This is an optimization exercise on Yosys and OpenROAD, whose aim is small area, not a production implementation.
Function was checked by simulation only, so behaviour that the tests miss may differ from the original.
The series may have gaps, and a smaller design here may also do less where the tests do not look.

## design/flow/config.mk

```make
export PLATFORM = sky130hd
export DESIGN_NAME = uart_16550
export DESIGN_NICKNAME = uart_16550
export VERILOG_FILES = /design/flow/design.v
export SDC_FILE = /design/flow/constraint.sdc
export NUM_CORES = 4
export LEC_CHECK = 0
export CAP_MARGIN = 20
export CORE_MARGIN = 2
export CORE_UTILIZATION = 60
export CTS_BUF_LIST = sky130_fd_sc_hd__clkbuf_16
export CTS_CLUSTER_DIAMETER = 100
export CTS_CLUSTER_SIZE = 28
export PLACE_DENSITY = 0.75
export SLEW_MARGIN = 20
```

## design/flow/constraint.sdc

```tcl
create_clock -name core_clock -period 10.0 [get_ports {clk}]
set_input_delay 2.0000 -clock core_clock [delete_from_list [all_inputs] [get_ports {clk}]]
set_output_delay 2.0000 -clock core_clock [all_outputs]
set_load 0.01 [all_outputs]
```

## design/flow/design.v

```verilog
`timescale 1ns / 1ps
module baud_rate_generator (
    input        clk,
    input        rst,
    input        load_div,
    input  [7:0] dll,
    input  [7:0] dlm,
    output reg   tick16,
    output       baud_tick
);
    reg [15:0] cnt;      
    reg [3:0]  sub;
    reg        loaded;
    wire [15:0] div = loaded ? {dlm, dll} : 16'd651;
    wire        hit = (cnt == 16'd1);
    always @(posedge clk or posedge rst) begin
        if (rst) begin
            cnt    <= 16'd651;
            sub    <= 4'd0;
            tick16 <= 1'b0;
            loaded <= 1'b0;
        end else begin
            if (load_div) loaded <= 1'b1;
            if (load_div)  cnt <= {dlm, dll};
            else if (hit)  cnt <= div;
            else           cnt <= cnt - 16'd1;
            tick16 <= ~load_div & hit;
            if (load_div)  sub <= 4'd0;
            else if (hit)  sub <= sub + 4'd1;
        end
    end
    assign baud_tick = tick16 & (sub == 4'd0);
endmodule
`timescale 1ns / 1ps
module fifo (
    input        clk,
    input        rst,
    input        wr_en,
    input        rd_en,
    input  [7:0] din,
    output [7:0] dout,
    output       full,
    output       empty
);
    reg [127:0] mem;
    reg [4:0]   head;
    assign empty = head[4];
    assign full  = (head == 5'd15);
    assign dout  = mem[head[3:0]*8 +: 8];
    wire do_wr = wr_en & ~full;
    wire do_rd = rd_en & ~empty;
    always @(posedge clk)
        if (do_wr) mem <= {mem[119:0], din};
    always @(posedge clk or posedge rst) begin
        if (rst)
            head <= 5'h1f;
        else if (do_wr & ~do_rd)
            head <= head + 5'd1;
        else if (do_rd & ~do_wr)
            head <= head - 5'd1;
    end
endmodule
`timescale 1ns / 1ps
module registers (
    input            clk,
    input            rst,
    input            cs,
    input            wr,
    input      [2:0] addr,
    input      [7:0] wdata,
    output reg [7:0] dll,
    output reg [7:0] dlm,
    output reg [7:0] ier,
    output reg [7:0] lcr,
    output reg [7:0] scr,
    output reg       write_thr,
    output reg       load_div,
    output reg       frst_tx,
    output reg       frst_rx
);
    wire dlab = lcr[7];
    wire wen  = cs & wr;
    always @(posedge clk or posedge rst) begin
        if (rst) begin
            dll <= 8'd0;
            dlm <= 8'd0;
            ier <= 8'd0;
            lcr <= 8'd0;
            scr <= 8'd0;
            write_thr <= 1'b0;
            load_div  <= 1'b0;
            frst_tx   <= 1'b0;
            frst_rx   <= 1'b0;
        end else begin
            write_thr <= wen & (addr == 3'd0) & ~dlab;
            load_div  <= wen & (addr[2:1] == 2'd0) & dlab;
            frst_rx   <= wen & (addr == 3'd2) & wdata[1];
            frst_tx   <= wen & (addr == 3'd2) & wdata[2];
            if (wen & (addr == 3'd0) & dlab)  dll <= wdata;
            if (wen & (addr == 3'd1) & dlab)  dlm <= wdata;
            if (wen & (addr == 3'd1) & ~dlab) ier <= wdata;
            if (wen & (addr == 3'd3))         lcr <= wdata;
            if (wen & (addr == 3'd7))         scr <= wdata;
        end
    end
endmodule
`timescale 1ns / 1ps
module tx (
    input        clk,
    input        rst,
    input        baud_tick,
    input        fifo_empty,
    input  [7:0] fifo_dout,
    input  [7:0] lcr,
    output       pop,
    output       idle,
    output reg   stx
);
    localparam IDLE = 3'd0, START = 3'd1, DATA = 3'd2, PAR = 3'd3, STOP = 3'd4;
    reg [2:0] st;
    reg [2:0] bitc;
    reg [7:0] dat;
    reg       par;
    wire [2:0] last = {1'b1, lcr[1:0]};    
    assign idle = (st == IDLE);
    assign pop  = idle & ~fifo_empty;
    always @(posedge clk or posedge rst) begin
        if (rst) begin
            st  <= IDLE;
            par <= 1'b0;
        end else begin
            case (st)
                IDLE:  if (pop) st <= START;
                START: if (baud_tick) st <= DATA;
                DATA:  if (baud_tick && bitc == last) st <= lcr[3] ? PAR : STOP;
                PAR:   if (baud_tick) st <= STOP;
                STOP:  if (baud_tick) st <= IDLE;
                default: st <= st;
            endcase
            if (baud_tick && st == START && lcr[3])
                par <= lcr[4] ? ~^dat : ^dat;
        end
    end
    always @(posedge clk) begin
        if (pop) dat <= fifo_dout;
        if (baud_tick) begin
            if (st == START) bitc <= 3'd0;
            else if (st == DATA && bitc < last) bitc <= bitc + 3'd1;
        end
    end
    always @(*) begin
        case (st)
            START:   stx = 1'b0;
            DATA:    stx = dat[bitc];
            PAR:     stx = par;
            default: stx = 1'b1;
        endcase
    end
endmodule
`timescale 1ns / 1ps
module rx (
    input            clk,
    input            rst,
    input            tick16,
    input            srx,
    input      [7:0] lcr,
    output     [7:0] sh,
    output reg       done,
    output reg       ferr
);
    localparam IDLE = 2'd0, START = 2'd1, DATA = 2'd2, STOP = 2'd3;
    reg [1:0] sync;
    reg [1:0] st;
    reg [3:0] os;
    reg [2:0] bitc;
    reg [4:0] sh_lo;    
    reg [2:0] sh_hi;
    wire s = sync[1];
    always @(posedge clk) sync <= {sync[0], srx};
    wire [2:0] last = {1'b1, lcr[1:0]};
    wire smp  = tick16 & (os == 4'd8);
    wire bend = tick16 & (os == 4'd15);
    assign sh = {sh_hi, sh_lo};
    always @(posedge clk or posedge rst) begin
        if (rst) begin
            st    <= IDLE;
            done  <= 1'b0;
            ferr  <= 1'b0;
            sh_hi <= 3'd0;
        end else begin
            done <= (st == STOP) & bend;
            ferr <= smp & (((st == START) & s) | ((st == STOP) & ~s));
            case (st)
                IDLE:  if (~s) st <= START;
                START: if (smp) st <= s ? IDLE : DATA;
                DATA:  if (bend && bitc == last) st <= STOP;
                STOP:  if (bend) st <= IDLE;
            endcase
            if (st == DATA && smp) begin
                if (bitc == 3'd5) sh_hi[0] <= s;
                if (bitc == 3'd6) sh_hi[1] <= s;
                if (bitc == 3'd7) sh_hi[2] <= s;
            end
        end
    end
    always @(posedge clk) begin
        if (st == IDLE) begin
            if (~s) os <= 4'd0;
        end else if (tick16) begin
            os <= (st == START && os == 4'd8 && ~s) ? 4'd0 : os + 4'd1;
        end
        if (st == START && smp && ~s) bitc <= 3'd0;
        else if (st == DATA && bend && bitc != last) bitc <= bitc + 3'd1;
        if (st == DATA && smp) begin
            if (bitc == 3'd0) sh_lo[0] <= s;
            if (bitc == 3'd1) sh_lo[1] <= s;
            if (bitc == 3'd2) sh_lo[2] <= s;
            if (bitc == 3'd3) sh_lo[3] <= s;
            if (bitc == 3'd4) sh_lo[4] <= s;
        end
    end
endmodule
`timescale 1ns / 1ps
module uart_16550 (
    input         clk,
    input         rst,
    input         cs,
    input         wr,
    input  [2:0]  addr,
    input  [7:0]  wdata,
    output reg [7:0] rdata,
    output        irq,
    input         rx,
    output        tx,
    output        out1,
    output        out2
);
    wire [7:0] dll, dlm, ier, lcr, scr;
    wire       write_thr, load_div, frst_tx, frst_rx;
    wire       tick16, baud_tick;
    wire [7:0] txf_dout, rxf_dout, rsh;
    wire       txf_full, txf_empty, rxf_full, rxf_empty;
    wire       tx_pop, tx_idle;
    wire       rx_done, ferr;
    reg        rxf_wr;
    wire dlab     = lcr[7];
    wire read_rbr = cs & ~wr & (addr == 3'd0) & ~dlab;
    registers reg_file (
        .clk(clk), .rst(rst), .cs(cs), .wr(wr), .addr(addr), .wdata(wdata),
        .dll(dll), .dlm(dlm), .ier(ier), .lcr(lcr), .scr(scr),
        .write_thr(write_thr), .load_div(load_div), .frst_tx(frst_tx), .frst_rx(frst_rx)
    );
    baud_rate_generator baud_gen (
        .clk(clk), .rst(rst), .load_div(load_div), .dll(dll), .dlm(dlm),
        .tick16(tick16), .baud_tick(baud_tick)
    );
    fifo tx_fifo (
        .clk(clk), .rst(rst | frst_tx),
        .wr_en(write_thr), .rd_en(tx_pop), .din(wdata),
        .dout(txf_dout), .full(txf_full), .empty(txf_empty)
    );
    always @(posedge clk or posedge rst)
        if (rst) rxf_wr <= 1'b0;
        else     rxf_wr <= rx_done;
    fifo rx_fifo (
        .clk(clk), .rst(rst | frst_rx),
        .wr_en(rxf_wr), .rd_en(read_rbr), .din(rsh),
        .dout(rxf_dout), .full(rxf_full), .empty(rxf_empty)
    );
    tx transmitter (
        .clk(clk), .rst(rst), .baud_tick(baud_tick),
        .fifo_empty(txf_empty), .fifo_dout(txf_dout), .lcr(lcr),
        .pop(tx_pop), .idle(tx_idle), .stx(tx)
    );
    rx receiver (
        .clk(clk), .rst(rst), .tick16(tick16), .srx(rx), .lcr(lcr),
        .sh(rsh), .done(rx_done), .ferr(ferr)
    );
    wire [7:0] lsr = {1'b0, tx_idle & txf_empty, tx_idle, ferr, 1'b0, 1'b0,
                      rxf_full & rx_done, ~rxf_empty};
    always @(*) begin
        rdata = 8'd0;
        if (cs & ~wr) begin
            case (addr)
                3'd0: rdata = dlab ? dll : (rxf_empty ? 8'd0 : rxf_dout);
                3'd1: rdata = dlab ? dlm : ier;
                3'd2: rdata = 8'h04;
                3'd3: rdata = lcr;
                3'd5: rdata = lsr;
                3'd7: rdata = scr;
                default: rdata = 8'd0;
            endcase
        end
    end
    assign irq  = ~rxf_empty & ier[0];
    assign out1 = 1'b0;
    assign out2 = 1'b0;
endmodule
```

## design/flow/run.sh

```bash
#!/bin/bash
# synth_recipe.tcl (not shown) runs the flow's synth.tcl, then flattens the netlist and writes it again
# the make line also repeats each setting of config.mk as NAME=value (left out here)
make -C /OpenROAD-flow-scripts/flow DESIGN_CONFIG=/design/flow/config.mk WORK_HOME=/design/flow/orfs CLKGATE_MAP_FILE= SYNTH_SCRIPT=/design/flow/synth_recipe.tcl finish
```

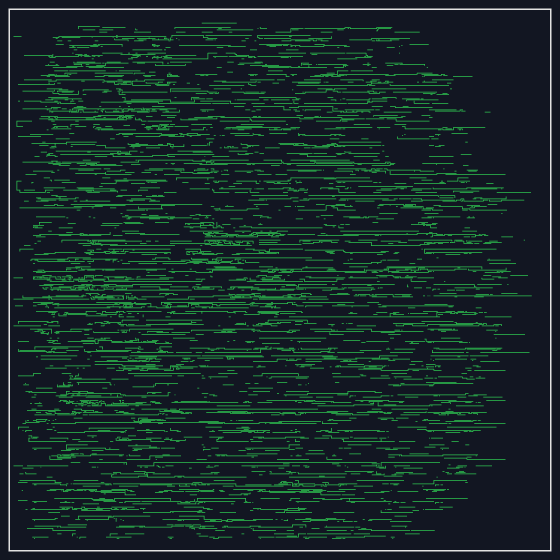
Figure 1: run 1, met1 routing.
main direction = horizontal
longest straight run = 68.1 microns
wire length on this layer = 12700 microns

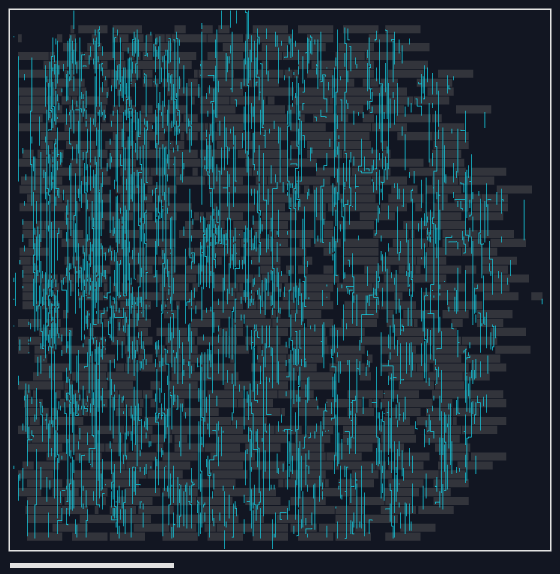
Figure 2: run 1, signal wires on met2.
The bar under the picture is 50 microns long.
longest straight run = 62.5 microns
wire length on this layer = 12100 microns
nets with wire on the layer = 846
share of all routed wire = 45%

==> impl_metrics.csv, run 1 <==
group,metric,value,unit
worst_setup_path,critPathCapture,"rdata[3]",
routing,viasPerCell,6.17,
global_routing,grt_use_total,0.205,
cells_and_area,dominant_cells,"sequential cells",
worst_setup_path,rr_startpoint,"tx_fifo.head[0]$_DFFE_PP1P_",
worst_setup_path,critPathTopFamily,"buffers and inverters",
clock_network,postCtsSetupBuffers,0,
routing,wl_met1,12700,microns
place,pre_cts_slack,3.16,ns
sta,finalSetupViolCount,0,
sta,min_period,6.87,ns
sta,layout_setup_ws,3.13,ns
global_routing,use_met1,0.339,
worst_setup_path,criticalPathCategory,"input pin to output pin",
cells_and_area,fin_util,0.655,
worst_setup_path,cp_cell_sequence,"clkdlybuf4s50_1 > or3b_1 > nor4b_1 > a31oi_1 > o21ai_0 > clkdlybuf4s50_1",
routing,first_iter_violations,737,
synthesis,synth_most_common_cell,"edfxtp_1",
cells_and_area,nNonClkInverters,24,
worst_setup_path,start_kind,"input pin",
global_routing,top_usage_layer,"met1",
synthesis,synth-seq-area-share,0.682,
synthesis,syn_area,0.0156,sq mm
cells_and_area,fin_cells,1270,
outcome,outcome,"timing/DRC/antenna clean",
synthesis,synth_top_area_share,0.533,
place,dp_hpwl,16800,microns
cells_and_area,seq_share,0.640,
global_routing,grt_pass1_wl,43000,microns
cells_and_area,final_area,0.0166,sq mm
routing,drc,0,
place,place_area,0.0161,sq mm
worst_setup_path,max_stage_delay,0.85,ns
cells_and_area,fin_nets,971,
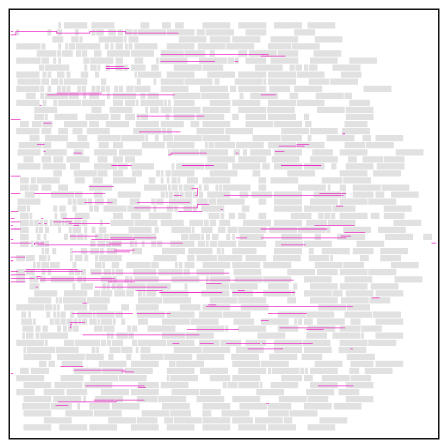
Figure 3: run 1, met3 routing.
longest straight run = 97.5 microns
nets with wire on the layer = 90
wire length on this layer = 1570 microns

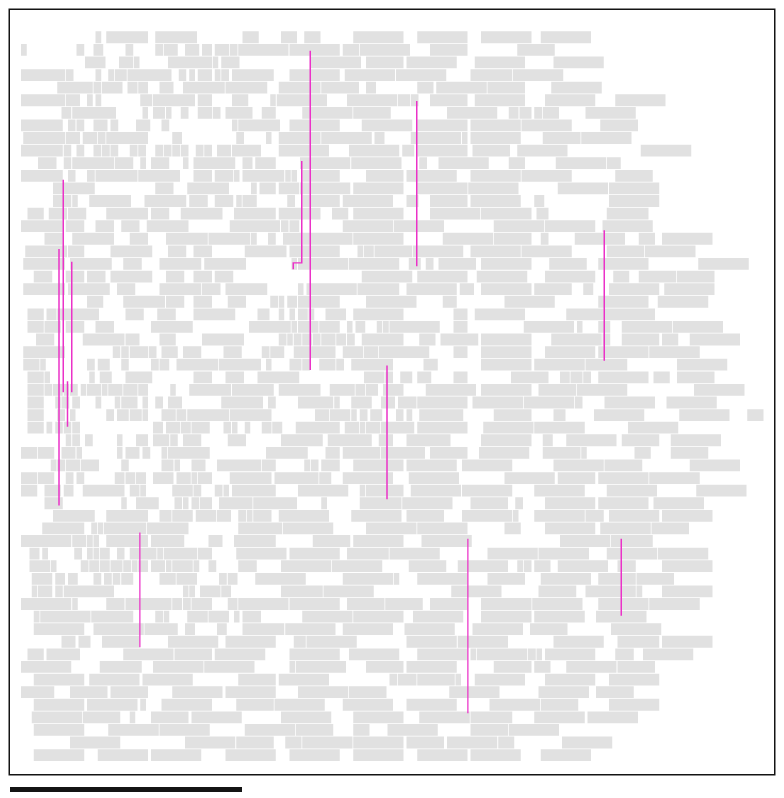
Figure 4: run 1, met4 routing.
The bar under the picture is 50 microns long.
wire length on this layer = 402 microns
main direction = vertical
Detailed Route WL: 26800 microns
vias: 7831

run 1: cell usage in the layout (no fill, tap or decap), types with 7 or more instances in the layout:
cell type / Yosys / final
a211oi_1: 9 / 9
a21oi_1: 31 / 31
and3_1: 7 / 7
clkbuf_16: 0 / 17
clkdlybuf4s50_1: 0 / 25
dfrtp_1: 73 / 73
dfstp_2: 15 / 15
edfxtp_1: 276 / 276
ha_1: 23 / 23
inv_1: 24 / 33
mux2_2: 54 / 54
mux2i_1: 20 / 20
mux4_2: 70 / 70
nand2_1: 28 / 28
nand3_1: 26 / 26
nor2_1: 43 / 43
nor2b_1: 16 / 15
nor3_1: 12 / 12
o21ai_0: 33 / 33
xnor2_1: 26 / 26
xor2_1: 12 / 12
run 1: cell families after synthesis:
logic type	count (synthesis)	synth area share
AOI/OAI and AO/OA	109	0.0431
muxes	144	0.153
and+or+nand+nor	169	0.0583
DFF	369	0.682
buffers and inverters	73	0.0205
xor gates and xnor gates	38	0.0214
adders and majority gates	25	0.0211
other	1	0.000241
## Run 2: what changed since run 1
--- a/design/flow/config.mk
+++ b/design/flow/config.mk
@@ -9,7 +9,7 @@
 export CORE_MARGIN = 2
 export CORE_UTILIZATION = 60
 export CTS_BUF_LIST = sky130_fd_sc_hd__clkbuf_16
-export CTS_CLUSTER_DIAMETER = 100
-export CTS_CLUSTER_SIZE = 28
+export CTS_CLUSTER_DIAMETER = 80
+export CTS_CLUSTER_SIZE = 22
 export PLACE_DENSITY = 0.75
 export SLEW_MARGIN = 20
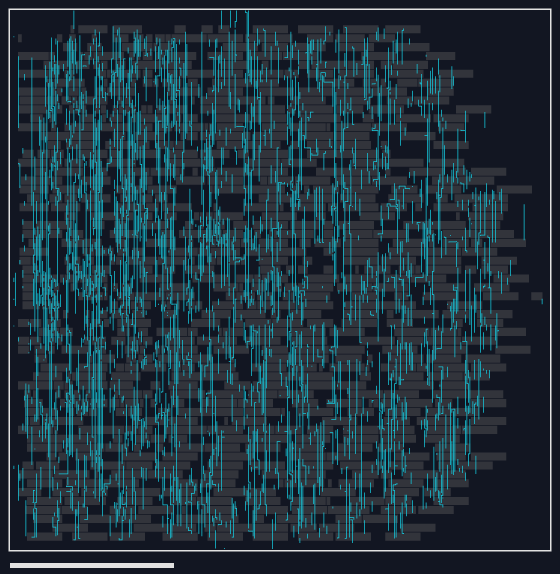
Figure 5: run 2, signal wires on met2.
The bar under the picture is 50 microns long.
share of all routed wire = 45%
main direction = vertical
nets with wire on the layer = 853
Detailed Route WL: 26900 microns
vias: 7875
met2 usage: 0.301

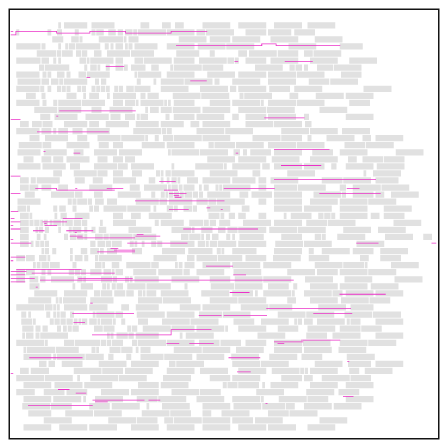
Figure 6: run 2, met3 routing.
main direction = horizontal
wire length on this layer = 1200 microns
nets with wire on the layer = 76
met3 Resource Use GR: 0.0249

==> impl_metrics.csv, run 2 <==
group,metric,value,unit
cells_and_area,final_cell_mix,"edfxtp_1 (276), dfrtp_1 (73), mux4_2 (70)",
global_routing,top_usage_layer,"met1",
cells_and_area,final_common_cell,"edfxtp_1",
routing,first_iter_violations,759,
synthesis,synthSimpleGateAreaFrac,0.0583,
cells_and_area,fin_cells,1277,
place,pre_cts_slack,3.16,ns
global_routing,grt_pass1_wl,43200,microns
synthesis,synth-seq-area-share,0.682,
worst_setup_path,criticalPathCategory,"input pin to output pin",
place,dp_hpwl,16800,microns
global_routing,use_met1,0.342,
routing,wl_met1,13000,microns
worst_setup_path,max_stage_delay,0.85,ns
routing,viasPerCell,6.17,
routing,drc,0,
cells_and_area,seqCellArea,0.0106,sq mm
synthesis,synth_most_common_cell,"edfxtp_1",
worst_setup_path,rr_startpoint,"tx_fifo.head[1]$_DFFE_PP1P_",
synthesis,synth_top_area_share,0.533,
clock_network,postCtsSetupBuffers,0,
global_routing,grt_use_total,0.207,
worst_setup_path,start_kind,"input pin",
cells_and_area,fin_util,0.659,
cells_and_area,final_area,0.0167,sq mm
synthesis,synth.area.mux_share,0.153,
synthesis,synth_compound_area_frac,0.0431,
routing,postRouteAntennaNets,0,
outcome,outcome,"timing/DRC/antenna clean",
worst_setup_path,cp_cell_sequence,"clkdlybuf4s50_1 > or3b_1 > nor4b_1 > a31oi_1 > o21ai_0 > clkdlybuf4s50_1",
synthesis,synth_area_leader_cell,"edfxtp_1",
worst_setup_path,critPathTopFamily,"buffers and inverters",
sta,min_period,6.85,ns
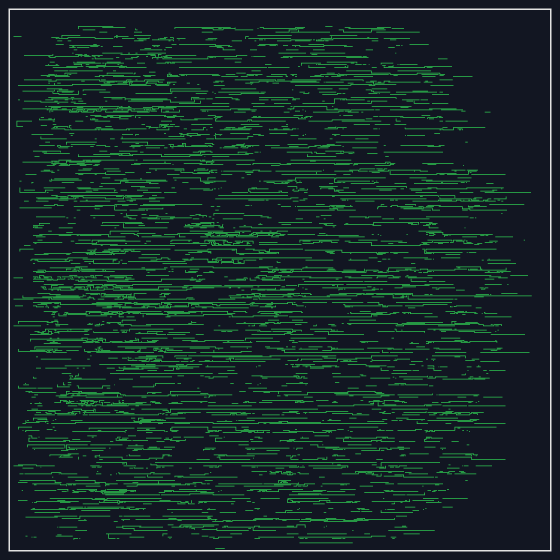
Figure 7: run 2, met1 routing.
share of all routed wire = 48%
nets with wire on the layer = 926

[run 2: cell types whose count changed in the layout (fill, tap and decap cells not counted)]
cell       previous run  this run
inv_2                 0         1
clkinv_1              0         1
inv_12                1         0
bufinv_8              0         1
clkbuf_16            17        21
inv_1                33        35
inv_6                 1         0
[run 2: cell type report]
cell class	count	area share
well taps	330	0.0247
flip-flops and latches	369	0.636
clock buffers	21	0.0315
clock inverters	15	0.00420
inverters	24	0.00547
multi-input cells	487	0.279
repair buffers	31	0.0191
[run 2: final timing paths]
check	to	slack (ns)
worst max-delay path	rdata[3]	3.15
worst min-delay path	receiver.sync[1]$_DFF_P_	0.34
worst max register to register	tx_fifo.head[4]$_DFFE_PP1P_	6.61
worst min register to register	receiver.sync[1]$_DFF_P_	0.34
max in group asynchronous	baud_gen.loaded$_DFFE_PP0P_	7.39
min in group asynchronous	rx_fifo.head[0]$_DFFE_PP1P_	0.55
## Run 3: what changed since run 2
==> design/flow/flow/run.sh (new file) <==
#!/bin/bash
# Layout flow: the standard ORFS flow (standard.sh) with three changes.
#  1. Synthesis is synth_recipe.tcl unchanged except that Yosys's abc pass maps
#     the combinational logic with flow/area.abc, an area-oriented ABC script,
#     instead of ORFS's speed script. Registers are mapped before abc runs, so
#     they are the same cells with the same names as in the standard synthesis.
#  2. CTS uses clkbuf_16 only, with larger sink clusters, and no dummy loads.
#  3. The port buffers are buf_1 cells.
# Every tool's output goes to orfs/logs (ORFS's own per-step logs) and to
# flow.log in this folder.
set -euo pipefail
W=$(pwd)

{
  printf 'proc abc {args} {\n'
  printf '  set i [lsearch -exact $args -script]\n'
  printf '  if {$i >= 0} { lset args [expr {$i + 1}] %s }\n' "$W/flow/area.abc"
  printf '  yosys abc {*}$args\n'
  printf '}\n'
  cat synth_recipe.tcl
} > own_synth.tcl
sed "s#$W/synth_recipe.tcl#$W/own_synth.tcl#g" standard.sh > own_standard.sh
grep -q own_synth.tcl own_standard.sh

export CTS_ARGS="-sink_clustering_enable -repair_clock_nets -dont_use_dummy_load -buf_list sky130_fd_sc_hd__clkbuf_16 -sink_clustering_size 22 -sink_clustering_max_diameter 80"
export BUFFER_PORTS_ARGS="-buffer_cell sky130_fd_sc_hd__buf_1"

bash own_standard.sh > flow.log 2>&1
test -f out/final.def
==> design/flow/flow/area.abc (new file) <==
strash
dc2
dch -f
amap
==> design/flow/standard.sh (new file) <==
#!/bin/bash
# synth_recipe.tcl (not shown) runs the flow's synth.tcl, then flattens the netlist and writes it again
# the make line also repeats each setting of config.mk as NAME=value (left out here)
make -C /OpenROAD-flow-scripts/flow DESIGN_CONFIG=/design/flow/config.mk WORK_HOME=/design/flow/orfs CLKGATE_MAP_FILE= SYNTH_SCRIPT=/design/flow/synth_recipe.tcl "${@:-finish}"
--- a/design/flow/config.mk
+++ b/design/flow/config.mk
@@ -8,8 +8,5 @@
 export CAP_MARGIN = 20
 export CORE_MARGIN = 2
 export CORE_UTILIZATION = 60
-export CTS_BUF_LIST = sky130_fd_sc_hd__clkbuf_16
-export CTS_CLUSTER_DIAMETER = 80
-export CTS_CLUSTER_SIZE = 22
 export PLACE_DENSITY = 0.75
 export SLEW_MARGIN = 20
removed: design/flow/run.sh
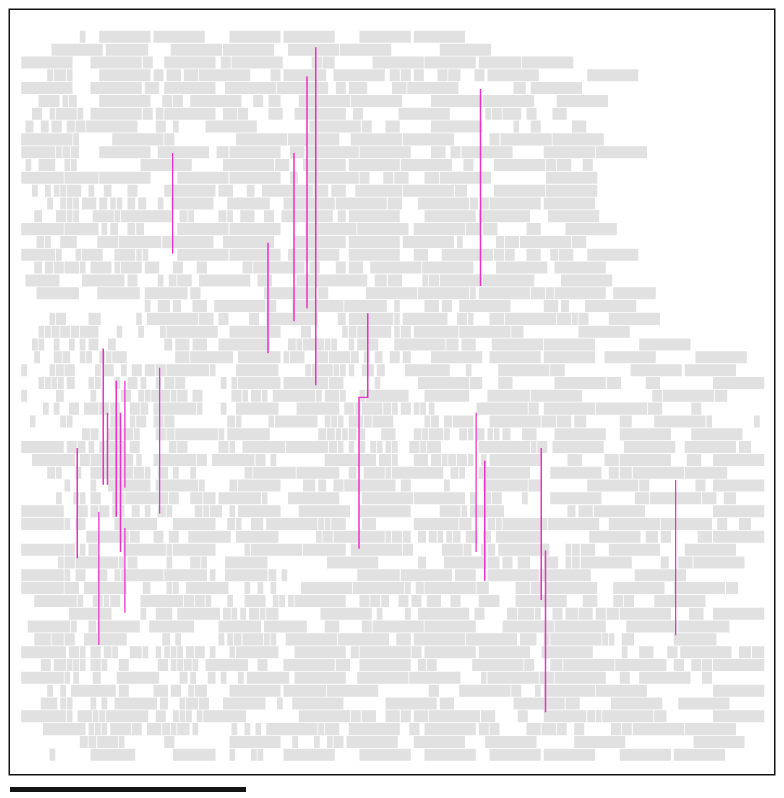
Figure 8: run 3, met4 routing.
The bar under the picture is 50 microns long.
main direction = vertical
wire length on this layer = 669 microns
longest straight run = 71.4 microns
Detailed Route WL: 31700 microns
vias: 9690

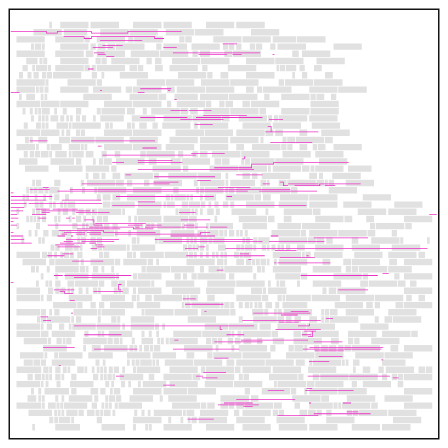
Figure 9: run 3, met3 routing.
wire length on this layer = 2550 microns
nets with wire on the layer = 148
main direction = horizontal
share of all routed wire = 8.1%
met3 Resource Use GR: 0.0442

==> impl_metrics.csv, run 3 <==
group,metric,value,unit
outcome,outcome,"timing/DRC/antenna clean",
synthesis,synthXorXnorAreaFrac,0.00117,
worst_setup_path,critPathTopFamily,"simple AND/OR/NAND/NOR gates",
global_routing,top_usage_layer,"met1",
sta,tightest_slew,1.07,ns
synthesis,synth_compound_area_frac,0.173,
worst_setup_path,rr_startpoint,"tx_fifo.head[1]$_DFFE_PP1P_",
synthesis,synth.ff_latch_count,369,
synthesis,synthAdderAreaFrac,0.0219,
cells_and_area,fin_cells,1493,
global_routing,grt_use_total,0.242,
synthesis,yosys-top-cells-count,"edfxtp_1 (276), o22ai_1 (126), clkinv_1 (119)",
worst_hold_path,holdPathEnd,"receiver.sync[1]$_DFF_P_",
routing,wl_met1,13900,microns
synthesis,synth.area.mux_share,0,
synthesis,synth_area_leader_cell,"edfxtp_1",
global_routing,grt_pass1_wl,50400,microns
routing,drc,0,
worst_setup_path,max_stage_delay,0.53,ns
worst_setup_path,r2r_end,"tx_fifo.head[4]$_DFFE_PP1P_",
synthesis,synth_top_area_share,0.553,
worst_hold_path,hold_start,"receiver.sync[0]$_DFF_P_",
synthesis,synthSimpleGateAreaFrac,0.0657,
routing,postRouteAntennaNets,0,
global_routing,grtUsageMet2,0.366,
cells_and_area,final_cell_mix,"edfxtp_1 (276), o22ai_1 (126), clkinv_1 (118)",
routing,first_iter_violations,1132,
sta,whs,0.344,ns
sta,layout_setup_ws,4.09,ns
synthesis,syn_area,0.0150,sq mm
worst_setup_path,criticalPathCategory,"input pin to output pin",
worst_setup_path,cp_cell_sequence,"buf_1 > clkinv_1 > nand3_1 > nor3_1 > clkinv_1 > nor2_1 > o31ai_1 > a21oi_1 > buf_1",
worst_setup_path,reg2reg_slack,5.08,ns
worst_setup_path,critPathCapture,"rdata[4]",
cells_and_area,reg.largest.list,"rx_fifo.mem (128), tx_fifo.mem (128), baud_gen.cnt (16)",
worst_hold_path,hold_path_class,"flip-flop to flip-flop",
clock_network,postCtsSetupBuffers,0,
place,pre_cts_slack,4.16,ns
cells_and_area,fin_util,0.658,
synthesis,synth-seq-area-share,0.707,
place,dp_hpwl,20200,microns
sta,min_period,5.91,ns
routing,viasPerCell,6.49,
cells_and_area,drive_gt1_frac,0.0411,
cells_and_area,final_common_cell,"edfxtp_1",
place,place_area,0.0156,sq mm
global_routing,antenna_found_initial,1,
cells_and_area,final_area,0.0161,sq mm
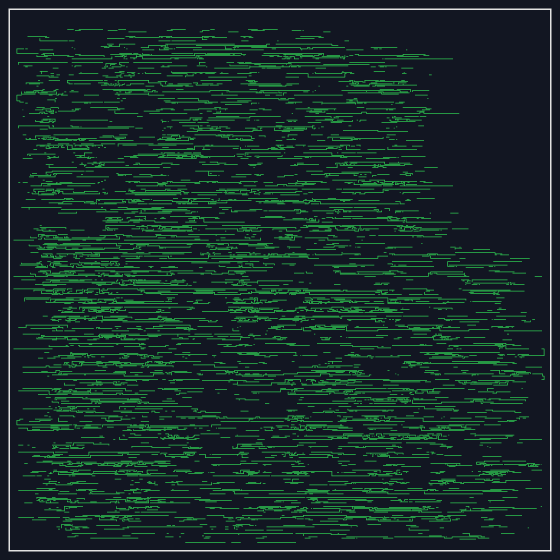
Figure 10: run 3, met1 routing.
main direction = horizontal
longest straight run = 35.0 microns
M1 GR Usage: 0.367

==> run 3: changes by cell type in the layout (fill, tap and decap cells not counted), moves of 35 or more <==
| cell | before | now |
|---|---|---|
| clkinv_1 | 1 | 118 |
| mux4_2 | 70 | 0 |
| o22ai_1 | 4 | 126 |
| inv_1 | 35 | 0 |
| mux2_2 | 54 | 0 |
| o221ai_1 | 0 | 45 |
| nor2_1 | 43 | 91 |
==> run 3: layout make-up <==
class,count,area [sq um]
Inverter,119,447
Clock buffer,20,500
Sequential cell,369,10600
Fill cell,1764,8380
Tap cell,324,405
Timing Repair Buffer,35,189
Antenna cell,1,2.50
Multi-Input combinational cell,625,3930
==> run 3: worst reg2reg max path, delay by kind of cell (launching register included) <==
family                   cells  cell delay, ns
AO/OA/AOI/OAI                5            1.95
AND/OR/NAND/NOR              2            0.15
flip-flops                   1            0.98
adder cells (fa/ha/maj)      2            0.72
buffers and inverters        2            1.06
## Run 4: what changed since run 3
--- a/design/flow/flow/run.sh
+++ b/design/flow/flow/run.sh
@@ -22,7 +22,7 @@
 sed "s#$W/synth_recipe.tcl#$W/own_synth.tcl#g" standard.sh > own_standard.sh
 grep -q own_synth.tcl own_standard.sh
 
-export CTS_ARGS="-sink_clustering_enable -repair_clock_nets -dont_use_dummy_load -buf_list sky130_fd_sc_hd__clkbuf_16 -sink_clustering_size 22 -sink_clustering_max_diameter 80"
+export CTS_ARGS="-sink_clustering_enable -repair_clock_nets -dont_use_dummy_load -buf_list sky130_fd_sc_hd__clkbuf_16 -sink_clustering_size 30 -sink_clustering_max_diameter 100"
 export BUFFER_PORTS_ARGS="-buffer_cell sky130_fd_sc_hd__buf_1"
 
 bash own_standard.sh > flow.log 2>&1
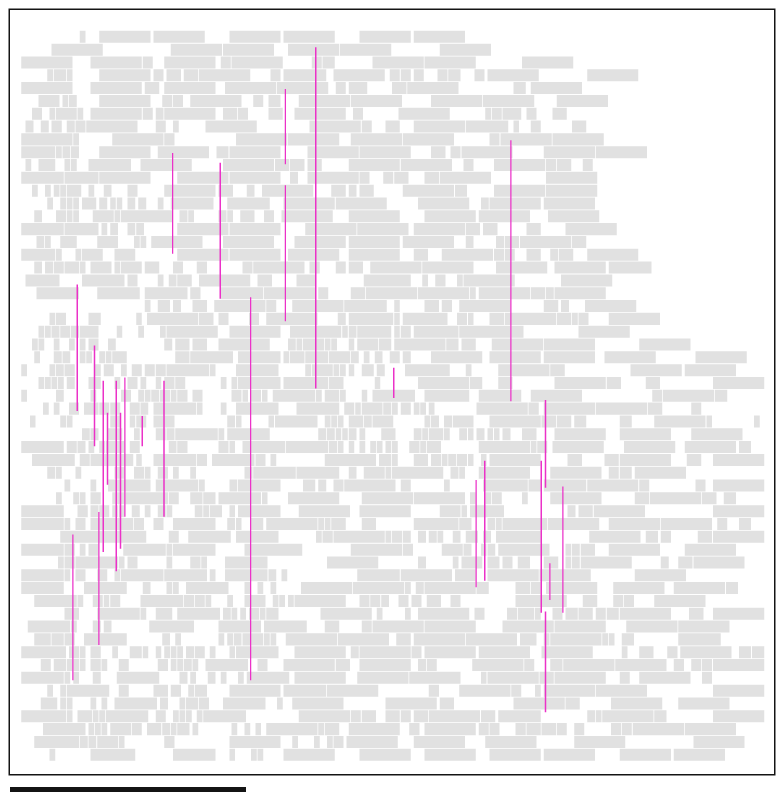
Figure 11: run 4, met4 routing.
The bar under the picture is 50 microns long.
wire length on this layer = 751 microns
longest straight run = 80.9 microns
share of all routed wire = 2.4%
main direction = vertical
nets with wire on the layer = 19

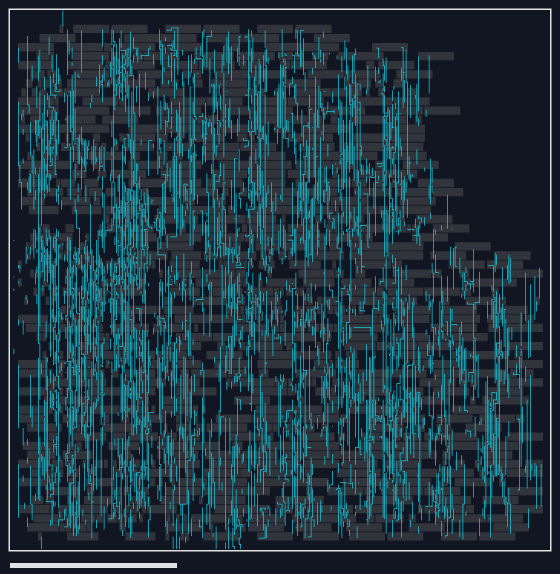
Figure 12: run 4, signal wires on met2.
The bar under the picture is 50 microns long.
share of all routed wire = 46%
main direction = vertical
longest straight run = 52.7 microns
nets with wire on the layer = 1024
wire length on this layer = 14400 microns

==> impl_metrics.csv, run 4 <==
group,metric,value,unit
clock_network,postCtsSetupBuffers,0,
place,pre_cts_slack,4.16,ns
cells_and_area,fin_nets,1207,
cells_and_area,final-nonclk-buf-share,0.0118,
cells_and_area,fin_cells,1489,
synthesis,syn_area,0.0150,sq mm
cells_and_area,nFlopsAndLatches,369,
worst_setup_path,cp_cell_sequence,"buf_1 > clkinv_1 > nand3_1 > nor3_1 > clkinv_1 > nor2_1 > o31ai_1 > a21oi_1 > buf_1",
cells_and_area,multi_input_comb_cells,625,
cells_and_area,dominant_cells,"sequential cells",
cells_and_area,nClkBuffers,16,
synthesis,yosys-top-cells-count,"edfxtp_1 (276), o22ai_1 (126), clkinv_1 (119)",
cells_and_area,final_common_cell,"edfxtp_1",
cells_and_area,seqCellArea,0.0106,sq mm
sta,whs,0.348,ns
worst_setup_path,start_kind,"input pin",
synthesis,synth_compound_area_frac,0.173,
outcome,outcome,"timing/DRC/antenna clean",
worst_setup_path,criticalPathCategory,"input pin to output pin",
cells_and_area,area_share_clock_buf_inv,0.0250,
synthesis,synth_top_area_share,0.553,
sta,tightest_slew,1.07,ns
routing,first_iter_violations,1190,
routing,postRouteAntennaNets,0,
synthesis,synth_most_common_cell,"edfxtp_1",
routing,drc,0,
cells_and_area,reg.largest.list,"rx_fifo.mem (128), tx_fifo.mem (128), baud_gen.cnt (16)",
worst_setup_path,critPathTopFamily,"simple AND/OR/NAND/NOR gates",
synthesis,synth_area_leader_cell,"edfxtp_1",
global_routing,grtUsageMet3,0.0452,
synthesis,synthSimpleGateAreaFrac,0.0657,
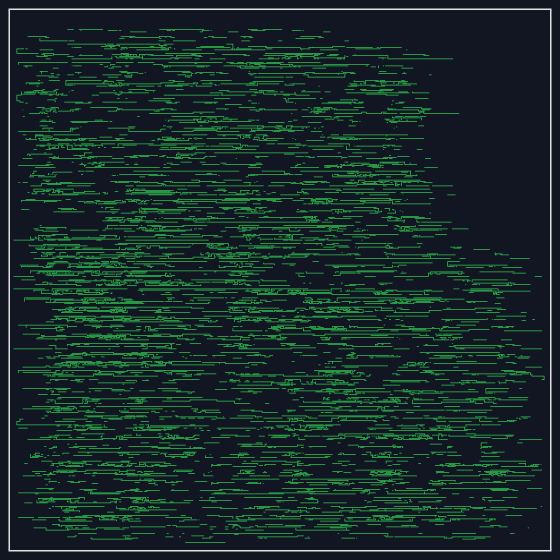
Figure 13: run 4, met1 routing.
share of all routed wire = 44%
nets with wire on the layer = 1137
wire length on this layer = 13800 microns
longest straight run = 40.0 microns
main direction = horizontal
vias: 9697
M1 GR Usage: 0.369
Detailed Route WL: 31400 microns

run 4: cell counts after synthesis:
No cell type changed its count.
run 4: cells by family (layout without fill, tap and decap cells):
kind of cell	after synthesis	in the layout
adders and majority gates	25	25
buffers and inverters	121	170
xor gates and xnor gates	2	2
DFF	369	369
other	1	3
and+or+nand+nor	222	222
AOI/OAI and AO/OA	374	374
run 4: through the flow:
step | util | cell area (sq um)
floorplan | - | 15000
global placement | 0.636 | 15600
detailed placement | 0.636 | 15600
CTS | 0.652 | 16000
global route | 0.653 | 16000
finish | 0.653 | 16000
run 4: worst paths after layout:
kind / startpoint / endpoint / slack, ns / cells after the start
min: receiver.sync[0]$_DFF_P_ / receiver.sync[1]$_DFF_P_ / 0.35 / 0
min reg2reg: receiver.sync[0]$_DFF_P_ / receiver.sync[1]$_DFF_P_ / 0.35 / 0
max in group asynchronous: rst / baud_gen.cnt[5]$_DFF_PP0_ / 7.22 / 3
max reg2reg: tx_fifo.head[1]$_DFFE_PP1P_ / tx_fifo.head[4]$_DFFE_PP1P_ / 5.16 / 11
min in group asynchronous: reg_file.frst_rx$_DFF_PP0_ / rx_fifo.head[4]$_DFFE_PP1P_ / 0.60 / 1
max: addr[0] / rdata[4] / 4.11 / 9
## Run 5: what changed since run 4
--- a/design/flow/flow/run.sh
+++ b/design/flow/flow/run.sh
@@ -22,7 +22,7 @@
 sed "s#$W/synth_recipe.tcl#$W/own_synth.tcl#g" standard.sh > own_standard.sh
 grep -q own_synth.tcl own_standard.sh
 
-export CTS_ARGS="-sink_clustering_enable -repair_clock_nets -dont_use_dummy_load -buf_list sky130_fd_sc_hd__clkbuf_16 -sink_clustering_size 30 -sink_clustering_max_diameter 100"
+export CTS_ARGS="-sink_clustering_enable -repair_clock_nets -dont_use_dummy_load -buf_list sky130_fd_sc_hd__clkbuf_8 -sink_clustering_size 14 -sink_clustering_max_diameter 60"
 export BUFFER_PORTS_ARGS="-buffer_cell sky130_fd_sc_hd__buf_1"
 
 bash own_standard.sh > flow.log 2>&1
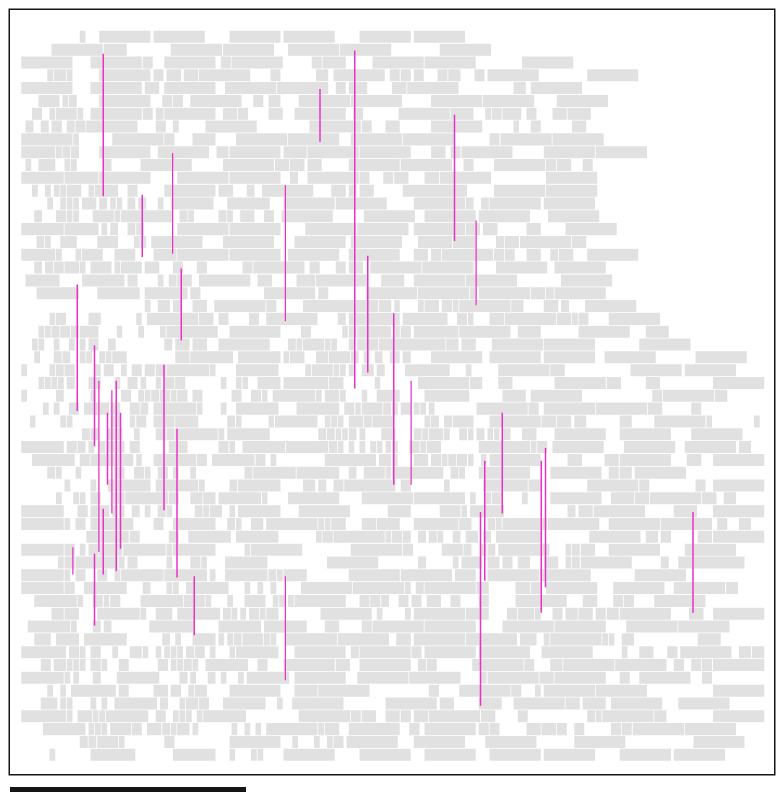
Figure 14: run 5, met4 routing.
The bar under the picture is 50 microns long.
wire length on this layer = 809 microns
share of all routed wire = 2.5%

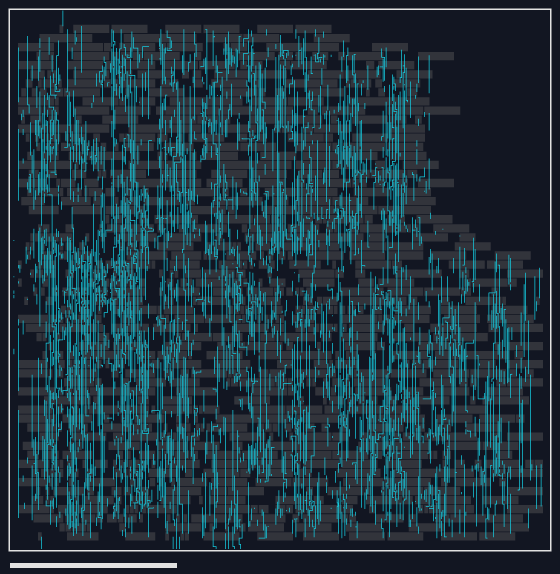
Figure 15: run 5, signal wires on met2.
The bar under the picture is 50 microns long.
wire length on this layer = 14400 microns
share of all routed wire = 45%
Detailed Route WL: 31800 microns
met2 usage: 0.363

==> impl_metrics.csv, run 5 <==
group,metric,value,unit
cells_and_area,seq_share,0.664,
routing,wl_met1,14100,microns
cells_and_area,diodes,0,
worst_hold_path,hold_path_class,"flip-flop to flip-flop",
global_routing,top_usage_layer,"met1",
cells_and_area,fillers,1786,
routing,postRouteAntennaNets,0,
routing,drc,0,
cells_and_area,fin_nets,1221,
outcome,outcome,"timing/DRC/antenna clean",
routing,first_iter_violations,1152,
global_routing,grt_pass1_wl,50600,microns
cells_and_area,nNonClkInverters,119,
global_routing,grt_use_total,0.243,
cells_and_area,nClkBuffers,30,
global_routing,grtUsageMet3,0.0449,
routing,viasPerCell,6.48,
synthesis,synth_area_leader_cell,"edfxtp_1",
cells_and_area,drive_gt1_frac,0.0492,
cells_and_area,nNonClkBuffers,35,
synthesis,synthXorXnorAreaFrac,0.00117,
cells_and_area,final_common_cell,"edfxtp_1",
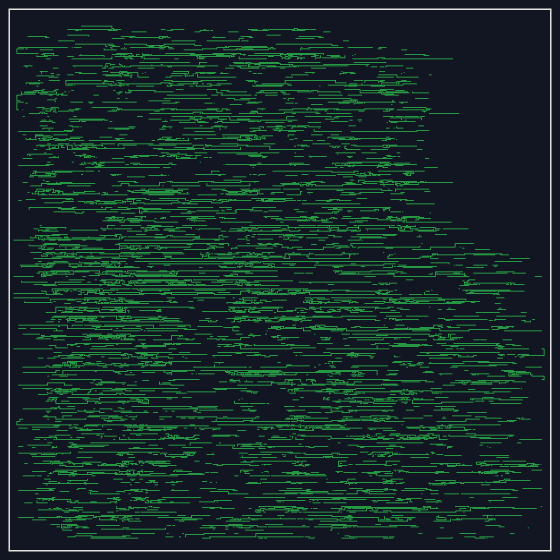
Figure 16: run 5, met1 routing.
wire length on this layer = 14100 microns
main direction = horizontal
M1 GR Usage: 0.371
vias: 9733

-- run 5: cell types whose count changed in the layout (fill, tap and decap cells not counted) --
cell       previous run  this run
clkbuf_16            16         0
buf_12                0         1
diode_2               1         0
buf_16                1         0
clkbuf_8              0        30
-- run 5: worst paths after layout --
| path | start | endpoint | depth (start not counted) |
|---|---|---|---|
| min in group asynchronous | reg_file.frst_rx$_DFF_PP0_ | rx_fifo.head[3]$_DFFE_PP1P_ | 1 |
| hold reg to reg | receiver.sync[0]$_DFF_P_ | receiver.sync[1]$_DFF_P_ | 0 |
| hold / removal | receiver.sync[0]$_DFF_P_ | receiver.sync[1]$_DFF_P_ | 0 |
| setup reg to reg | tx_fifo.head[1]$_DFFE_PP1P_ | tx_fifo.head[4]$_DFFE_PP1P_ | 11 |
| max in group asynchronous | rst | baud_gen.cnt[12]$_DFF_PP0_ | 3 |
| setup / recovery | addr[0] | rdata[4] | 9 |
## Run 6: what changed since run 5
--- a/design/flow/design.v
+++ b/design/flow/design.v
@@ -8,22 +8,20 @@
     output reg   tick16,
     output       baud_tick
 );
-    reg [15:0] cnt;      
+    reg [15:0] ncnt;     
     reg [3:0]  sub;
     reg        loaded;
-    wire [15:0] div = loaded ? {dlm, dll} : 16'd651;
-    wire        hit = (cnt == 16'd1);
-    always @(posedge clk or posedge rst) begin
-        if (rst) begin
-            cnt    <= 16'd651;
+    wire [15:0] div = (loaded | load_div) ? {dlm, dll} : 16'd651;
+    wire        hit = (ncnt == 16'hfffe);    
+    always @(posedge clk or posedge rst) begin
+        if (rst) begin
+            ncnt   <= ~16'd651;
             sub    <= 4'd0;
             tick16 <= 1'b0;
             loaded <= 1'b0;
         end else begin
             if (load_div) loaded <= 1'b1;
-            if (load_div)  cnt <= {dlm, dll};
-            else if (hit)  cnt <= div;
-            else           cnt <= cnt - 16'd1;
+            ncnt   <= (load_div | hit) ? ~div : ncnt + 16'd1;
             tick16 <= ~load_div & hit;
             if (load_div)  sub <= 4'd0;
             else if (hit)  sub <= sub + 4'd1;
@@ -143,10 +141,8 @@
     end
     always @(posedge clk) begin
         if (pop) dat <= fifo_dout;
-        if (baud_tick) begin
-            if (st == START) bitc <= 3'd0;
-            else if (st == DATA && bitc < last) bitc <= bitc + 3'd1;
-        end
+        if (st != DATA)                   bitc <= 3'd0;
+        else if (baud_tick && bitc < last) bitc <= bitc + 3'd1;
     end
     always @(*) begin
         case (st)
@@ -168,7 +164,7 @@
     output reg       done,
     output reg       ferr
 );
-    localparam IDLE = 2'd0, START = 2'd1, DATA = 2'd2, STOP = 2'd3;
+    localparam IDLE = 2'd0, START = 2'd3, DATA = 2'd2, STOP = 2'd1;
     reg [1:0] sync;
     reg [1:0] st;
     reg [3:0] os;
@@ -178,8 +174,8 @@
     wire s = sync[1];
     always @(posedge clk) sync <= {sync[0], srx};
     wire [2:0] last = {1'b1, lcr[1:0]};
-    wire smp  = tick16 & (os == 4'd8);
-    wire bend = tick16 & (os == 4'd15);
+    wire smp  = tick16 & (os == 4'd1);
+    wire bend = tick16 & (os == 4'd8);
     assign sh = {sh_hi, sh_lo};
     always @(posedge clk or posedge rst) begin
         if (rst) begin
@@ -189,10 +185,10 @@
             sh_hi <= 3'd0;
         end else begin
             done <= (st == STOP) & bend;
-            ferr <= smp & (((st == START) & s) | ((st == STOP) & ~s));
+            ferr <= ((st == START) & bend & s) | ((st == STOP) & smp & ~s);
             case (st)
                 IDLE:  if (~s) st <= START;
-                START: if (smp) st <= s ? IDLE : DATA;
+                START: if (bend) st <= s ? IDLE : DATA;
                 DATA:  if (bend && bitc == last) st <= STOP;
                 STOP:  if (bend) st <= IDLE;
             endcase
@@ -204,13 +200,10 @@
         end
     end
     always @(posedge clk) begin
-        if (st == IDLE) begin
-            if (~s) os <= 4'd0;
-        end else if (tick16) begin
-            os <= (st == START && os == 4'd8 && ~s) ? 4'd0 : os + 4'd1;
-        end
-        if (st == START && smp && ~s) bitc <= 3'd0;
-        else if (st == DATA && bend && bitc != last) bitc <= bitc + 3'd1;
+        if (st == IDLE)  os <= 4'd0;
+        else if (tick16) os <= os + 4'd1;
+        if (st != DATA)  bitc <= 3'd0;
+        else if (bend)   bitc <= bitc + 3'd1;
         if (st == DATA && smp) begin
             if (bitc == 3'd0) sh_lo[0] <= s;
             if (bitc == 3'd1) sh_lo[1] <= s;
--- a/design/flow/flow/run.sh
+++ b/design/flow/flow/run.sh
@@ -22,7 +22,7 @@
 sed "s#$W/synth_recipe.tcl#$W/own_synth.tcl#g" standard.sh > own_standard.sh
 grep -q own_synth.tcl own_standard.sh
 
-export CTS_ARGS="-sink_clustering_enable -repair_clock_nets -dont_use_dummy_load -buf_list sky130_fd_sc_hd__clkbuf_8 -sink_clustering_size 14 -sink_clustering_max_diameter 60"
+export CTS_ARGS="-sink_clustering_enable -repair_clock_nets -dont_use_dummy_load -buf_list sky130_fd_sc_hd__clkbuf_8 -sink_clustering_size 15 -sink_clustering_max_diameter 60"
 export BUFFER_PORTS_ARGS="-buffer_cell sky130_fd_sc_hd__buf_1"
 
 bash own_standard.sh > flow.log 2>&1
==> design/flow/flow/area.abc (replaced) <==
&get -n
&st
&syn2
&synch2
&put
dch -f
amap
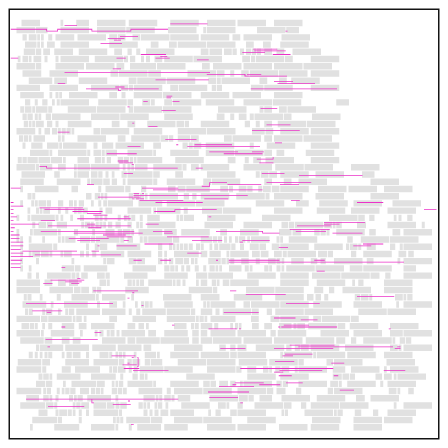
Figure 17: run 6, met3 routing.
share of all routed wire = 6.8%
longest straight run = 65.8 microns
nets with wire on the layer = 149
Detailed Route WL: 30700 microns
met3 Resource Use GR: 0.0347
vias: 9653

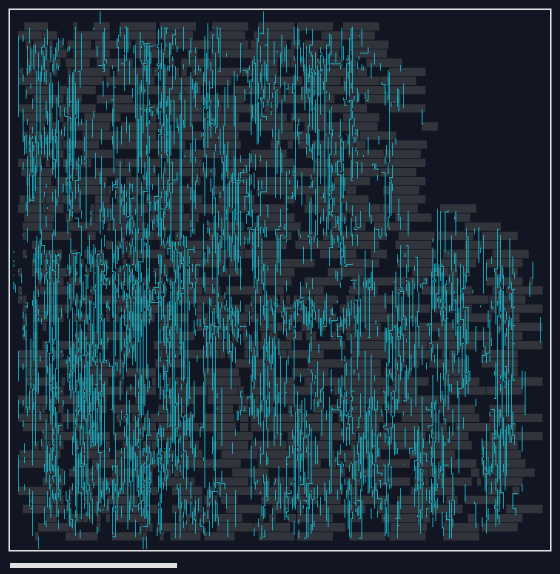
Figure 18: run 6, signal wires on met2.
The bar under the picture is 50 microns long.
longest straight run = 59.2 microns
share of all routed wire = 44%
main direction = vertical
nets with wire on the layer = 1003
wire length on this layer = 13600 microns
met2 usage: 0.348

==> impl_metrics.csv, run 6 <==
group,metric,value,unit
cells_and_area,multiInputGateArea,0.00400,sq mm
place,place_area,0.0154,sq mm
sta,whs,0.337,ns
cells_and_area,reg.largest.list,"rx_fifo.mem (128), tx_fifo.mem (128), baud_gen.ncnt (16)",
synthesis,synth_compound_area_frac,0.171,
die,nWellTaps,324,
synthesis,synthXorXnorAreaFrac,0.000590,
worst_setup_path,r2r_end,"rx_fifo.head[4]$_DFFE_PP1P_",
worst_hold_path,hold_depth,0,
place,dp_hpwl,19100,microns
global_routing,top_usage_layer,"met1",
cells_and_area,drive_gt1_frac,0.0596,
sta,tightest_slew,0.995,ns
cells_and_area,final-nonclk-buf-share,0.0131,
worst_setup_path,reg2reg_slack,5.51,ns
synthesis,syn_area,0.0148,sq mm
place,pre_cts_slack,4.08,ns
worst_setup_path,rr_startpoint,"rx_fifo.head[1]$_DFFE_PP1P_",
worst_hold_path,hold_start,"receiver.sync[0]$_DFF_P_",
sta,layout_setup_ws,3.90,ns
synthesis,synthAdderAreaFrac,0.0238,
worst_setup_path,cp_cell_sequence,"clkinv_1 > buf_16 > a221oi_1 > nor3_1 > nor4_1 > o21ai_0 > a22oi_1 > nor2_1 > buf_1",
routing,viasPerCell,6.59,
cells_and_area,dominant_cells,"sequential cells",
worst_setup_path,max_stage_delay,1.00,ns
cells_and_area,area_share_clock_buf_inv,0.0269,
global_routing,grt_use_total,0.235,
worst_hold_path,hold_path_class,"flip-flop to flip-flop",
synthesis,synth_top_family_by_area,"compound AO/OA/AOI/OAI gates",
worst_setup_path,r2r_cells,12,
outcome,outcome,"timing/DRC/antenna clean",
synthesis,synth-seq-area-share,0.711,
cells_and_area,nNonClkInverters,81,
cells_and_area,final_common_cell,"edfxtp_1",
cells_and_area,seq_share,0.664,
cells_and_area,multi_input_comb_cells,622,
cells_and_area,fin_nets,1185,
cells_and_area,fillers,1798,
routing,postRouteAntennaNets,0,
worst_setup_path,startpoint,"rx_fifo.head[1]$_DFFE_PP1P_",
cells_and_area,fin_cells,1464,
cells_and_area,multi_input_area_share,0.252,
routing,drc,0,
global_routing,antenna_found_initial,0,
synthesis,synth_area_leader_cell,"edfxtp_1",
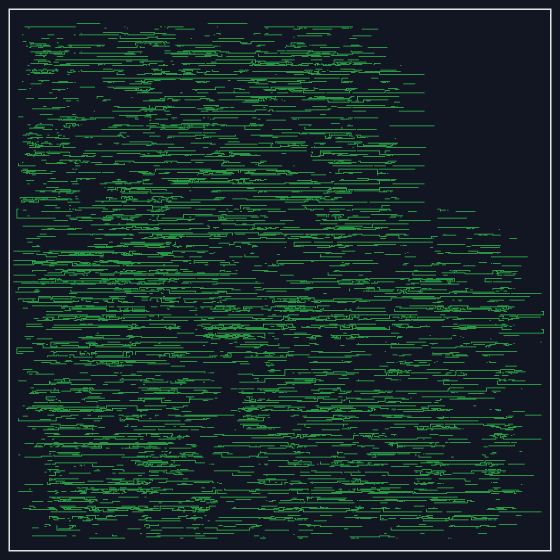
Figure 19: run 6, met1 routing.
main direction = horizontal
share of all routed wire = 46%
longest straight run = 40.9 microns
wire length on this layer = 14100 microns
nets with wire on the layer = 1123
M1 GR Usage: 0.370

run 6: changes by cell type in the layout (fill, tap and decap cells not counted), sizes merged, moves of 10 or more:
| cell | delta |
|---|---|
| a21oi | +27 |
| a221o | +14 |
| a221oi | +49 |
| a22o | -10 |
| a32oi | +22 |
| clkinv | -38 |
| nand2 | +10 |
| nor2b | -11 |
| nor3 | +24 |
| o21ai | -17 |
| o221ai | -32 |
| o22ai | -71 |
run 6: kinds of logic after synthesis:
| logic type | Yosys count |
|---|---|
| and+or+nand+nor | 245 |
| buffers and inverters | 83 |
| xor gates and xnor gates | 1 |
| adders and majority gates | 27 |
| other | 1 |
| AOI/OAI and AO/OA | 347 |
| DFF | 369 |
## Run 7: what changed since run 6
--- a/design/flow/flow/run.sh
+++ b/design/flow/flow/run.sh
@@ -22,7 +22,7 @@
 sed "s#$W/synth_recipe.tcl#$W/own_synth.tcl#g" standard.sh > own_standard.sh
 grep -q own_synth.tcl own_standard.sh
 
-export CTS_ARGS="-sink_clustering_enable -repair_clock_nets -dont_use_dummy_load -buf_list sky130_fd_sc_hd__clkbuf_8 -sink_clustering_size 15 -sink_clustering_max_diameter 60"
+export CTS_ARGS="-sink_clustering_enable -repair_clock_nets -dont_use_dummy_load -buf_list sky130_fd_sc_hd__clkbuf_8 -sink_clustering_size 20 -sink_clustering_max_diameter 50"
 export BUFFER_PORTS_ARGS="-buffer_cell sky130_fd_sc_hd__buf_1"
 
 bash own_standard.sh > flow.log 2>&1
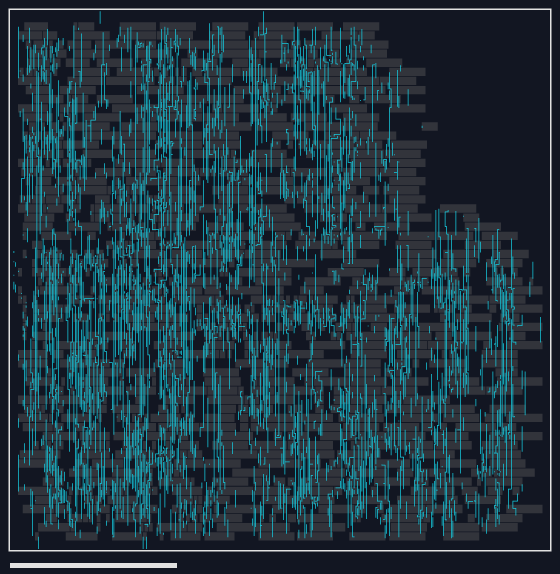
Figure 20: run 7, signal wires on met2.
The bar under the picture is 50 microns long.
longest straight run = 59.2 microns
main direction = vertical
wire length on this layer = 13700 microns

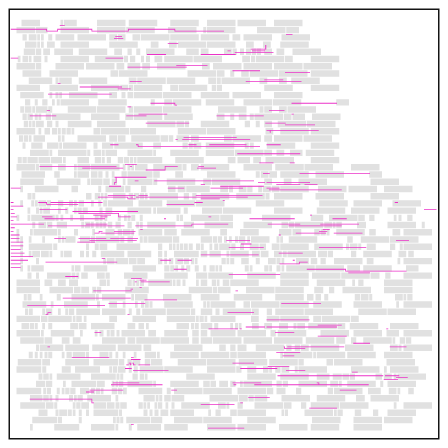
Figure 21: run 7, met3 routing.
wire length on this layer = 2170 microns
longest straight run = 45.8 microns
Detailed Route WL: 30700 microns
met3 Resource Use GR: 0.0365
vias: 9648

==> impl_metrics.csv, run 7 <==
group,metric,value,unit
routing,wl_met1,14000,microns
synthesis,synthXorXnorAreaFrac,0.000590,
synthesis,synthSimpleGateAreaFrac,0.0721,
worst_setup_path,criticalPathCategory,"flip-flop to output pin",
cells_and_area,final_common_cell,"edfxtp_1",
routing,first_iter_violations,1206,
worst_hold_path,hold_start,"receiver.sync[0]$_DFF_P_",
global_routing,grtUsageMet2,0.344,
cells_and_area,fin_nets,1189,
synthesis,yosys-top-cells-count,"edfxtp_1 (269), nor2_1 (98), clkinv_1 (81)",
worst_setup_path,r2r_cells,12,
worst_setup_path,start_kind,"flip-flop",
clock_network,post_cts_resize_count,0,
worst_setup_path,critPathCapture,"rdata[3]",
cells_and_area,final_area,0.0159,sq mm
synthesis,synth_compound_area_frac,0.171,
worst_setup_path,reg2reg_slack,5.49,ns
synthesis,synthAdderAreaFrac,0.0238,
worst_setup_path,max_stage_delay,1.00,ns
synthesis,synth_top_area_share,0.544,
cells_and_area,diodes,0,
cells_and_area,drive_gt1_frac,0.0629,
routing,drc,0,
routing,viasPerCell,6.57,
worst_setup_path,r2r_end,"rx_fifo.head[4]$_DFFE_PP1P_",
synthesis,synth.area.mux_share,0,
global_routing,antenna_found_initial,0,
global_routing,grt_pass1_wl,48500,microns
place,dp_hpwl,19100,microns
global_routing,top_usage_layer,"met1",
sta,min_period,6.10,ns
cells_and_area,final_cell_mix,"edfxtp_1 (269), nor2_1 (98), clkinv_1 (79)",
outcome,outcome,"timing/DRC/antenna clean",
sta,tightest_slew,0.989,ns
global_routing,grt_use_total,0.234,
worst_setup_path,critPathTopFamily,"flip-flops",
worst_setup_path,startpoint,"rx_fifo.head[1]$_DFFE_PP1P_",
synthesis,synth-seq-area-share,0.711,
worst_hold_path,hold_depth,0,
worst_setup_path,cp_num_cells,9,
cells_and_area,fin_util,0.656,
global_routing,use_met1,0.365,
die,die_y,161,microns
place,place_area,0.0154,sq mm
worst_hold_path,hold_path_class,"flip-flop to flip-flop",
synthesis,synth_edf_count,269,
cells_and_area,fillers,1778,
worst_setup_path,rr_startpoint,"rx_fifo.head[1]$_DFFE_PP1P_",
synthesis,synth.ff_latch_count,369,
synthesis,synth_top_family_by_area,"compound AO/OA/AOI/OAI gates",
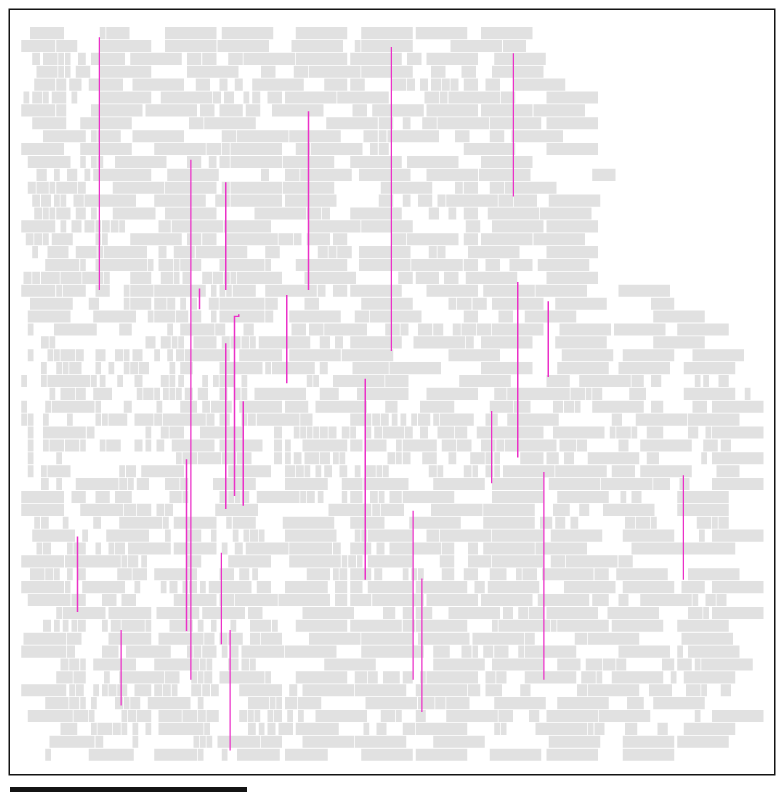
Figure 22: run 7, met4 routing.
The bar under the picture is 50 microns long.
share of all routed wire = 2.6%
longest straight run = 110 microns
nets with wire on the layer = 16

==> run 7: through the flow <==
stage | instances | hold WS (ns) | setup slack [ns]
after floorplan | 1074 | 0.310 | 0.586
after global placement | 1432 | 0.316 | 4.08
after detailed placement | 1432 | 0.315 | 4.08
after CTS | 1467 | 0.326 | 3.43
after global routing | 1468 | 0.342 | 3.82
final | 1468 | 0.322 | 3.90
==> run 7: area by class of cell <==
| cell class | instances | area, sq um | area share |
|---|---|---|---|
| clock buffers | 35 | 482 | 0.0302 |
| multi-input cells | 622 | 4000 | 0.251 |
| well taps | 324 | 405 | 0.0254 |
| repair buffers | 37 | 208 | 0.0130 |
| inverters | 81 | 305 | 0.0191 |
| flip-flops and latches | 369 | 10500 | 0.661 |
==> run 7: logic make-up after synthesis <==
group | after synthesis
flip-flops | 369
other | 1
buffers and inverters | 83
XOR/XNOR | 1
adder cells (fa/ha/maj) | 27
AND/OR/NAND/NOR | 245
AO/OA/AOI/OAI | 347
## Run 8: what changed since run 7
--- a/design/flow/flow/run.sh
+++ b/design/flow/flow/run.sh
@@ -22,7 +22,7 @@
 sed "s#$W/synth_recipe.tcl#$W/own_synth.tcl#g" standard.sh > own_standard.sh
 grep -q own_synth.tcl own_standard.sh
 
-export CTS_ARGS="-sink_clustering_enable -repair_clock_nets -dont_use_dummy_load -buf_list sky130_fd_sc_hd__clkbuf_8 -sink_clustering_size 20 -sink_clustering_max_diameter 50"
+export CTS_ARGS="-sink_clustering_enable -repair_clock_nets -dont_use_dummy_load -buf_list sky130_fd_sc_hd__clkbuf_8 -sink_clustering_size 22 -sink_clustering_max_diameter 55"
 export BUFFER_PORTS_ARGS="-buffer_cell sky130_fd_sc_hd__buf_1"
 
 bash own_standard.sh > flow.log 2>&1
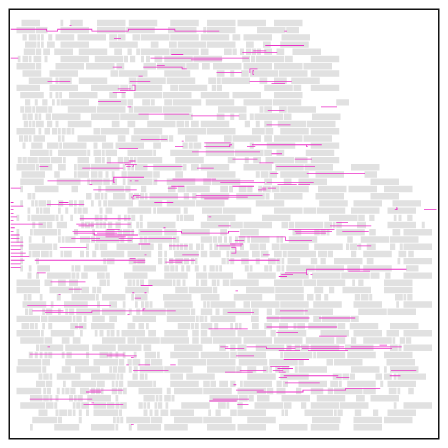
Figure 23: run 8, met3 routing.
wire length on this layer = 2080 microns
main direction = horizontal

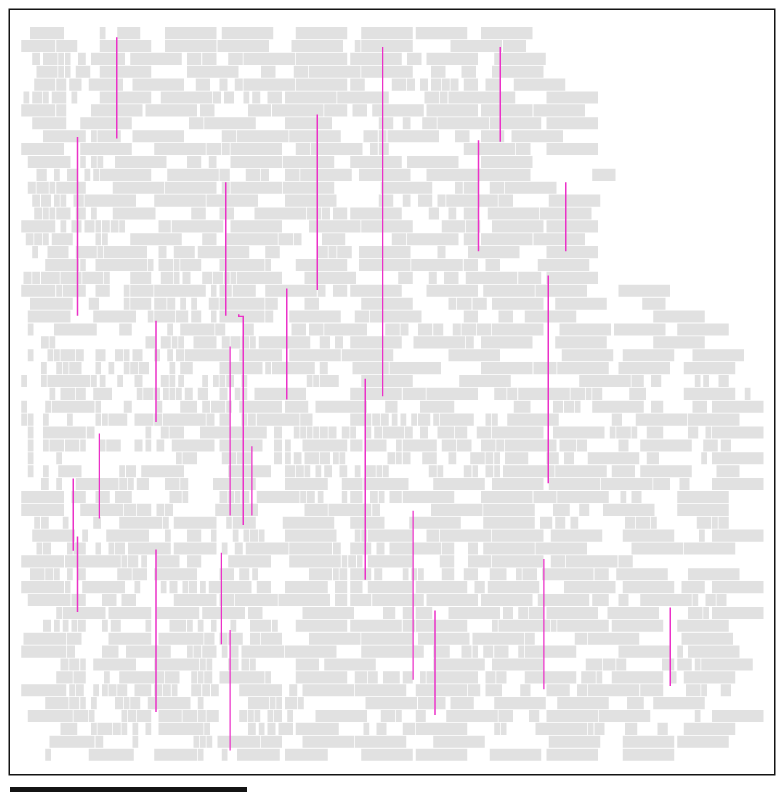
Figure 24: run 8, met4 routing.
The bar under the picture is 50 microns long.
wire length on this layer = 705 microns
longest straight run = 73.4 microns
nets with wire on the layer = 15

==> impl_metrics.csv, run 8 <==
group,metric,value,unit
outcome,outcome,"timing/DRC/antenna clean",
worst_setup_path,criticalPathCategory,"flip-flop to output pin",
cells_and_area,dominant_cells,"sequential cells",
cells_and_area,nClkBuffers,35,
worst_setup_path,critPathCapture,"rdata[3]",
global_routing,grt_use_total,0.236,
clock_network,post_cts_resize_count,0,
worst_setup_path,reg2reg_slack,5.42,ns
cells_and_area,final_common_cell,"edfxtp_1",
sta,finalSetupViolCount,0,
die,nWellTaps,324,
synthesis,synth_most_common_cell,"edfxtp_1",
cells_and_area,nNonClkBuffers,37,
synthesis,syn_area,0.0148,sq mm
global_routing,top_usage_layer,"met1",
synthesis,yosys-top-cells-count,"edfxtp_1 (269), nor2_1 (98), clkinv_1 (81)",
sta,min_period,6.16,ns
cells_and_area,multi_input_comb_cells,622,
place,dp_hpwl,19100,microns
global_routing,use_met1,0.366,
routing,first_iter_violations,1285,
cells_and_area,area_share_clock_buf_inv,0.0302,
synthesis,synth_edf_count,269,
global_routing,grtUsageMet3,0.0372,
worst_setup_path,cp_cell_sequence,"clkinv_1 > buf_16 > a221oi_1 > nor3_1 > nor4_1 > o21ai_0 > a22oi_1 > nor2_1 > buf_1",
worst_setup_path,r2r_end,"rx_fifo.head[4]$_DFFE_PP1P_",
worst_setup_path,start_kind,"flip-flop",
sta,tightest_slew,0.996,ns
routing,finalWirelength,30700,microns
cells_and_area,final_cell_mix,"edfxtp_1 (269), nor2_1 (98), clkinv_1 (79)",
cells_and_area,final-nonclk-buf-share,0.0130,
worst_hold_path,hold_depth,0,
routing,postRouteAntennaNets,0,
cells_and_area,fillers,1786,
synthesis,synth.ff_latch_count,369,
worst_setup_path,rr_startpoint,"rx_fifo.head[1]$_DFFE_PP1P_",
routing,wl_met1,14100,microns
routing,viasPerCell,6.53,
global_routing,grtUsageMet2,0.348,
synthesis,synth-seq-area-share,0.711,
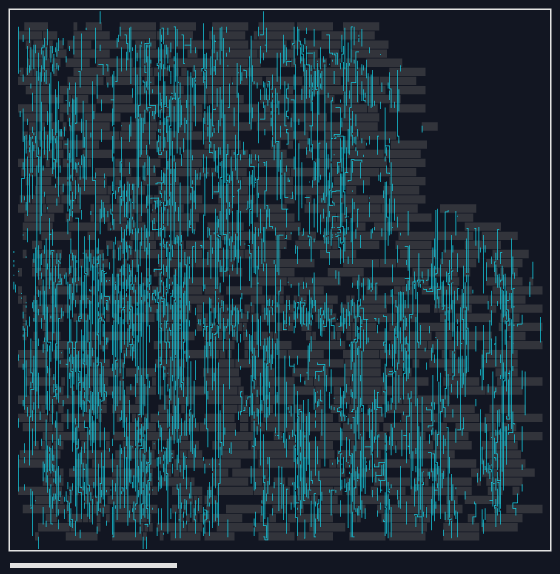
Figure 25: run 8, signal wires on met2.
The bar under the picture is 50 microns long.
share of all routed wire = 45%
nets with wire on the layer = 1003
longest straight run = 94.6 microns
main direction = vertical

-- run 8: cell counts in the layout (fill, tap and decap cells not counted) --
Identical to the previous run, type by type.
-- run 8: kinds of logic (layout without fill, tap and decap cells) --
family,count (synthesis),in the layout,share of synthesized area
DFF,369,369,0.711
AOI/OAI and AO/OA,347,347,0.171
and+or+nand+nor,245,245,0.0721
buffers and inverters,83,153,0.0215
adders and majority gates,27,27,0.0238
other,1,2,0.000253
xor gates and xnor gates,1,1,0.000590
-- run 8: metrics by stage --
| stage | instance area (sq um) | setup slack, ns | hold slack (ns) | std cells |
|---|---|---|---|---|
| 4_1_cts | 15900 | 3.42 | 0.350 | 1467 |
| 3_3_place_gp | 15400 | 4.08 | 0.316 | 1432 |
| 3_5_place_dp | 15400 | 4.08 | 0.315 | 1432 |
| 6_report | 15900 | 3.84 | 0.347 | 1468 |
| 2_1_floorplan | 14800 | 0.586 | 0.310 | 1074 |
| 5_1_grt | 15900 | 3.80 | 0.371 | 1468 |
-- run 8: worst max-delay path, delay by kind of cell (launching register included) --
kind / cells / cell delay (ns)
buffers and inverters: 3 / 1.02
AO/OA/AOI/OAI: 3 / 0.75
flip-flops: 1 / 1.02
AND/OR/NAND/NOR: 3 / 0.78
## Run 9: what changed since run 8
--- a/design/flow/flow/run.sh
+++ b/design/flow/flow/run.sh
@@ -22,7 +22,7 @@
 sed "s#$W/synth_recipe.tcl#$W/own_synth.tcl#g" standard.sh > own_standard.sh
 grep -q own_synth.tcl own_standard.sh
 
-export CTS_ARGS="-sink_clustering_enable -repair_clock_nets -dont_use_dummy_load -buf_list sky130_fd_sc_hd__clkbuf_8 -sink_clustering_size 22 -sink_clustering_max_diameter 55"
+export CTS_ARGS="-sink_clustering_enable -repair_clock_nets -dont_use_dummy_load -buf_list sky130_fd_sc_hd__clkbuf_8 -sink_clustering_size 18 -sink_clustering_max_diameter 70"
 export BUFFER_PORTS_ARGS="-buffer_cell sky130_fd_sc_hd__buf_1"
 
 bash own_standard.sh > flow.log 2>&1
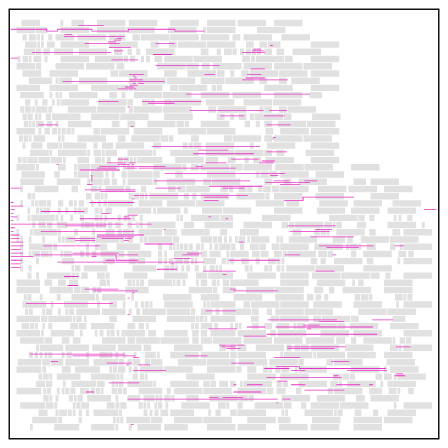
Figure 26: run 9, met3 routing.
share of all routed wire = 7.4%
main direction = horizontal
wire length on this layer = 2260 microns
longest straight run = 56.4 microns

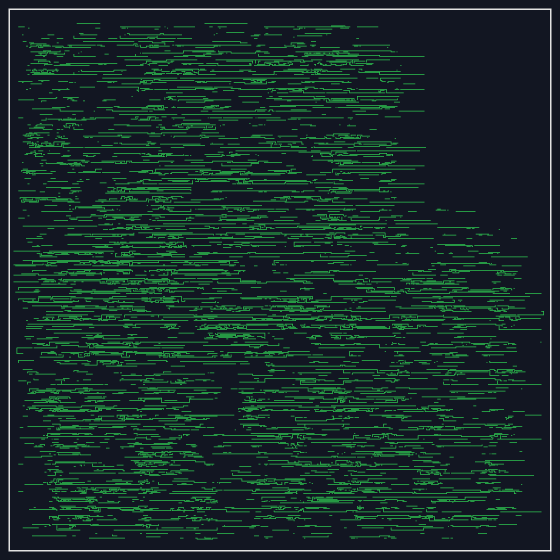
Figure 27: run 9, met1 routing.
wire length on this layer = 14000 microns
share of all routed wire = 46%
main direction = horizontal
vias: 9588
Detailed Route WL: 30600 microns

==> impl_metrics.csv, run 9 <==
group,metric,value,unit
routing,drc,0,
worst_setup_path,cp_cell_sequence,"clkinv_1 > clkbuf_16 > a221oi_1 > nor3_1 > nor4_1 > o21ai_0 > a22oi_1 > nor2_1 > buf_1",
worst_setup_path,reg2reg_slack,5.37,ns
synthesis,synth.ff_latch_count,369,
sta,whs,0.341,ns
cells_and_area,fin_nets,1178,
global_routing,grtUsageMet2,0.346,
clock_network,postCtsSetupBuffers,0,
worst_setup_path,rr_startpoint,"rx_fifo.head[1]$_DFFE_PP1P_",
worst_hold_path,hold_path_class,"flip-flop to flip-flop",
cells_and_area,multi_input_comb_cells,622,
global_routing,antenna_found_initial,0,
sta,finalSetupViolCount,0,
synthesis,synth_top_area_share,0.544,
cells_and_area,diodes,0,
routing,wl_met1,14000,microns
die,nWellTaps,324,
worst_hold_path,hold_depth,0,
sta,min_period,6.15,ns
cells_and_area,dominant_cells,"sequential cells",
place,dpl.cell_count,1432,
cells_and_area,nFlopsAndLatches,369,
synthesis,synth-seq-area-share,0.711,
cells_and_area,nNonClkInverters,81,
routing,first_iter_violations,1352,
outcome,outcome,"timing/DRC/antenna clean",
sta,tightest_slew,0.995,ns
cells_and_area,reg.largest.list,"rx_fifo.mem (128), tx_fifo.mem (128), baud_gen.ncnt (16)",
cells_and_area,seqCellArea,0.0105,sq mm
cells_and_area,multi_input_area_share,0.253,
synthesis,synth_most_common_cell,"edfxtp_1",
global_routing,grt_pass1_wl,48300,microns
worst_setup_path,r2r_cells,12,
synthesis,synth_edf_count,269,
cells_and_area,area_share_clock_buf_inv,0.0209,
cells_and_area,nClkBuffers,24,
cells_and_area,final_common_cell,"edfxtp_1",
cells_and_area,nNonClkBuffers,37,
routing,viasPerCell,6.58,
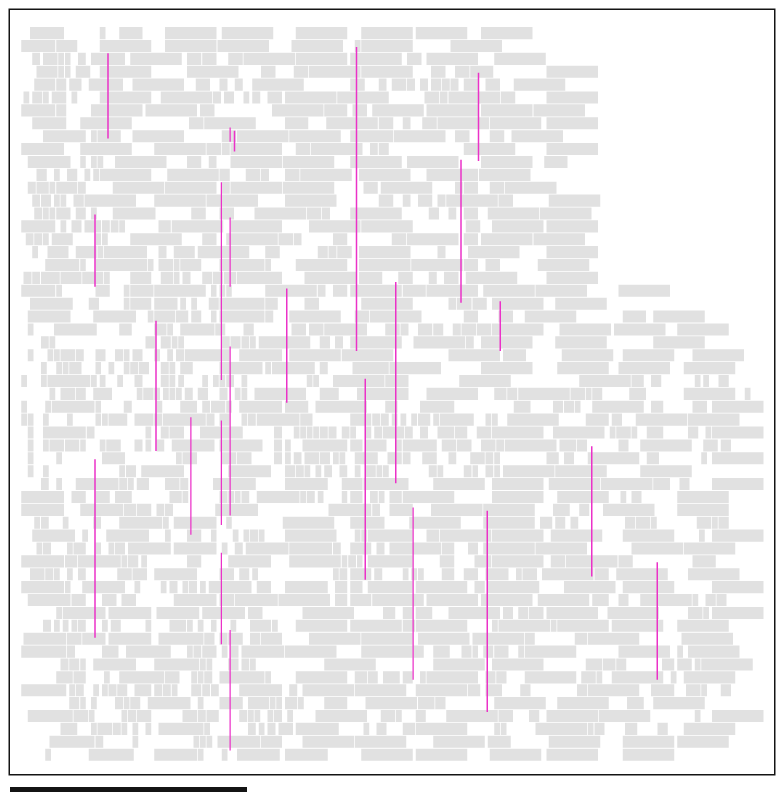
Figure 28: run 9, met4 routing.
The bar under the picture is 50 microns long.
main direction = vertical
longest straight run = 63.9 microns

-- run 9: changes by cell type in the layout (fill, tap and decap cells not counted), sizes merged --
cell,delta
buf,-1
clkbuf,-10
-- run 9: cells by family after synthesis --
group,Yosys count,share of synthesized area
xor+xnor,1,0.000590
other cells,1,0.000253
simple gates,245,0.0721
flops,369,0.711
buf+inv,83,0.0215
compound gates,347,0.171
fa+ha+maj,27,0.0238
-- run 9: critical path, delay by kind of cell, from the launching register on --
family	cells	cell delay [ns]
AOI/OAI and AO/OA	3	0.72
DFF	1	1.01
buffers and inverters	3	1.05
and+or+nand+nor	3	0.76
-- run 9: through the flow --
| stage | util | area (sq um) | setup slack [ns] |
|---|---|---|---|
| global placement | 0.634 | 15400 | 4.08 |
| global route | 0.649 | 15800 | 3.73 |
| CTS | 0.648 | 15800 | 3.40 |
| detailed placement | 0.634 | 15400 | 4.08 |
| floorplan | - | 14800 | 0.586 |
| finish | 0.649 | 15800 | 3.85 |
## Run 10: what changed since run 9
--- a/design/flow/design.v
+++ b/design/flow/design.v
@@ -271,19 +271,19 @@
     );
     wire [7:0] lsr = {1'b0, tx_idle & txf_empty, tx_idle, ferr, 1'b0, 1'b0,
                       rxf_full & rx_done, ~rxf_empty};
+    wire rd    = cs & ~wr;
+    wire s_dll = rd & (addr == 3'd0) & dlab;
+    wire s_rbr = rd & (addr == 3'd0) & ~dlab & ~rxf_empty;
+    wire s_dlm = rd & (addr == 3'd1) & dlab;
+    wire s_ier = rd & (addr == 3'd1) & ~dlab;
+    wire s_iir = rd & (addr == 3'd2);
+    wire s_lcr = rd & (addr == 3'd3);
+    wire s_lsr = rd & (addr == 3'd5);
+    wire s_scr = rd & (addr == 3'd7);
     always @(*) begin
-        rdata = 8'd0;
-        if (cs & ~wr) begin
-            case (addr)
-                3'd0: rdata = dlab ? dll : (rxf_empty ? 8'd0 : rxf_dout);
-                3'd1: rdata = dlab ? dlm : ier;
-                3'd2: rdata = 8'h04;
-                3'd3: rdata = lcr;
-                3'd5: rdata = lsr;
-                3'd7: rdata = scr;
-                default: rdata = 8'd0;
-            endcase
-        end
+        rdata = ({8{s_dll}} & dll) | ({8{s_rbr}} & rxf_dout) | ({8{s_dlm}} & dlm) |
+                ({8{s_ier}} & ier) | ({8{s_lcr}} & lcr) | ({8{s_lsr}} & lsr) |
+                ({8{s_scr}} & scr) | {5'd0, s_iir, 2'd0};
     end
     assign irq  = ~rxf_empty & ier[0];
     assign out1 = 1'b0;
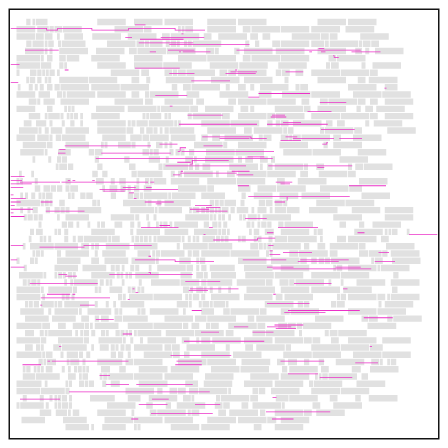
Figure 29: run 10, met3 routing.
nets with wire on the layer = 118
share of all routed wire = 6.6%
wire length on this layer = 2060 microns
main direction = horizontal
longest straight run = 66.2 microns
vias: 9530
met3 Resource Use GR: 0.0385

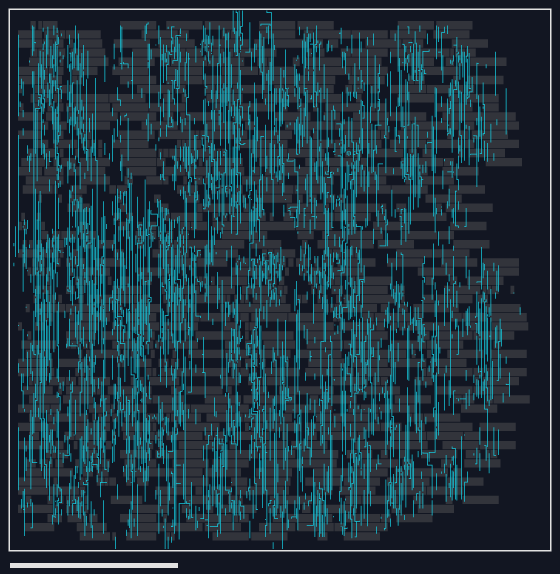
Figure 30: run 10, signal wires on met2.
The bar under the picture is 50 microns long.
main direction = vertical
share of all routed wire = 45%
met2 usage: 0.362
Detailed Route WL: 31100 microns

==> impl_metrics.csv, run 10 <==
group,metric,value,unit
sta,min_period,6.17,ns
sta,layout_setup_ws,3.83,ns
cells_and_area,final_common_cell,"edfxtp_1",
outcome,outcome,"timing/DRC/antenna clean",
worst_setup_path,worst-path-buf-inv,3,
synthesis,synth_edf_count,269,
sta,whs,0.354,ns
global_routing,antenna_found_initial,1,
clock_network,postCtsSetupBuffers,0,
die,die_y,161,microns
place,place_area,0.0154,sq mm
place,pre_cts_slack,4.01,ns
worst_setup_path,cp_cell_sequence,"buf_1 > clkinv_1 > o21ai_0 > a21oi_1 > a2111oi_0 > o21ai_0 > buf_1",
global_routing,grt_pass1_wl,49500,microns
place,dp_hpwl,19900,microns
cells_and_area,fin_cells,1459,
synthesis,syn_area,0.0148,sq mm
routing,first_iter_violations,1057,
routing,drc,0,
synthesis,synth_area_leader_cell,"edfxtp_1",
worst_setup_path,criticalPathCategory,"input pin to output pin",
clock_network,post_cts_resize_count,0,
cells_and_area,fin_nets,1179,
cells_and_area,diodes,0,
cells_and_area,reg.largest.list,"rx_fifo.mem (128), tx_fifo.mem (128), baud_gen.ncnt (16)",
worst_hold_path,hold_path_class,"flip-flop to flip-flop",
sta,finalSetupViolCount,0,
worst_setup_path,critPathTopFamily,"compound AO/OA/AOI/OAI gates",
cells_and_area,final_cell_mix,"edfxtp_1 (269), nor2_1 (106), clkinv_1 (93)",
global_routing,use_met1,0.374,
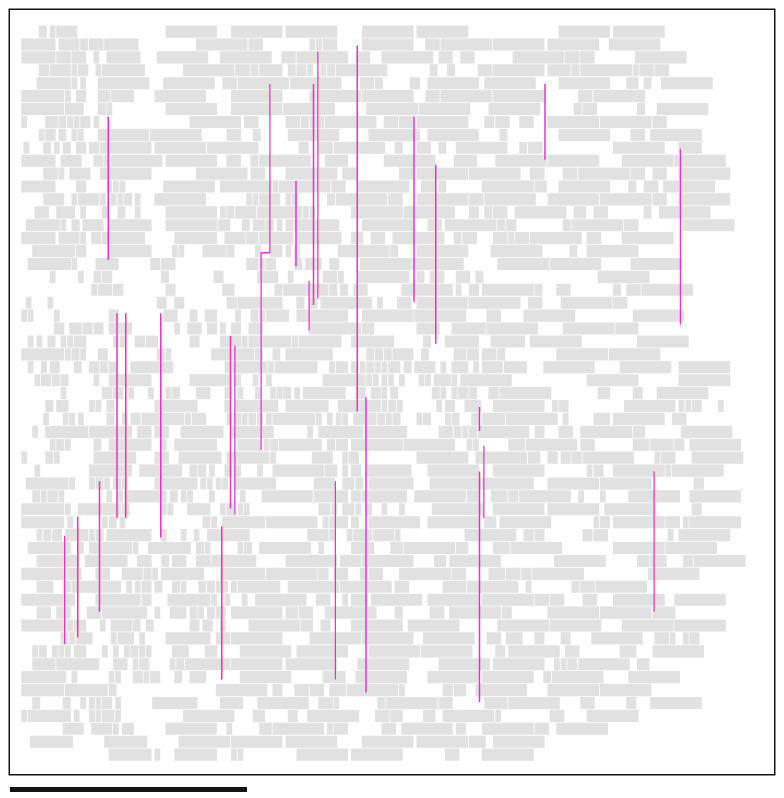
Figure 31: run 10, met4 routing.
The bar under the picture is 50 microns long.
share of all routed wire = 3.1%
nets with wire on the layer = 17

## run 10: area by class of cell
cell class	instances	area (sq um)
flip-flops and latches	369	10600
fillers	1841	8520
multi-input cells	610	3880
well taps	324	405
inverters	94	354
clock buffers	24	330
repair buffers	38	211
## run 10: final timing paths
path | slack (ns) | endpoint | cells after the start | startpoint
min reg2reg | 0.35 | receiver.sync[1]$_DFF_P_ | 0 | receiver.sync[0]$_DFF_P_
min in group asynchronous | 0.54 | tx_fifo.head[1]$_DFFE_PP1P_ | 1 | reg_file.frst_tx$_DFF_PP0_
min | 0.35 | receiver.sync[1]$_DFF_P_ | 0 | receiver.sync[0]$_DFF_P_
max reg2reg | 5.88 | rx_fifo.head[4]$_DFFE_PP1P_ | 13 | rx_fifo.head[0]$_DFFE_PP1P_
max in group asynchronous | 7.84 | baud_gen.ncnt[8]$_DFF_PP1_ | 4 | rst
max | 3.83 | rdata[2] | 7 | addr[0]
## run 10: cell families after synthesis
kind of cell | after synthesis | synth area share
AOI/OAI and AO/OA | 338 | 0.165
DFF | 369 | 0.714
xor gates and xnor gates | 1 | 0.000593
other | 1 | 0.000254
and+or+nand+nor | 243 | 0.0729
adders and majority gates | 26 | 0.0230
buffers and inverters | 96 | 0.0249
## Run 11: what changed since run 10
--- a/design/flow/config.mk
+++ b/design/flow/config.mk
@@ -7,6 +7,6 @@
 export LEC_CHECK = 0
 export CAP_MARGIN = 20
 export CORE_MARGIN = 2
-export CORE_UTILIZATION = 60
-export PLACE_DENSITY = 0.75
+export CORE_UTILIZATION = 50
+export PLACE_DENSITY = 0.65
 export SLEW_MARGIN = 20
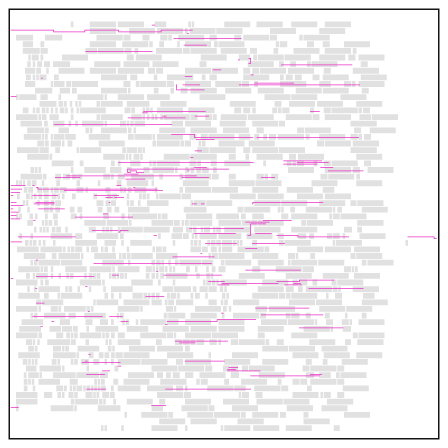
Figure 32: run 11, met3 routing.
wire length on this layer = 1720 microns
share of all routed wire = 5.5%
vias: 9345
Detailed Route WL: 31600 microns
met3 Resource Use GR: 0.0266

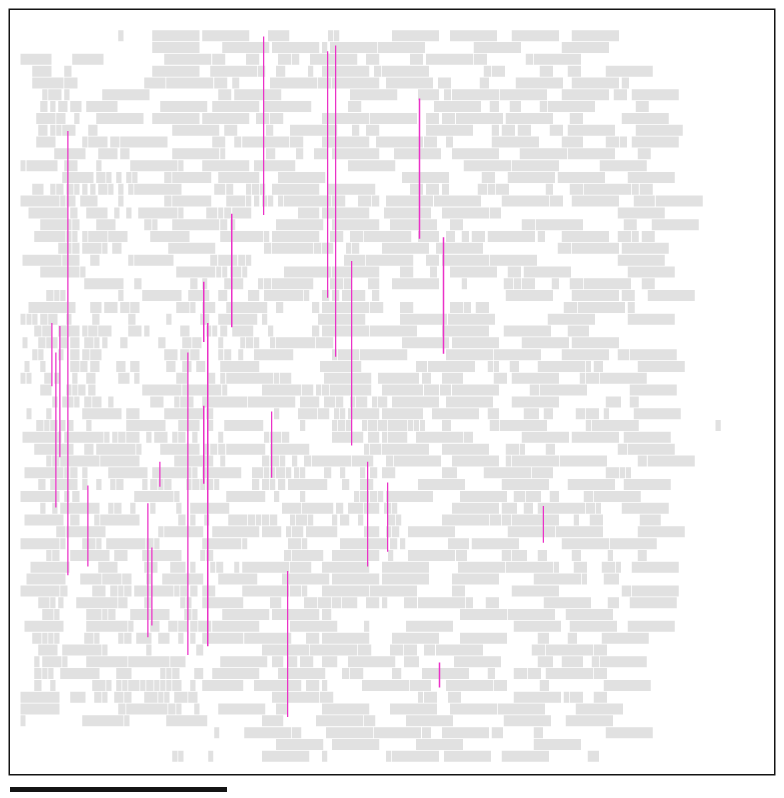
Figure 33: run 11, met4 routing.
The bar under the picture is 50 microns long.
longest straight run = 102 microns
nets with wire on the layer = 16
wire length on this layer = 825 microns
main direction = vertical
share of all routed wire = 2.6%

==> impl_metrics.csv, run 11 <==
group,metric,value,unit
global_routing,antenna_found_initial,0,
cells_and_area,nNonClkBuffers,37,
worst_hold_path,hold_path_class,"flip-flop to flip-flop",
worst_setup_path,rr_startpoint,"rx_fifo.head[1]$_DFFE_PP1P_",
cells_and_area,fin_nets,1178,
outcome,outcome,"timing/DRC/antenna clean",
cells_and_area,multiInputGateArea,0.00388,sq mm
routing,drc,0,
cells_and_area,dominant_cells,"sequential cells",
cells_and_area,seq_share,0.668,
cells_and_area,area_share_clock_buf_inv,0.0209,
cells_and_area,nFlopsAndLatches,369,
place,dpl.cell_count,1494,
worst_hold_path,holdPathEnd,"receiver.sync[1]$_DFF_P_",
synthesis,synth_most_common_cell,"edfxtp_1",
cells_and_area,fin_cells,1518,
synthesis,synth-seq-area-share,0.714,
synthesis,synth_compound_area_frac,0.165,
synthesis,synth_top_family_by_area,"compound AO/OA/AOI/OAI gates",
cells_and_area,reg.largest.list,"rx_fifo.mem (128), tx_fifo.mem (128), baud_gen.ncnt (16)",
synthesis,synth_edf_count,269,
cells_and_area,final-nonclk-buf-share,0.0119,
global_routing,grt_use_total,0.204,
worst_setup_path,r2r_cells,12,
synthesis,synthAdderAreaFrac,0.0230,
sta,layout_setup_ws,3.72,ns
place,pre_cts_slack,3.93,ns
routing,postRouteAntennaNets,0,
sta,min_period,6.28,ns
die,nWellTaps,384,
cells_and_area,nClkBuffers,24,
cells_and_area,final_cell_mix,"edfxtp_1 (269), nor2_1 (105), clkinv_1 (92)",
global_routing,grt_pass1_wl,50000,microns
cells_and_area,final_common_cell,"edfxtp_1",
worst_setup_path,max_stage_delay,0.78,ns
worst_setup_path,critPathCapture,"rdata[2]",
synthesis,synth.ff_latch_count,369,
cells_and_area,multi_input_area_share,0.246,
cells_and_area,final_area,0.0158,sq mm
worst_hold_path,hold_start,"receiver.sync[0]$_DFF_P_",
worst_setup_path,start_kind,"input pin",
worst_setup_path,reg2reg_slack,6.20,ns
place,dp_hpwl,19500,microns
synthesis,synthSimpleGateAreaFrac,0.0729,
worst_setup_path,r2r_end,"rx_fifo.head[4]$_DFFE_PP1P_",
cells_and_area,fillers,2347,
clock_network,postCtsSetupBuffers,0,
routing,first_iter_violations,905,
cells_and_area,drive_gt1_frac,0.0547,
worst_setup_path,startpoint,"addr[0]",
worst_hold_path,hold_depth,0,
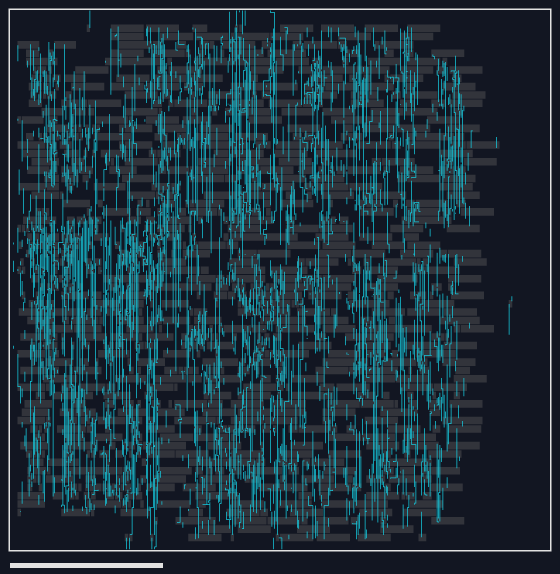
Figure 34: run 11, signal wires on met2.
The bar under the picture is 50 microns long.
longest straight run = 60.9 microns
nets with wire on the layer = 989
share of all routed wire = 45%
wire length on this layer = 14300 microns

[run 11: routing by layer]
metal  share of wire  global-route usage
met5               0                   0
met4           0.026              0.0606
met3           0.055              0.0266
met2            0.45               0.307
met1            0.47               0.312
[run 11: cells by family (layout without fill, tap and decap cells)]
| logic type | Yosys count | after routing |
|---|---|---|
| and+or+nand+nor | 243 | 243 |
| xor gates and xnor gates | 1 | 1 |
| other | 1 | 2 |
| AOI/OAI and AO/OA | 338 | 338 |
| DFF | 369 | 369 |
| adders and majority gates | 26 | 26 |
| buffers and inverters | 96 | 155 |
[run 11: metrics by stage]
| stage | hold slack (ns) | util |
|---|---|---|
| after floorplan | 0.310 | - |
| after global placement | 0.318 | 0.534 |
| after detailed placement | 0.315 | 0.534 |
| after CTS | 0.342 | 0.545 |
| after global routing | 0.342 | 0.545 |
| final | 0.335 | 0.545 |
[run 11: worst max-delay path: cells and delay by family]
kind	cells	cell delay, ns
AO/OA/AOI/OAI	4	1.57
buffers and inverters	3	0.71
## Run 12: what changed since run 11
--- a/design/flow/flow/run.sh
+++ b/design/flow/flow/run.sh
@@ -22,7 +22,7 @@
 sed "s#$W/synth_recipe.tcl#$W/own_synth.tcl#g" standard.sh > own_standard.sh
 grep -q own_synth.tcl own_standard.sh
 
-export CTS_ARGS="-sink_clustering_enable -repair_clock_nets -dont_use_dummy_load -buf_list sky130_fd_sc_hd__clkbuf_8 -sink_clustering_size 18 -sink_clustering_max_diameter 70"
+export CTS_ARGS="-sink_clustering_enable -repair_clock_nets -dont_use_dummy_load -buf_list {sky130_fd_sc_hd__clkbuf_4 sky130_fd_sc_hd__clkbuf_8} -sink_clustering_size 18 -sink_clustering_max_diameter 70"
 export BUFFER_PORTS_ARGS="-buffer_cell sky130_fd_sc_hd__buf_1"
 
 bash own_standard.sh > flow.log 2>&1
--- a/design/flow/config.mk
+++ b/design/flow/config.mk
@@ -7,6 +7,6 @@
 export LEC_CHECK = 0
 export CAP_MARGIN = 20
 export CORE_MARGIN = 2
-export CORE_UTILIZATION = 50
-export PLACE_DENSITY = 0.65
+export CORE_UTILIZATION = 60
+export PLACE_DENSITY = 0.75
 export SLEW_MARGIN = 20
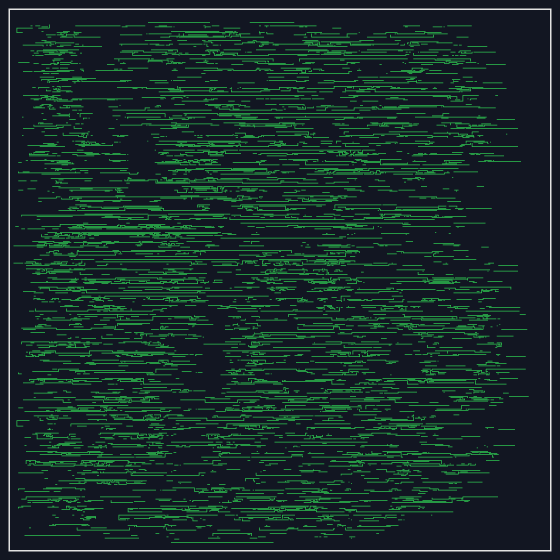
Figure 35: run 12, met1 routing.
nets with wire on the layer = 1113
share of all routed wire = 45%
longest straight run = 48.3 microns
main direction = horizontal
wire length on this layer = 14000 microns
vias: 9530
M1 GR Usage: 0.374
Detailed Route WL: 31100 microns

==> impl_metrics.csv, run 12 <==
group,metric,value,unit
outcome,outcome,"timing/DRC/antenna clean",
routing,postRouteAntennaNets,0,
routing,top_layer,"met5",
worst_setup_path,r2r_end,"rx_fifo.head[4]$_DFFE_PP1P_",
cells_and_area,reg.largest.list,"rx_fifo.mem (128), tx_fifo.mem (128), baud_gen.ncnt (16)",
routing,drc,0,
cells_and_area,final_cell_mix,"edfxtp_1 (269), nor2_1 (106), clkinv_1 (93)",
cells_and_area,dominant_cells,"sequential cells",
worst_hold_path,hold_path_class,"flip-flop to flip-flop",
worst_setup_path,cp_cell_sequence,"buf_1 > clkinv_1 > o21ai_0 > a21oi_1 > a2111oi_0 > o21ai_0 > buf_1",
synthesis,synth_area_leader_cell,"edfxtp_1",
cells_and_area,fin_nets,1179,
cells_and_area,final_common_cell,"edfxtp_1",
cells_and_area,multi_input_area_share,0.247,
worst_setup_path,critPathTopFamily,"compound AO/OA/AOI/OAI gates",
synthesis,synth.ff_latch_count,369,
global_routing,top_usage_layer,"met1",
synthesis,synth_edf_count,269,
place,dp_hpwl,19900,microns
sta,whs,0.354,ns
worst_hold_path,holdPathEnd,"receiver.sync[1]$_DFF_P_",
synthesis,synth-seq-area-share,0.714,
cells_and_area,fin_cells,1459,
place,dpl.cell_count,1434,
clock_network,postCtsSetupBuffers,0,
synthesis,yosys-top-cells-count,"edfxtp_1 (269), nor2_1 (106), clkinv_1 (94)",
worst_setup_path,worst-path-buf-inv,3,
sta,min_period,6.17,ns
worst_setup_path,start_kind,"input pin",
global_routing,grtUsageMet2,0.362,
cells_and_area,final_area,0.0157,sq mm
cells_and_area,seq_share,0.671,
cells_and_area,multi_input_comb_cells,610,
worst_setup_path,criticalPathCategory,"input pin to output pin",
cells_and_area,nFlopsAndLatches,369,
routing,wl_met1,14000,microns
routing,viasPerCell,6.53,
routing,first_iter_violations,1057,
global_routing,antenna_found_initial,1,
clock_network,post_cts_resize_count,0,
place,place_area,0.0154,sq mm
worst_hold_path,hold_start,"receiver.sync[0]$_DFF_P_",
[run 12: cell counts after synthesis]
No cell type changed its count.
[run 12: per-stage QoR]
step	setup WS [ns]	util
after floorplan	0.555	-
after global placement	4.00	0.633
after detailed placement	4.01	0.634
after CTS	4.01	0.647
after global routing	3.82	0.649
final	3.83	0.649
[run 12: kinds of logic after synthesis]
group           Yosys count  share of synthesized area
flops                   369                      0.714
compound gates          338                      0.165
other cells               1                   0.000254
fa+ha+maj                26                     0.0230
buf+inv                  96                     0.0249
simple gates            243                     0.0729
xor+xnor                  1                   0.000593
[run 12: how the worst max path moves through the flow]
stage	from	end	slack (ns)	cells past startpoint
2_1_floorplan	rx_fifo.head[1]$_DFFE_PP1P_	rx_fifo.head[4]$_DFFE_PP1P_	0.55	12
3_3_place_gp	addr[0]	rdata[2]	4.00	7
3_5_place_dp	addr[0]	rdata[2]	4.01	7
4_1_cts	addr[0]	rdata[2]	4.01	7
5_1_grt	rx_fifo.head[0]$_DFFE_PP1P_	rdata[4]	3.82	7
6_report	addr[0]	rdata[2]	3.83	7
## Run 13: what changed since run 12
--- a/design/flow/flow/run.sh
+++ b/design/flow/flow/run.sh
@@ -22,7 +22,7 @@
 sed "s#$W/synth_recipe.tcl#$W/own_synth.tcl#g" standard.sh > own_standard.sh
 grep -q own_synth.tcl own_standard.sh
 
-export CTS_ARGS="-sink_clustering_enable -repair_clock_nets -dont_use_dummy_load -buf_list {sky130_fd_sc_hd__clkbuf_4 sky130_fd_sc_hd__clkbuf_8} -sink_clustering_size 18 -sink_clustering_max_diameter 70"
+export CTS_ARGS="-sink_clustering_enable -repair_clock_nets -dont_use_dummy_load -buf_list sky130_fd_sc_hd__clkbuf_8 -sink_clustering_size 20 -sink_clustering_max_diameter 75"
 export BUFFER_PORTS_ARGS="-buffer_cell sky130_fd_sc_hd__buf_1"
 
 bash own_standard.sh > flow.log 2>&1
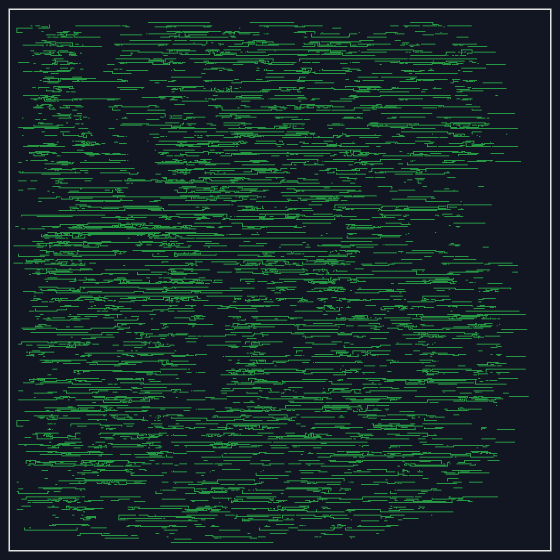
Figure 36: run 13, met1 routing.
longest straight run = 74.5 microns
main direction = horizontal
wire length on this layer = 13900 microns

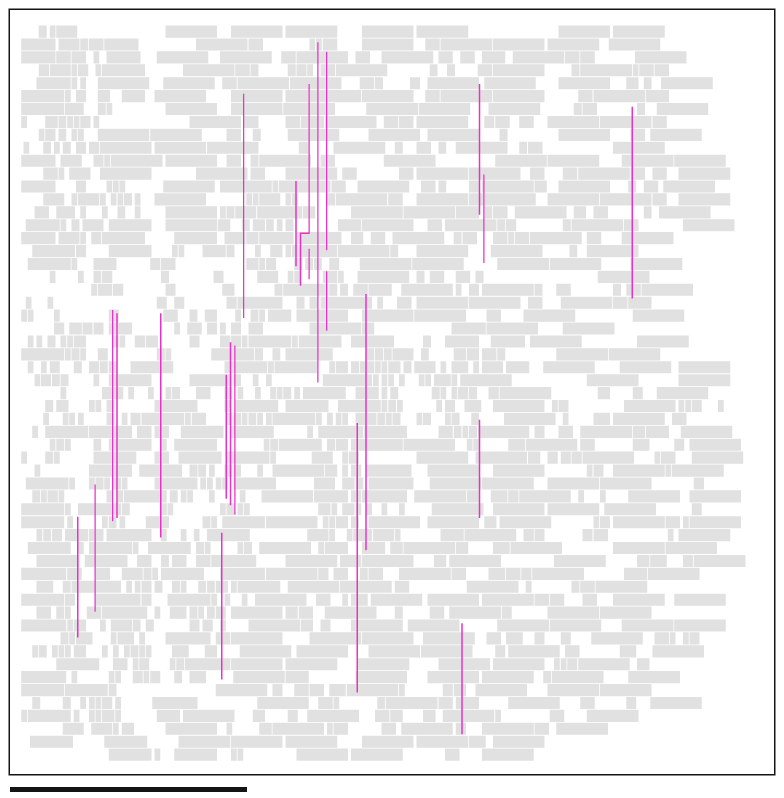
Figure 37: run 13, met4 routing.
The bar under the picture is 50 microns long.
nets with wire on the layer = 18
wire length on this layer = 791 microns
longest straight run = 71.4 microns
Detailed Route WL: 31200 microns
vias: 9563

==> impl_metrics.csv, run 13 <==
group,metric,value,unit
cells_and_area,reg.largest.list,"rx_fifo.mem (128), tx_fifo.mem (128), baud_gen.ncnt (16)",
synthesis,synth_most_common_cell,"edfxtp_1",
synthesis,synth-seq-area-share,0.714,
synthesis,synth_top_area_share,0.547,
global_routing,grtUsageMet2,0.364,
sta,min_period,6.12,ns
global_routing,grtUsageMet3,0.0367,
routing,wl_met1,13900,microns
die,die_y,161,microns
synthesis,synth_area_leader_cell,"edfxtp_1",
synthesis,syn_area,0.0148,sq mm
outcome,outcome,"timing/DRC/antenna clean",
sta,layout_setup_ws,3.88,ns
place,dpl.cell_count,1434,
synthesis,synth.ff_latch_count,369,
global_routing,grt_pass1_wl,49600,microns
cells_and_area,fin_util,0.648,
global_routing,top_usage_layer,"met1",
cells_and_area,diodes,0,
synthesis,synth_edf_count,269,
worst_hold_path,hold_depth,0,
routing,viasPerCell,6.56,
worst_hold_path,hold_path_class,"flip-flop to flip-flop",
global_routing,use_met1,0.376,
global_routing,grt_use_total,0.243,
place,dp_hpwl,19900,microns
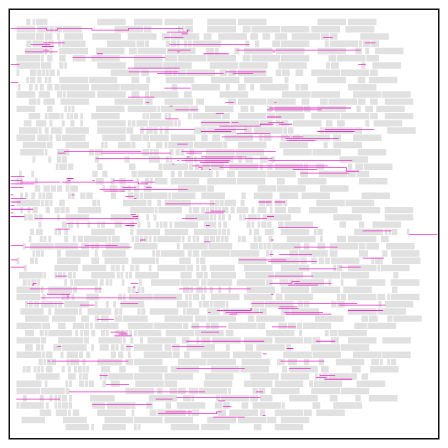
Figure 38: run 13, met3 routing.
share of all routed wire = 7.2%
main direction = horizontal
nets with wire on the layer = 125
longest straight run = 66.2 microns

[run 13: cell count changes in the layout (fill, tap and decap cells not counted), sizes merged]
cell / previous run / this run
clkbuf: 24 / 22
[run 13: cell type report]
class                      count  area (sq um)
timing repair buffer          38           211
clock buffer                  22           303
fill                        1849          8550
tap                          324           405
inverter                      94           354
sequential                   369         10600
multi-input combinational    610          3880
[run 13: logic make-up after synthesis]
family	after synthesis	synth area share
compound gates	338	0.165
xor+xnor	1	0.000593
fa+ha+maj	26	0.0230
buf+inv	96	0.0249
flops	369	0.714
other cells	1	0.000254
simple gates	243	0.0729
[run 13: critical path: cells and delay by family]
family / cells / cell delay, ns
AO/OA/AOI/OAI: 4 / 1.38
buffers and inverters: 3 / 0.74
## Run 14: what changed since run 13
--- a/design/flow/design.v
+++ b/design/flow/design.v
@@ -5,22 +5,22 @@
     input        load_div,
     input  [7:0] dll,
     input  [7:0] dlm,
+    input        dll_ok,
+    input        dlm_ok,
     output reg   tick16,
     output       baud_tick
 );
     reg [15:0] ncnt;     
     reg [3:0]  sub;
-    reg        loaded;
-    wire [15:0] div = (loaded | load_div) ? {dlm, dll} : 16'd651;
+    wire        loaded = dll_ok | dlm_ok;
+    wire [15:0] div = loaded ? {dlm & {8{dlm_ok}}, dll & {8{dll_ok}}} : 16'd651;
     wire        hit = (ncnt == 16'hfffe);    
     always @(posedge clk or posedge rst) begin
         if (rst) begin
             ncnt   <= ~16'd651;
             sub    <= 4'd0;
             tick16 <= 1'b0;
-            loaded <= 1'b0;
         end else begin
-            if (load_div) loaded <= 1'b1;
             ncnt   <= (load_div | hit) ? ~div : ncnt + 16'd1;
             tick16 <= ~load_div & hit;
             if (load_div)  sub <= 4'd0;
@@ -71,6 +71,10 @@
     output reg [7:0] ier,
     output reg [7:0] lcr,
     output reg [7:0] scr,
+    output reg       dll_ok,
+    output reg       dlm_ok,
+    output reg       ier_ok,
+    output reg       scr_ok,
     output reg       write_thr,
     output reg       load_div,
     output reg       frst_tx,
@@ -78,28 +82,38 @@
 );
     wire dlab = lcr[7];
     wire wen  = cs & wr;
+    wire we_dll = wen & (addr == 3'd0) & dlab;
+    wire we_dlm = wen & (addr == 3'd1) & dlab;
+    wire we_ier = wen & (addr == 3'd1) & ~dlab;
+    wire we_scr = wen & (addr == 3'd7);
     always @(posedge clk or posedge rst) begin
         if (rst) begin
-            dll <= 8'd0;
-            dlm <= 8'd0;
-            ier <= 8'd0;
-            lcr <= 8'd0;
-            scr <= 8'd0;
+            lcr       <= 8'd0;
+            dll_ok    <= 1'b0;
+            dlm_ok    <= 1'b0;
+            ier_ok    <= 1'b0;
+            scr_ok    <= 1'b0;
             write_thr <= 1'b0;
             load_div  <= 1'b0;
             frst_tx   <= 1'b0;
             frst_rx   <= 1'b0;
         end else begin
             write_thr <= wen & (addr == 3'd0) & ~dlab;
-            load_div  <= wen & (addr[2:1] == 2'd0) & dlab;
+            load_div  <= we_dll | we_dlm;
             frst_rx   <= wen & (addr == 3'd2) & wdata[1];
             frst_tx   <= wen & (addr == 3'd2) & wdata[2];
-            if (wen & (addr == 3'd0) & dlab)  dll <= wdata;
-            if (wen & (addr == 3'd1) & dlab)  dlm <= wdata;
-            if (wen & (addr == 3'd1) & ~dlab) ier <= wdata;
-            if (wen & (addr == 3'd3))         lcr <= wdata;
-            if (wen & (addr == 3'd7))         scr <= wdata;
-        end
+            if (we_dll) dll_ok <= 1'b1;
+            if (we_dlm) dlm_ok <= 1'b1;
+            if (we_ier) ier_ok <= 1'b1;
+            if (we_scr) scr_ok <= 1'b1;
+            if (wen & (addr == 3'd3)) lcr <= wdata;
+        end
+    end
+    always @(posedge clk) begin
+        if (we_dll) dll <= wdata;
+        if (we_dlm) dlm <= wdata;
+        if (we_ier) ier <= wdata;
+        if (we_scr) scr <= wdata;
     end
 endmodule
 `timescale 1ns / 1ps
@@ -229,6 +243,7 @@
     output        out2
 );
     wire [7:0] dll, dlm, ier, lcr, scr;
+    wire       dll_ok, dlm_ok, ier_ok, scr_ok;
     wire       write_thr, load_div, frst_tx, frst_rx;
     wire       tick16, baud_tick;
     wire [7:0] txf_dout, rxf_dout, rsh;
@@ -241,10 +256,12 @@
     registers reg_file (
         .clk(clk), .rst(rst), .cs(cs), .wr(wr), .addr(addr), .wdata(wdata),
         .dll(dll), .dlm(dlm), .ier(ier), .lcr(lcr), .scr(scr),
+        .dll_ok(dll_ok), .dlm_ok(dlm_ok), .ier_ok(ier_ok), .scr_ok(scr_ok),
         .write_thr(write_thr), .load_div(load_div), .frst_tx(frst_tx), .frst_rx(frst_rx)
     );
     baud_rate_generator baud_gen (
         .clk(clk), .rst(rst), .load_div(load_div), .dll(dll), .dlm(dlm),
+        .dll_ok(dll_ok), .dlm_ok(dlm_ok),
         .tick16(tick16), .baud_tick(baud_tick)
     );
     fifo tx_fifo (
@@ -272,20 +289,20 @@
     wire [7:0] lsr = {1'b0, tx_idle & txf_empty, tx_idle, ferr, 1'b0, 1'b0,
                       rxf_full & rx_done, ~rxf_empty};
     wire rd    = cs & ~wr;
-    wire s_dll = rd & (addr == 3'd0) & dlab;
+    wire s_dll = rd & (addr == 3'd0) & dlab & dll_ok;
     wire s_rbr = rd & (addr == 3'd0) & ~dlab & ~rxf_empty;
-    wire s_dlm = rd & (addr == 3'd1) & dlab;
-    wire s_ier = rd & (addr == 3'd1) & ~dlab;
+    wire s_dlm = rd & (addr == 3'd1) & dlab & dlm_ok;
+    wire s_ier = rd & (addr == 3'd1) & ~dlab & ier_ok;
     wire s_iir = rd & (addr == 3'd2);
     wire s_lcr = rd & (addr == 3'd3);
     wire s_lsr = rd & (addr == 3'd5);
-    wire s_scr = rd & (addr == 3'd7);
+    wire s_scr = rd & (addr == 3'd7) & scr_ok;
     always @(*) begin
         rdata = ({8{s_dll}} & dll) | ({8{s_rbr}} & rxf_dout) | ({8{s_dlm}} & dlm) |
                 ({8{s_ier}} & ier) | ({8{s_lcr}} & lcr) | ({8{s_lsr}} & lsr) |
                 ({8{s_scr}} & scr) | {5'd0, s_iir, 2'd0};
     end
-    assign irq  = ~rxf_empty & ier[0];
+    assign irq  = ~rxf_empty & ier[0] & ier_ok;
     assign out1 = 1'b0;
     assign out2 = 1'b0;
 endmodule
--- a/design/flow/flow/run.sh
+++ b/design/flow/flow/run.sh
@@ -22,7 +22,7 @@
 sed "s#$W/synth_recipe.tcl#$W/own_synth.tcl#g" standard.sh > own_standard.sh
 grep -q own_synth.tcl own_standard.sh
 
-export CTS_ARGS="-sink_clustering_enable -repair_clock_nets -dont_use_dummy_load -buf_list sky130_fd_sc_hd__clkbuf_8 -sink_clustering_size 20 -sink_clustering_max_diameter 75"
+export CTS_ARGS="-sink_clustering_enable -repair_clock_nets -dont_use_dummy_load -buf_list sky130_fd_sc_hd__clkbuf_8 -sink_clustering_size 18 -sink_clustering_max_diameter 70"
 export BUFFER_PORTS_ARGS="-buffer_cell sky130_fd_sc_hd__buf_1"
 
 bash own_standard.sh > flow.log 2>&1
--- a/design/flow/config.mk
+++ b/design/flow/config.mk
@@ -7,6 +7,6 @@
 export LEC_CHECK = 0
 export CAP_MARGIN = 20
 export CORE_MARGIN = 2
-export CORE_UTILIZATION = 60
-export PLACE_DENSITY = 0.75
+export CORE_UTILIZATION = 50
+export PLACE_DENSITY = 0.65
 export SLEW_MARGIN = 20
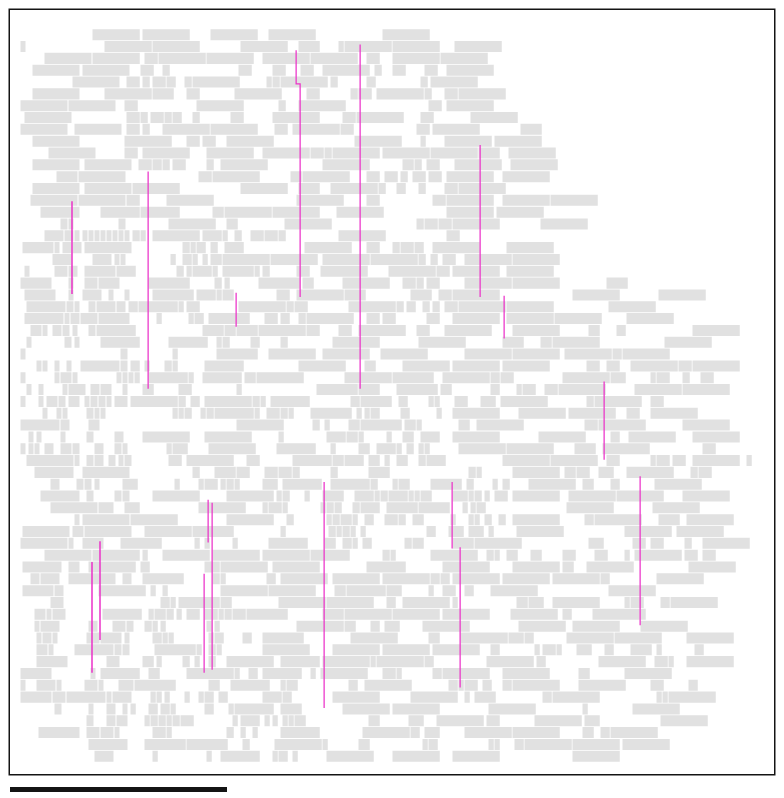
Figure 39: run 14, met4 routing.
The bar under the picture is 50 microns long.
main direction = vertical
longest straight run = 78.9 microns
share of all routed wire = 1.7%
nets with wire on the layer = 8

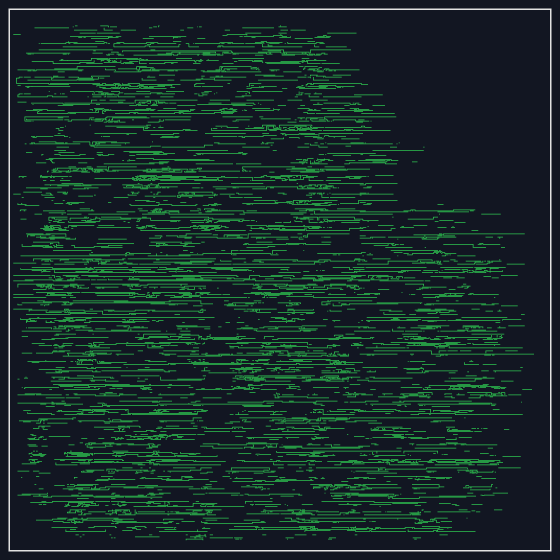
Figure 40: run 14, met1 routing.
longest straight run = 48.8 microns
main direction = horizontal
nets with wire on the layer = 1054
wire length on this layer = 15000 microns

==> impl_metrics.csv, run 14 <==
group,metric,value,unit
synthesis,synth-seq-area-share,0.732,
cells_and_area,seqCellArea,0.0108,sq mm
global_routing,use_met1,0.318,
sta,finalSetupViolCount,0,
worst_setup_path,reg2reg_slack,4.69,ns
cells_and_area,fin_nets,1114,
synthesis,synth_most_common_cell,"edfxtp_1",
cells_and_area,nFlopsAndLatches,372,
global_routing,grtUsageMet3,0.0182,
routing,wl_met2,13700,microns
global_routing,grt_pass1_wl,48600,microns
global_routing,top_usage_layer,"met1",
worst_hold_path,hold_path_class,"flip-flop to flip-flop",
worst_hold_path,holdPathEnd,"receiver.sync[1]$_DFF_P_",
sta,tightest_slew,1.00,ns
routing,viasPerCell,6.24,
cells_and_area,fin_cells,1454,
routing,top_layer,"met4",
cells_and_area,multi_input_area_share,0.233,
global_routing,grt_use_total,0.198,
place,dpl.cell_count,1429,
synthesis,synth_edf_count,301,
cells_and_area,seq_share,0.684,
cells_and_area,final_common_cell,"edfxtp_1",
synthesis,yosys-top-cells-count,"edfxtp_1 (301), nor2_1 (83), clkinv_1 (74)",
cells_and_area,fillers,2403,
cells_and_area,nClkBuffers,25,
global_routing,antenna_found_initial,0,
synthesis,syn_area,0.0147,sq mm
routing,wl_met3,1410,microns
worst_setup_path,max_stage_delay,0.96,ns
global_routing,grtUsageMet2,0.294,
routing,postRouteAntennaNets,0,
clock_network,postCtsSetupBuffers,0,
routing,drc,0,
cells_and_area,final_area,0.0158,sq mm
worst_setup_path,start_kind,"flip-flop",
cells_and_area,fin_util,0.547,
cells_and_area,drive_gt1_frac,0.0607,
worst_hold_path,hold_start,"receiver.sync[0]$_DFF_P_",
synthesis,synth_area_leader_cell,"edfxtp_1",
worst_setup_path,r2r_cells,15,
cells_and_area,area_share_clock_buf_inv,0.0218,
worst_setup_path,rr_startpoint,"rx_fifo.head[1]$_DFFE_PP1P_",
worst_setup_path,criticalPathCategory,"flip-flop to output pin",
routing,wl_met1,15000,microns
outcome,outcome,"timing/DRC/antenna clean",
synthesis,synth_top_area_share,0.613,
cells_and_area,dominant_cells,"sequential cells",
worst_setup_path,cp_cell_sequence,"buf_4 > clkinv_1 > buf_4 > a221oi_1 > nor3_1 > nor4_1 > o2111ai_1 > buf_1",
routing,first_iter_violations,1061,
worst_setup_path,r2r_end,"rx_fifo.head[4]$_DFFE_PP1P_",
cells_and_area,reg.largest.list,"rx_fifo.mem (128), tx_fifo.mem (128), baud_gen.ncnt (16)",
sta,min_period,6.68,ns
sta,layout_setup_ws,3.32,ns
place,place_area,0.0154,sq mm
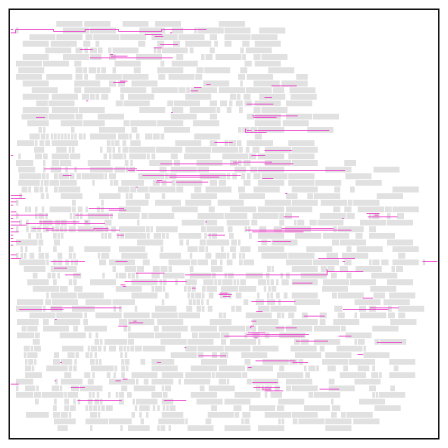
Figure 41: run 14, met3 routing.
longest straight run = 85.3 microns
share of all routed wire = 4.6%
wire length on this layer = 1410 microns
nets with wire on the layer = 97
vias: 9072
Detailed Route WL: 30600 microns

-- run 14: cells by family after synthesis --
group / share of synthesized area
and+or+nand+nor: 0.0702
buffers and inverters: 0.0199
DFF: 0.732
xor gates and xnor gates: 0.000594
AOI/OAI and AO/OA: 0.154
adders and majority gates: 0.0231
other: 0.000254
-- run 14: worst max-delay path by stage --
stage | startpoint | to | slack, ns
after floorplan | rx_fifo.head[1]$_DFFE_PP1P_ | rx_fifo.head[4]$_DFFE_PP1P_ | 0.56
after global placement | wr | rdata[4] | 3.93
after detailed placement | rx_fifo.head[1]$_DFFE_PP1P_ | rdata[4] | 3.89
after CTS | rx_fifo.head[1]$_DFFE_PP1P_ | rdata[4] | 3.25
after global routing | rx_fifo.head[1]$_DFFE_PP1P_ | rdata[4] | 3.00
final | rx_fifo.head[1]$_DFFE_PP1P_ | rdata[2] | 3.32
-- run 14: worst max-delay path: cells and delay by family (launching register included) --
family / cells / cell delay [ns]
DFF: 1 / 0.53
and+or+nand+nor: 2 / 0.82
AOI/OAI and AO/OA: 2 / 0.50
buffers and inverters: 4 / 2.21
## Run 15: what changed since run 14
--- a/design/flow/config.mk
+++ b/design/flow/config.mk
@@ -8,5 +8,6 @@
 export CAP_MARGIN = 20
 export CORE_MARGIN = 2
 export CORE_UTILIZATION = 50
+export GPL_TIMING_DRIVEN = 0
 export PLACE_DENSITY = 0.65
 export SLEW_MARGIN = 20
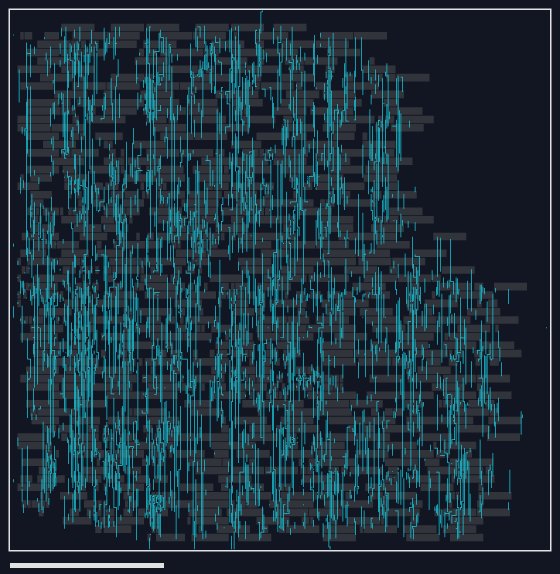
Figure 42: run 15, signal wires on met2.
The bar under the picture is 50 microns long.
nets with wire on the layer = 936
longest straight run = 57.1 microns
Detailed Route WL: 30300 microns
vias: 9032
met2 usage: 0.299

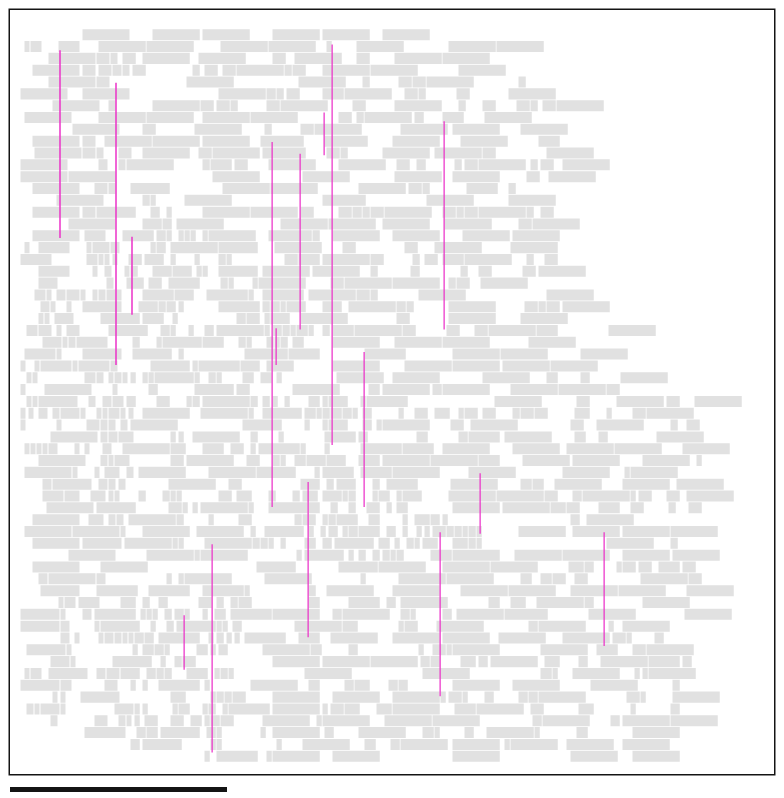
Figure 43: run 15, met4 routing.
The bar under the picture is 50 microns long.
main direction = vertical
longest straight run = 91.8 microns
share of all routed wire = 2.0%
nets with wire on the layer = 7

==> impl_metrics.csv, run 15 <==
group,metric,value,unit
outcome,outcome,"timing/DRC/antenna clean",
cells_and_area,drive_gt1_frac,0.0682,
cells_and_area,diodes,0,
routing,wl_met1,14300,microns
worst_setup_path,r2r_cells,10,
worst_hold_path,hold_path_class,"flip-flop to flip-flop",
worst_hold_path,hold_depth,0,
worst_setup_path,reg2reg_slack,5.52,ns
routing,first_iter_violations,832,
routing,wl_met3,1750,microns
worst_setup_path,start_kind,"flip-flop",
place,dpl.cell_count,1428,
synthesis,synth_top_family_by_area,"compound AO/OA/AOI/OAI gates",
global_routing,grt_use_total,0.199,
synthesis,synth_edf_count,301,
synthesis,yosys-top-cells-count,"edfxtp_1 (301), nor2_1 (83), clkinv_1 (74)",
sta,finalSetupViolCount,0,
routing,wl_met2,13600,microns
global_routing,grt_pass1_wl,48800,microns
routing,postRouteAntennaNets,0,
sta,whs,0.339,ns
cells_and_area,final_common_cell,"edfxtp_1",
die,die_y,176,microns
clock_network,post_cts_resize_count,0,
worst_setup_path,worst-path-buf-inv,2,
synthesis,synth-seq-area-share,0.732,
cells_and_area,fin_cells,1454,
synthesis,synth_area_leader_cell,"edfxtp_1",
synthesis,synthXorXnorAreaFrac,0.000594,
worst_setup_path,rr_startpoint,"tx_fifo.head[1]$_DFFE_PP1P_",
routing,viasPerCell,6.21,
routing,top_layer,"met4",
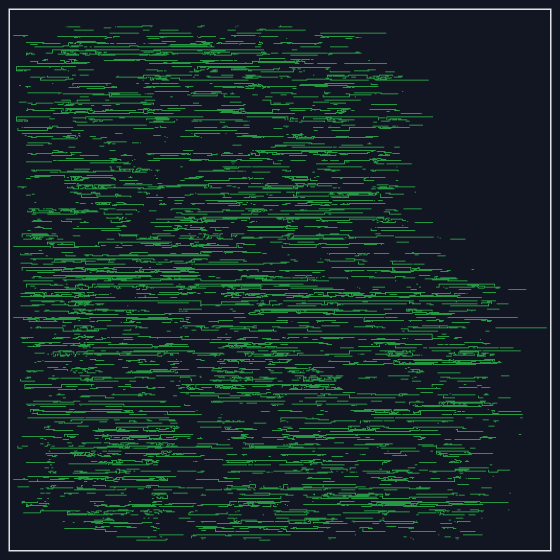
Figure 44: run 15, met1 routing.
longest straight run = 56.1 microns
share of all routed wire = 47%
wire length on this layer = 14300 microns
main direction = horizontal
nets with wire on the layer = 1057

-- run 15: layout make-up --
type | count | area (sq um)
Inverter | 74 | 283
Buffer | 2 | 15.0
Timing Repair Buffer | 38 | 407
Multi-Input combinational cell | 558 | 3700
Tap cell | 384 | 480
Sequential cell | 372 | 10800
Clock buffer | 26 | 358
Fill cell | 2359 | 12800
-- run 15: layer usage --
metal / global-route usage / up-vias
li1: - / 4225
met1: 0.315 / 4509
met2: 0.299 / 259
met3: 0.0199 / 39
met4: 0.0468 / 0
met5: 0 / -
-- run 15: kinds of logic (layout without fill, tap and decap cells) --
group | count (synthesis) | count (layout)
compound gates | 305 | 305
xor+xnor | 1 | 1
fa+ha+maj | 26 | 26
buf+inv | 76 | 140
flops | 372 | 372
other cells | 1 | 2
simple gates | 224 | 224
-- run 15: metrics by stage --
step	area, sq um	setup slack (ns)
global route	16000	3.65
finish	16000	3.77
global placement	15300	-2.37
floorplan	14700	0.556
CTS	16000	3.75
detailed placement	15700	3.87

[afterwards: timing with drivers on the ports]
How much do the figures lean on ideal ports? The routed layouts below were timed once more, with nothing changed but the port constraints.
Step 1: set_driving_cell puts a clkbuf_16 on clk and a buf_2 on each other input, an assumption about the parent block.
Step 2 moves the port delays by t, midway between the first and last clock arrival at a register: inputs arrive t later, outputs are due t later. That takes back most of the time a late clock gives input paths.
Slacks: ideal / step 1 / step 2; pairs: ideal / step 1.
run	t (ns)	setup slack, ns	worst setup path at the end	slew at the worst register clock pin (ns)	pins driven straight from the clock port
run 1	0.548	3.128 / 3.107 / 3.107	input to output	0.11 / 0.11	1
run 2	0.558	3.155 / 3.134 / 3.134	input to output	0.09 / 0.09	1
run 3	0.562	4.086 / 4.065 / 4.065	input to output	0.09 / 0.09	1
run 4	0.540	4.107 / 4.085 / 4.085	input to output	0.11 / 0.11	1
run 5	0.627	4.118 / 4.096 / 4.096	input to output	0.10 / 0.10	1
run 6	0.625	3.904 / 3.856 / 4.031	input to output	0.10 / 0.10	1
run 7	0.556	3.896 / 3.853 / 4.032	input to output	0.10 / 0.10	1
run 8	0.574	3.845 / 3.799 / 4.025	input to output	0.12 / 0.12	1
run 9	0.607	3.848 / 3.803 / 4.026	input to output	0.11 / 0.11	1
run 10	0.605	3.828 / 3.804 / 3.804	input to output	0.11 / 0.11	1
run 11	0.607	3.725 / 3.696 / 3.696	input to output	0.11 / 0.11	1
run 12	0.605	3.828 / 3.804 / 3.804	input to output	0.11 / 0.11	1
run 13	0.591	3.880 / 3.856 / 3.856	input to output	0.12 / 0.12	1
run 14	0.595	3.322 / 3.277 / 3.871	register to output	0.12 / 0.12	1
run 15	0.612	3.770 / 3.720 / 3.821	input to output	0.11 / 0.11	1
After both steps every run listed still meets setup and hold. The setup slack of run 11, which loses most, moves by -0.029 ns with the drivers and by -0.029 ns with both steps.
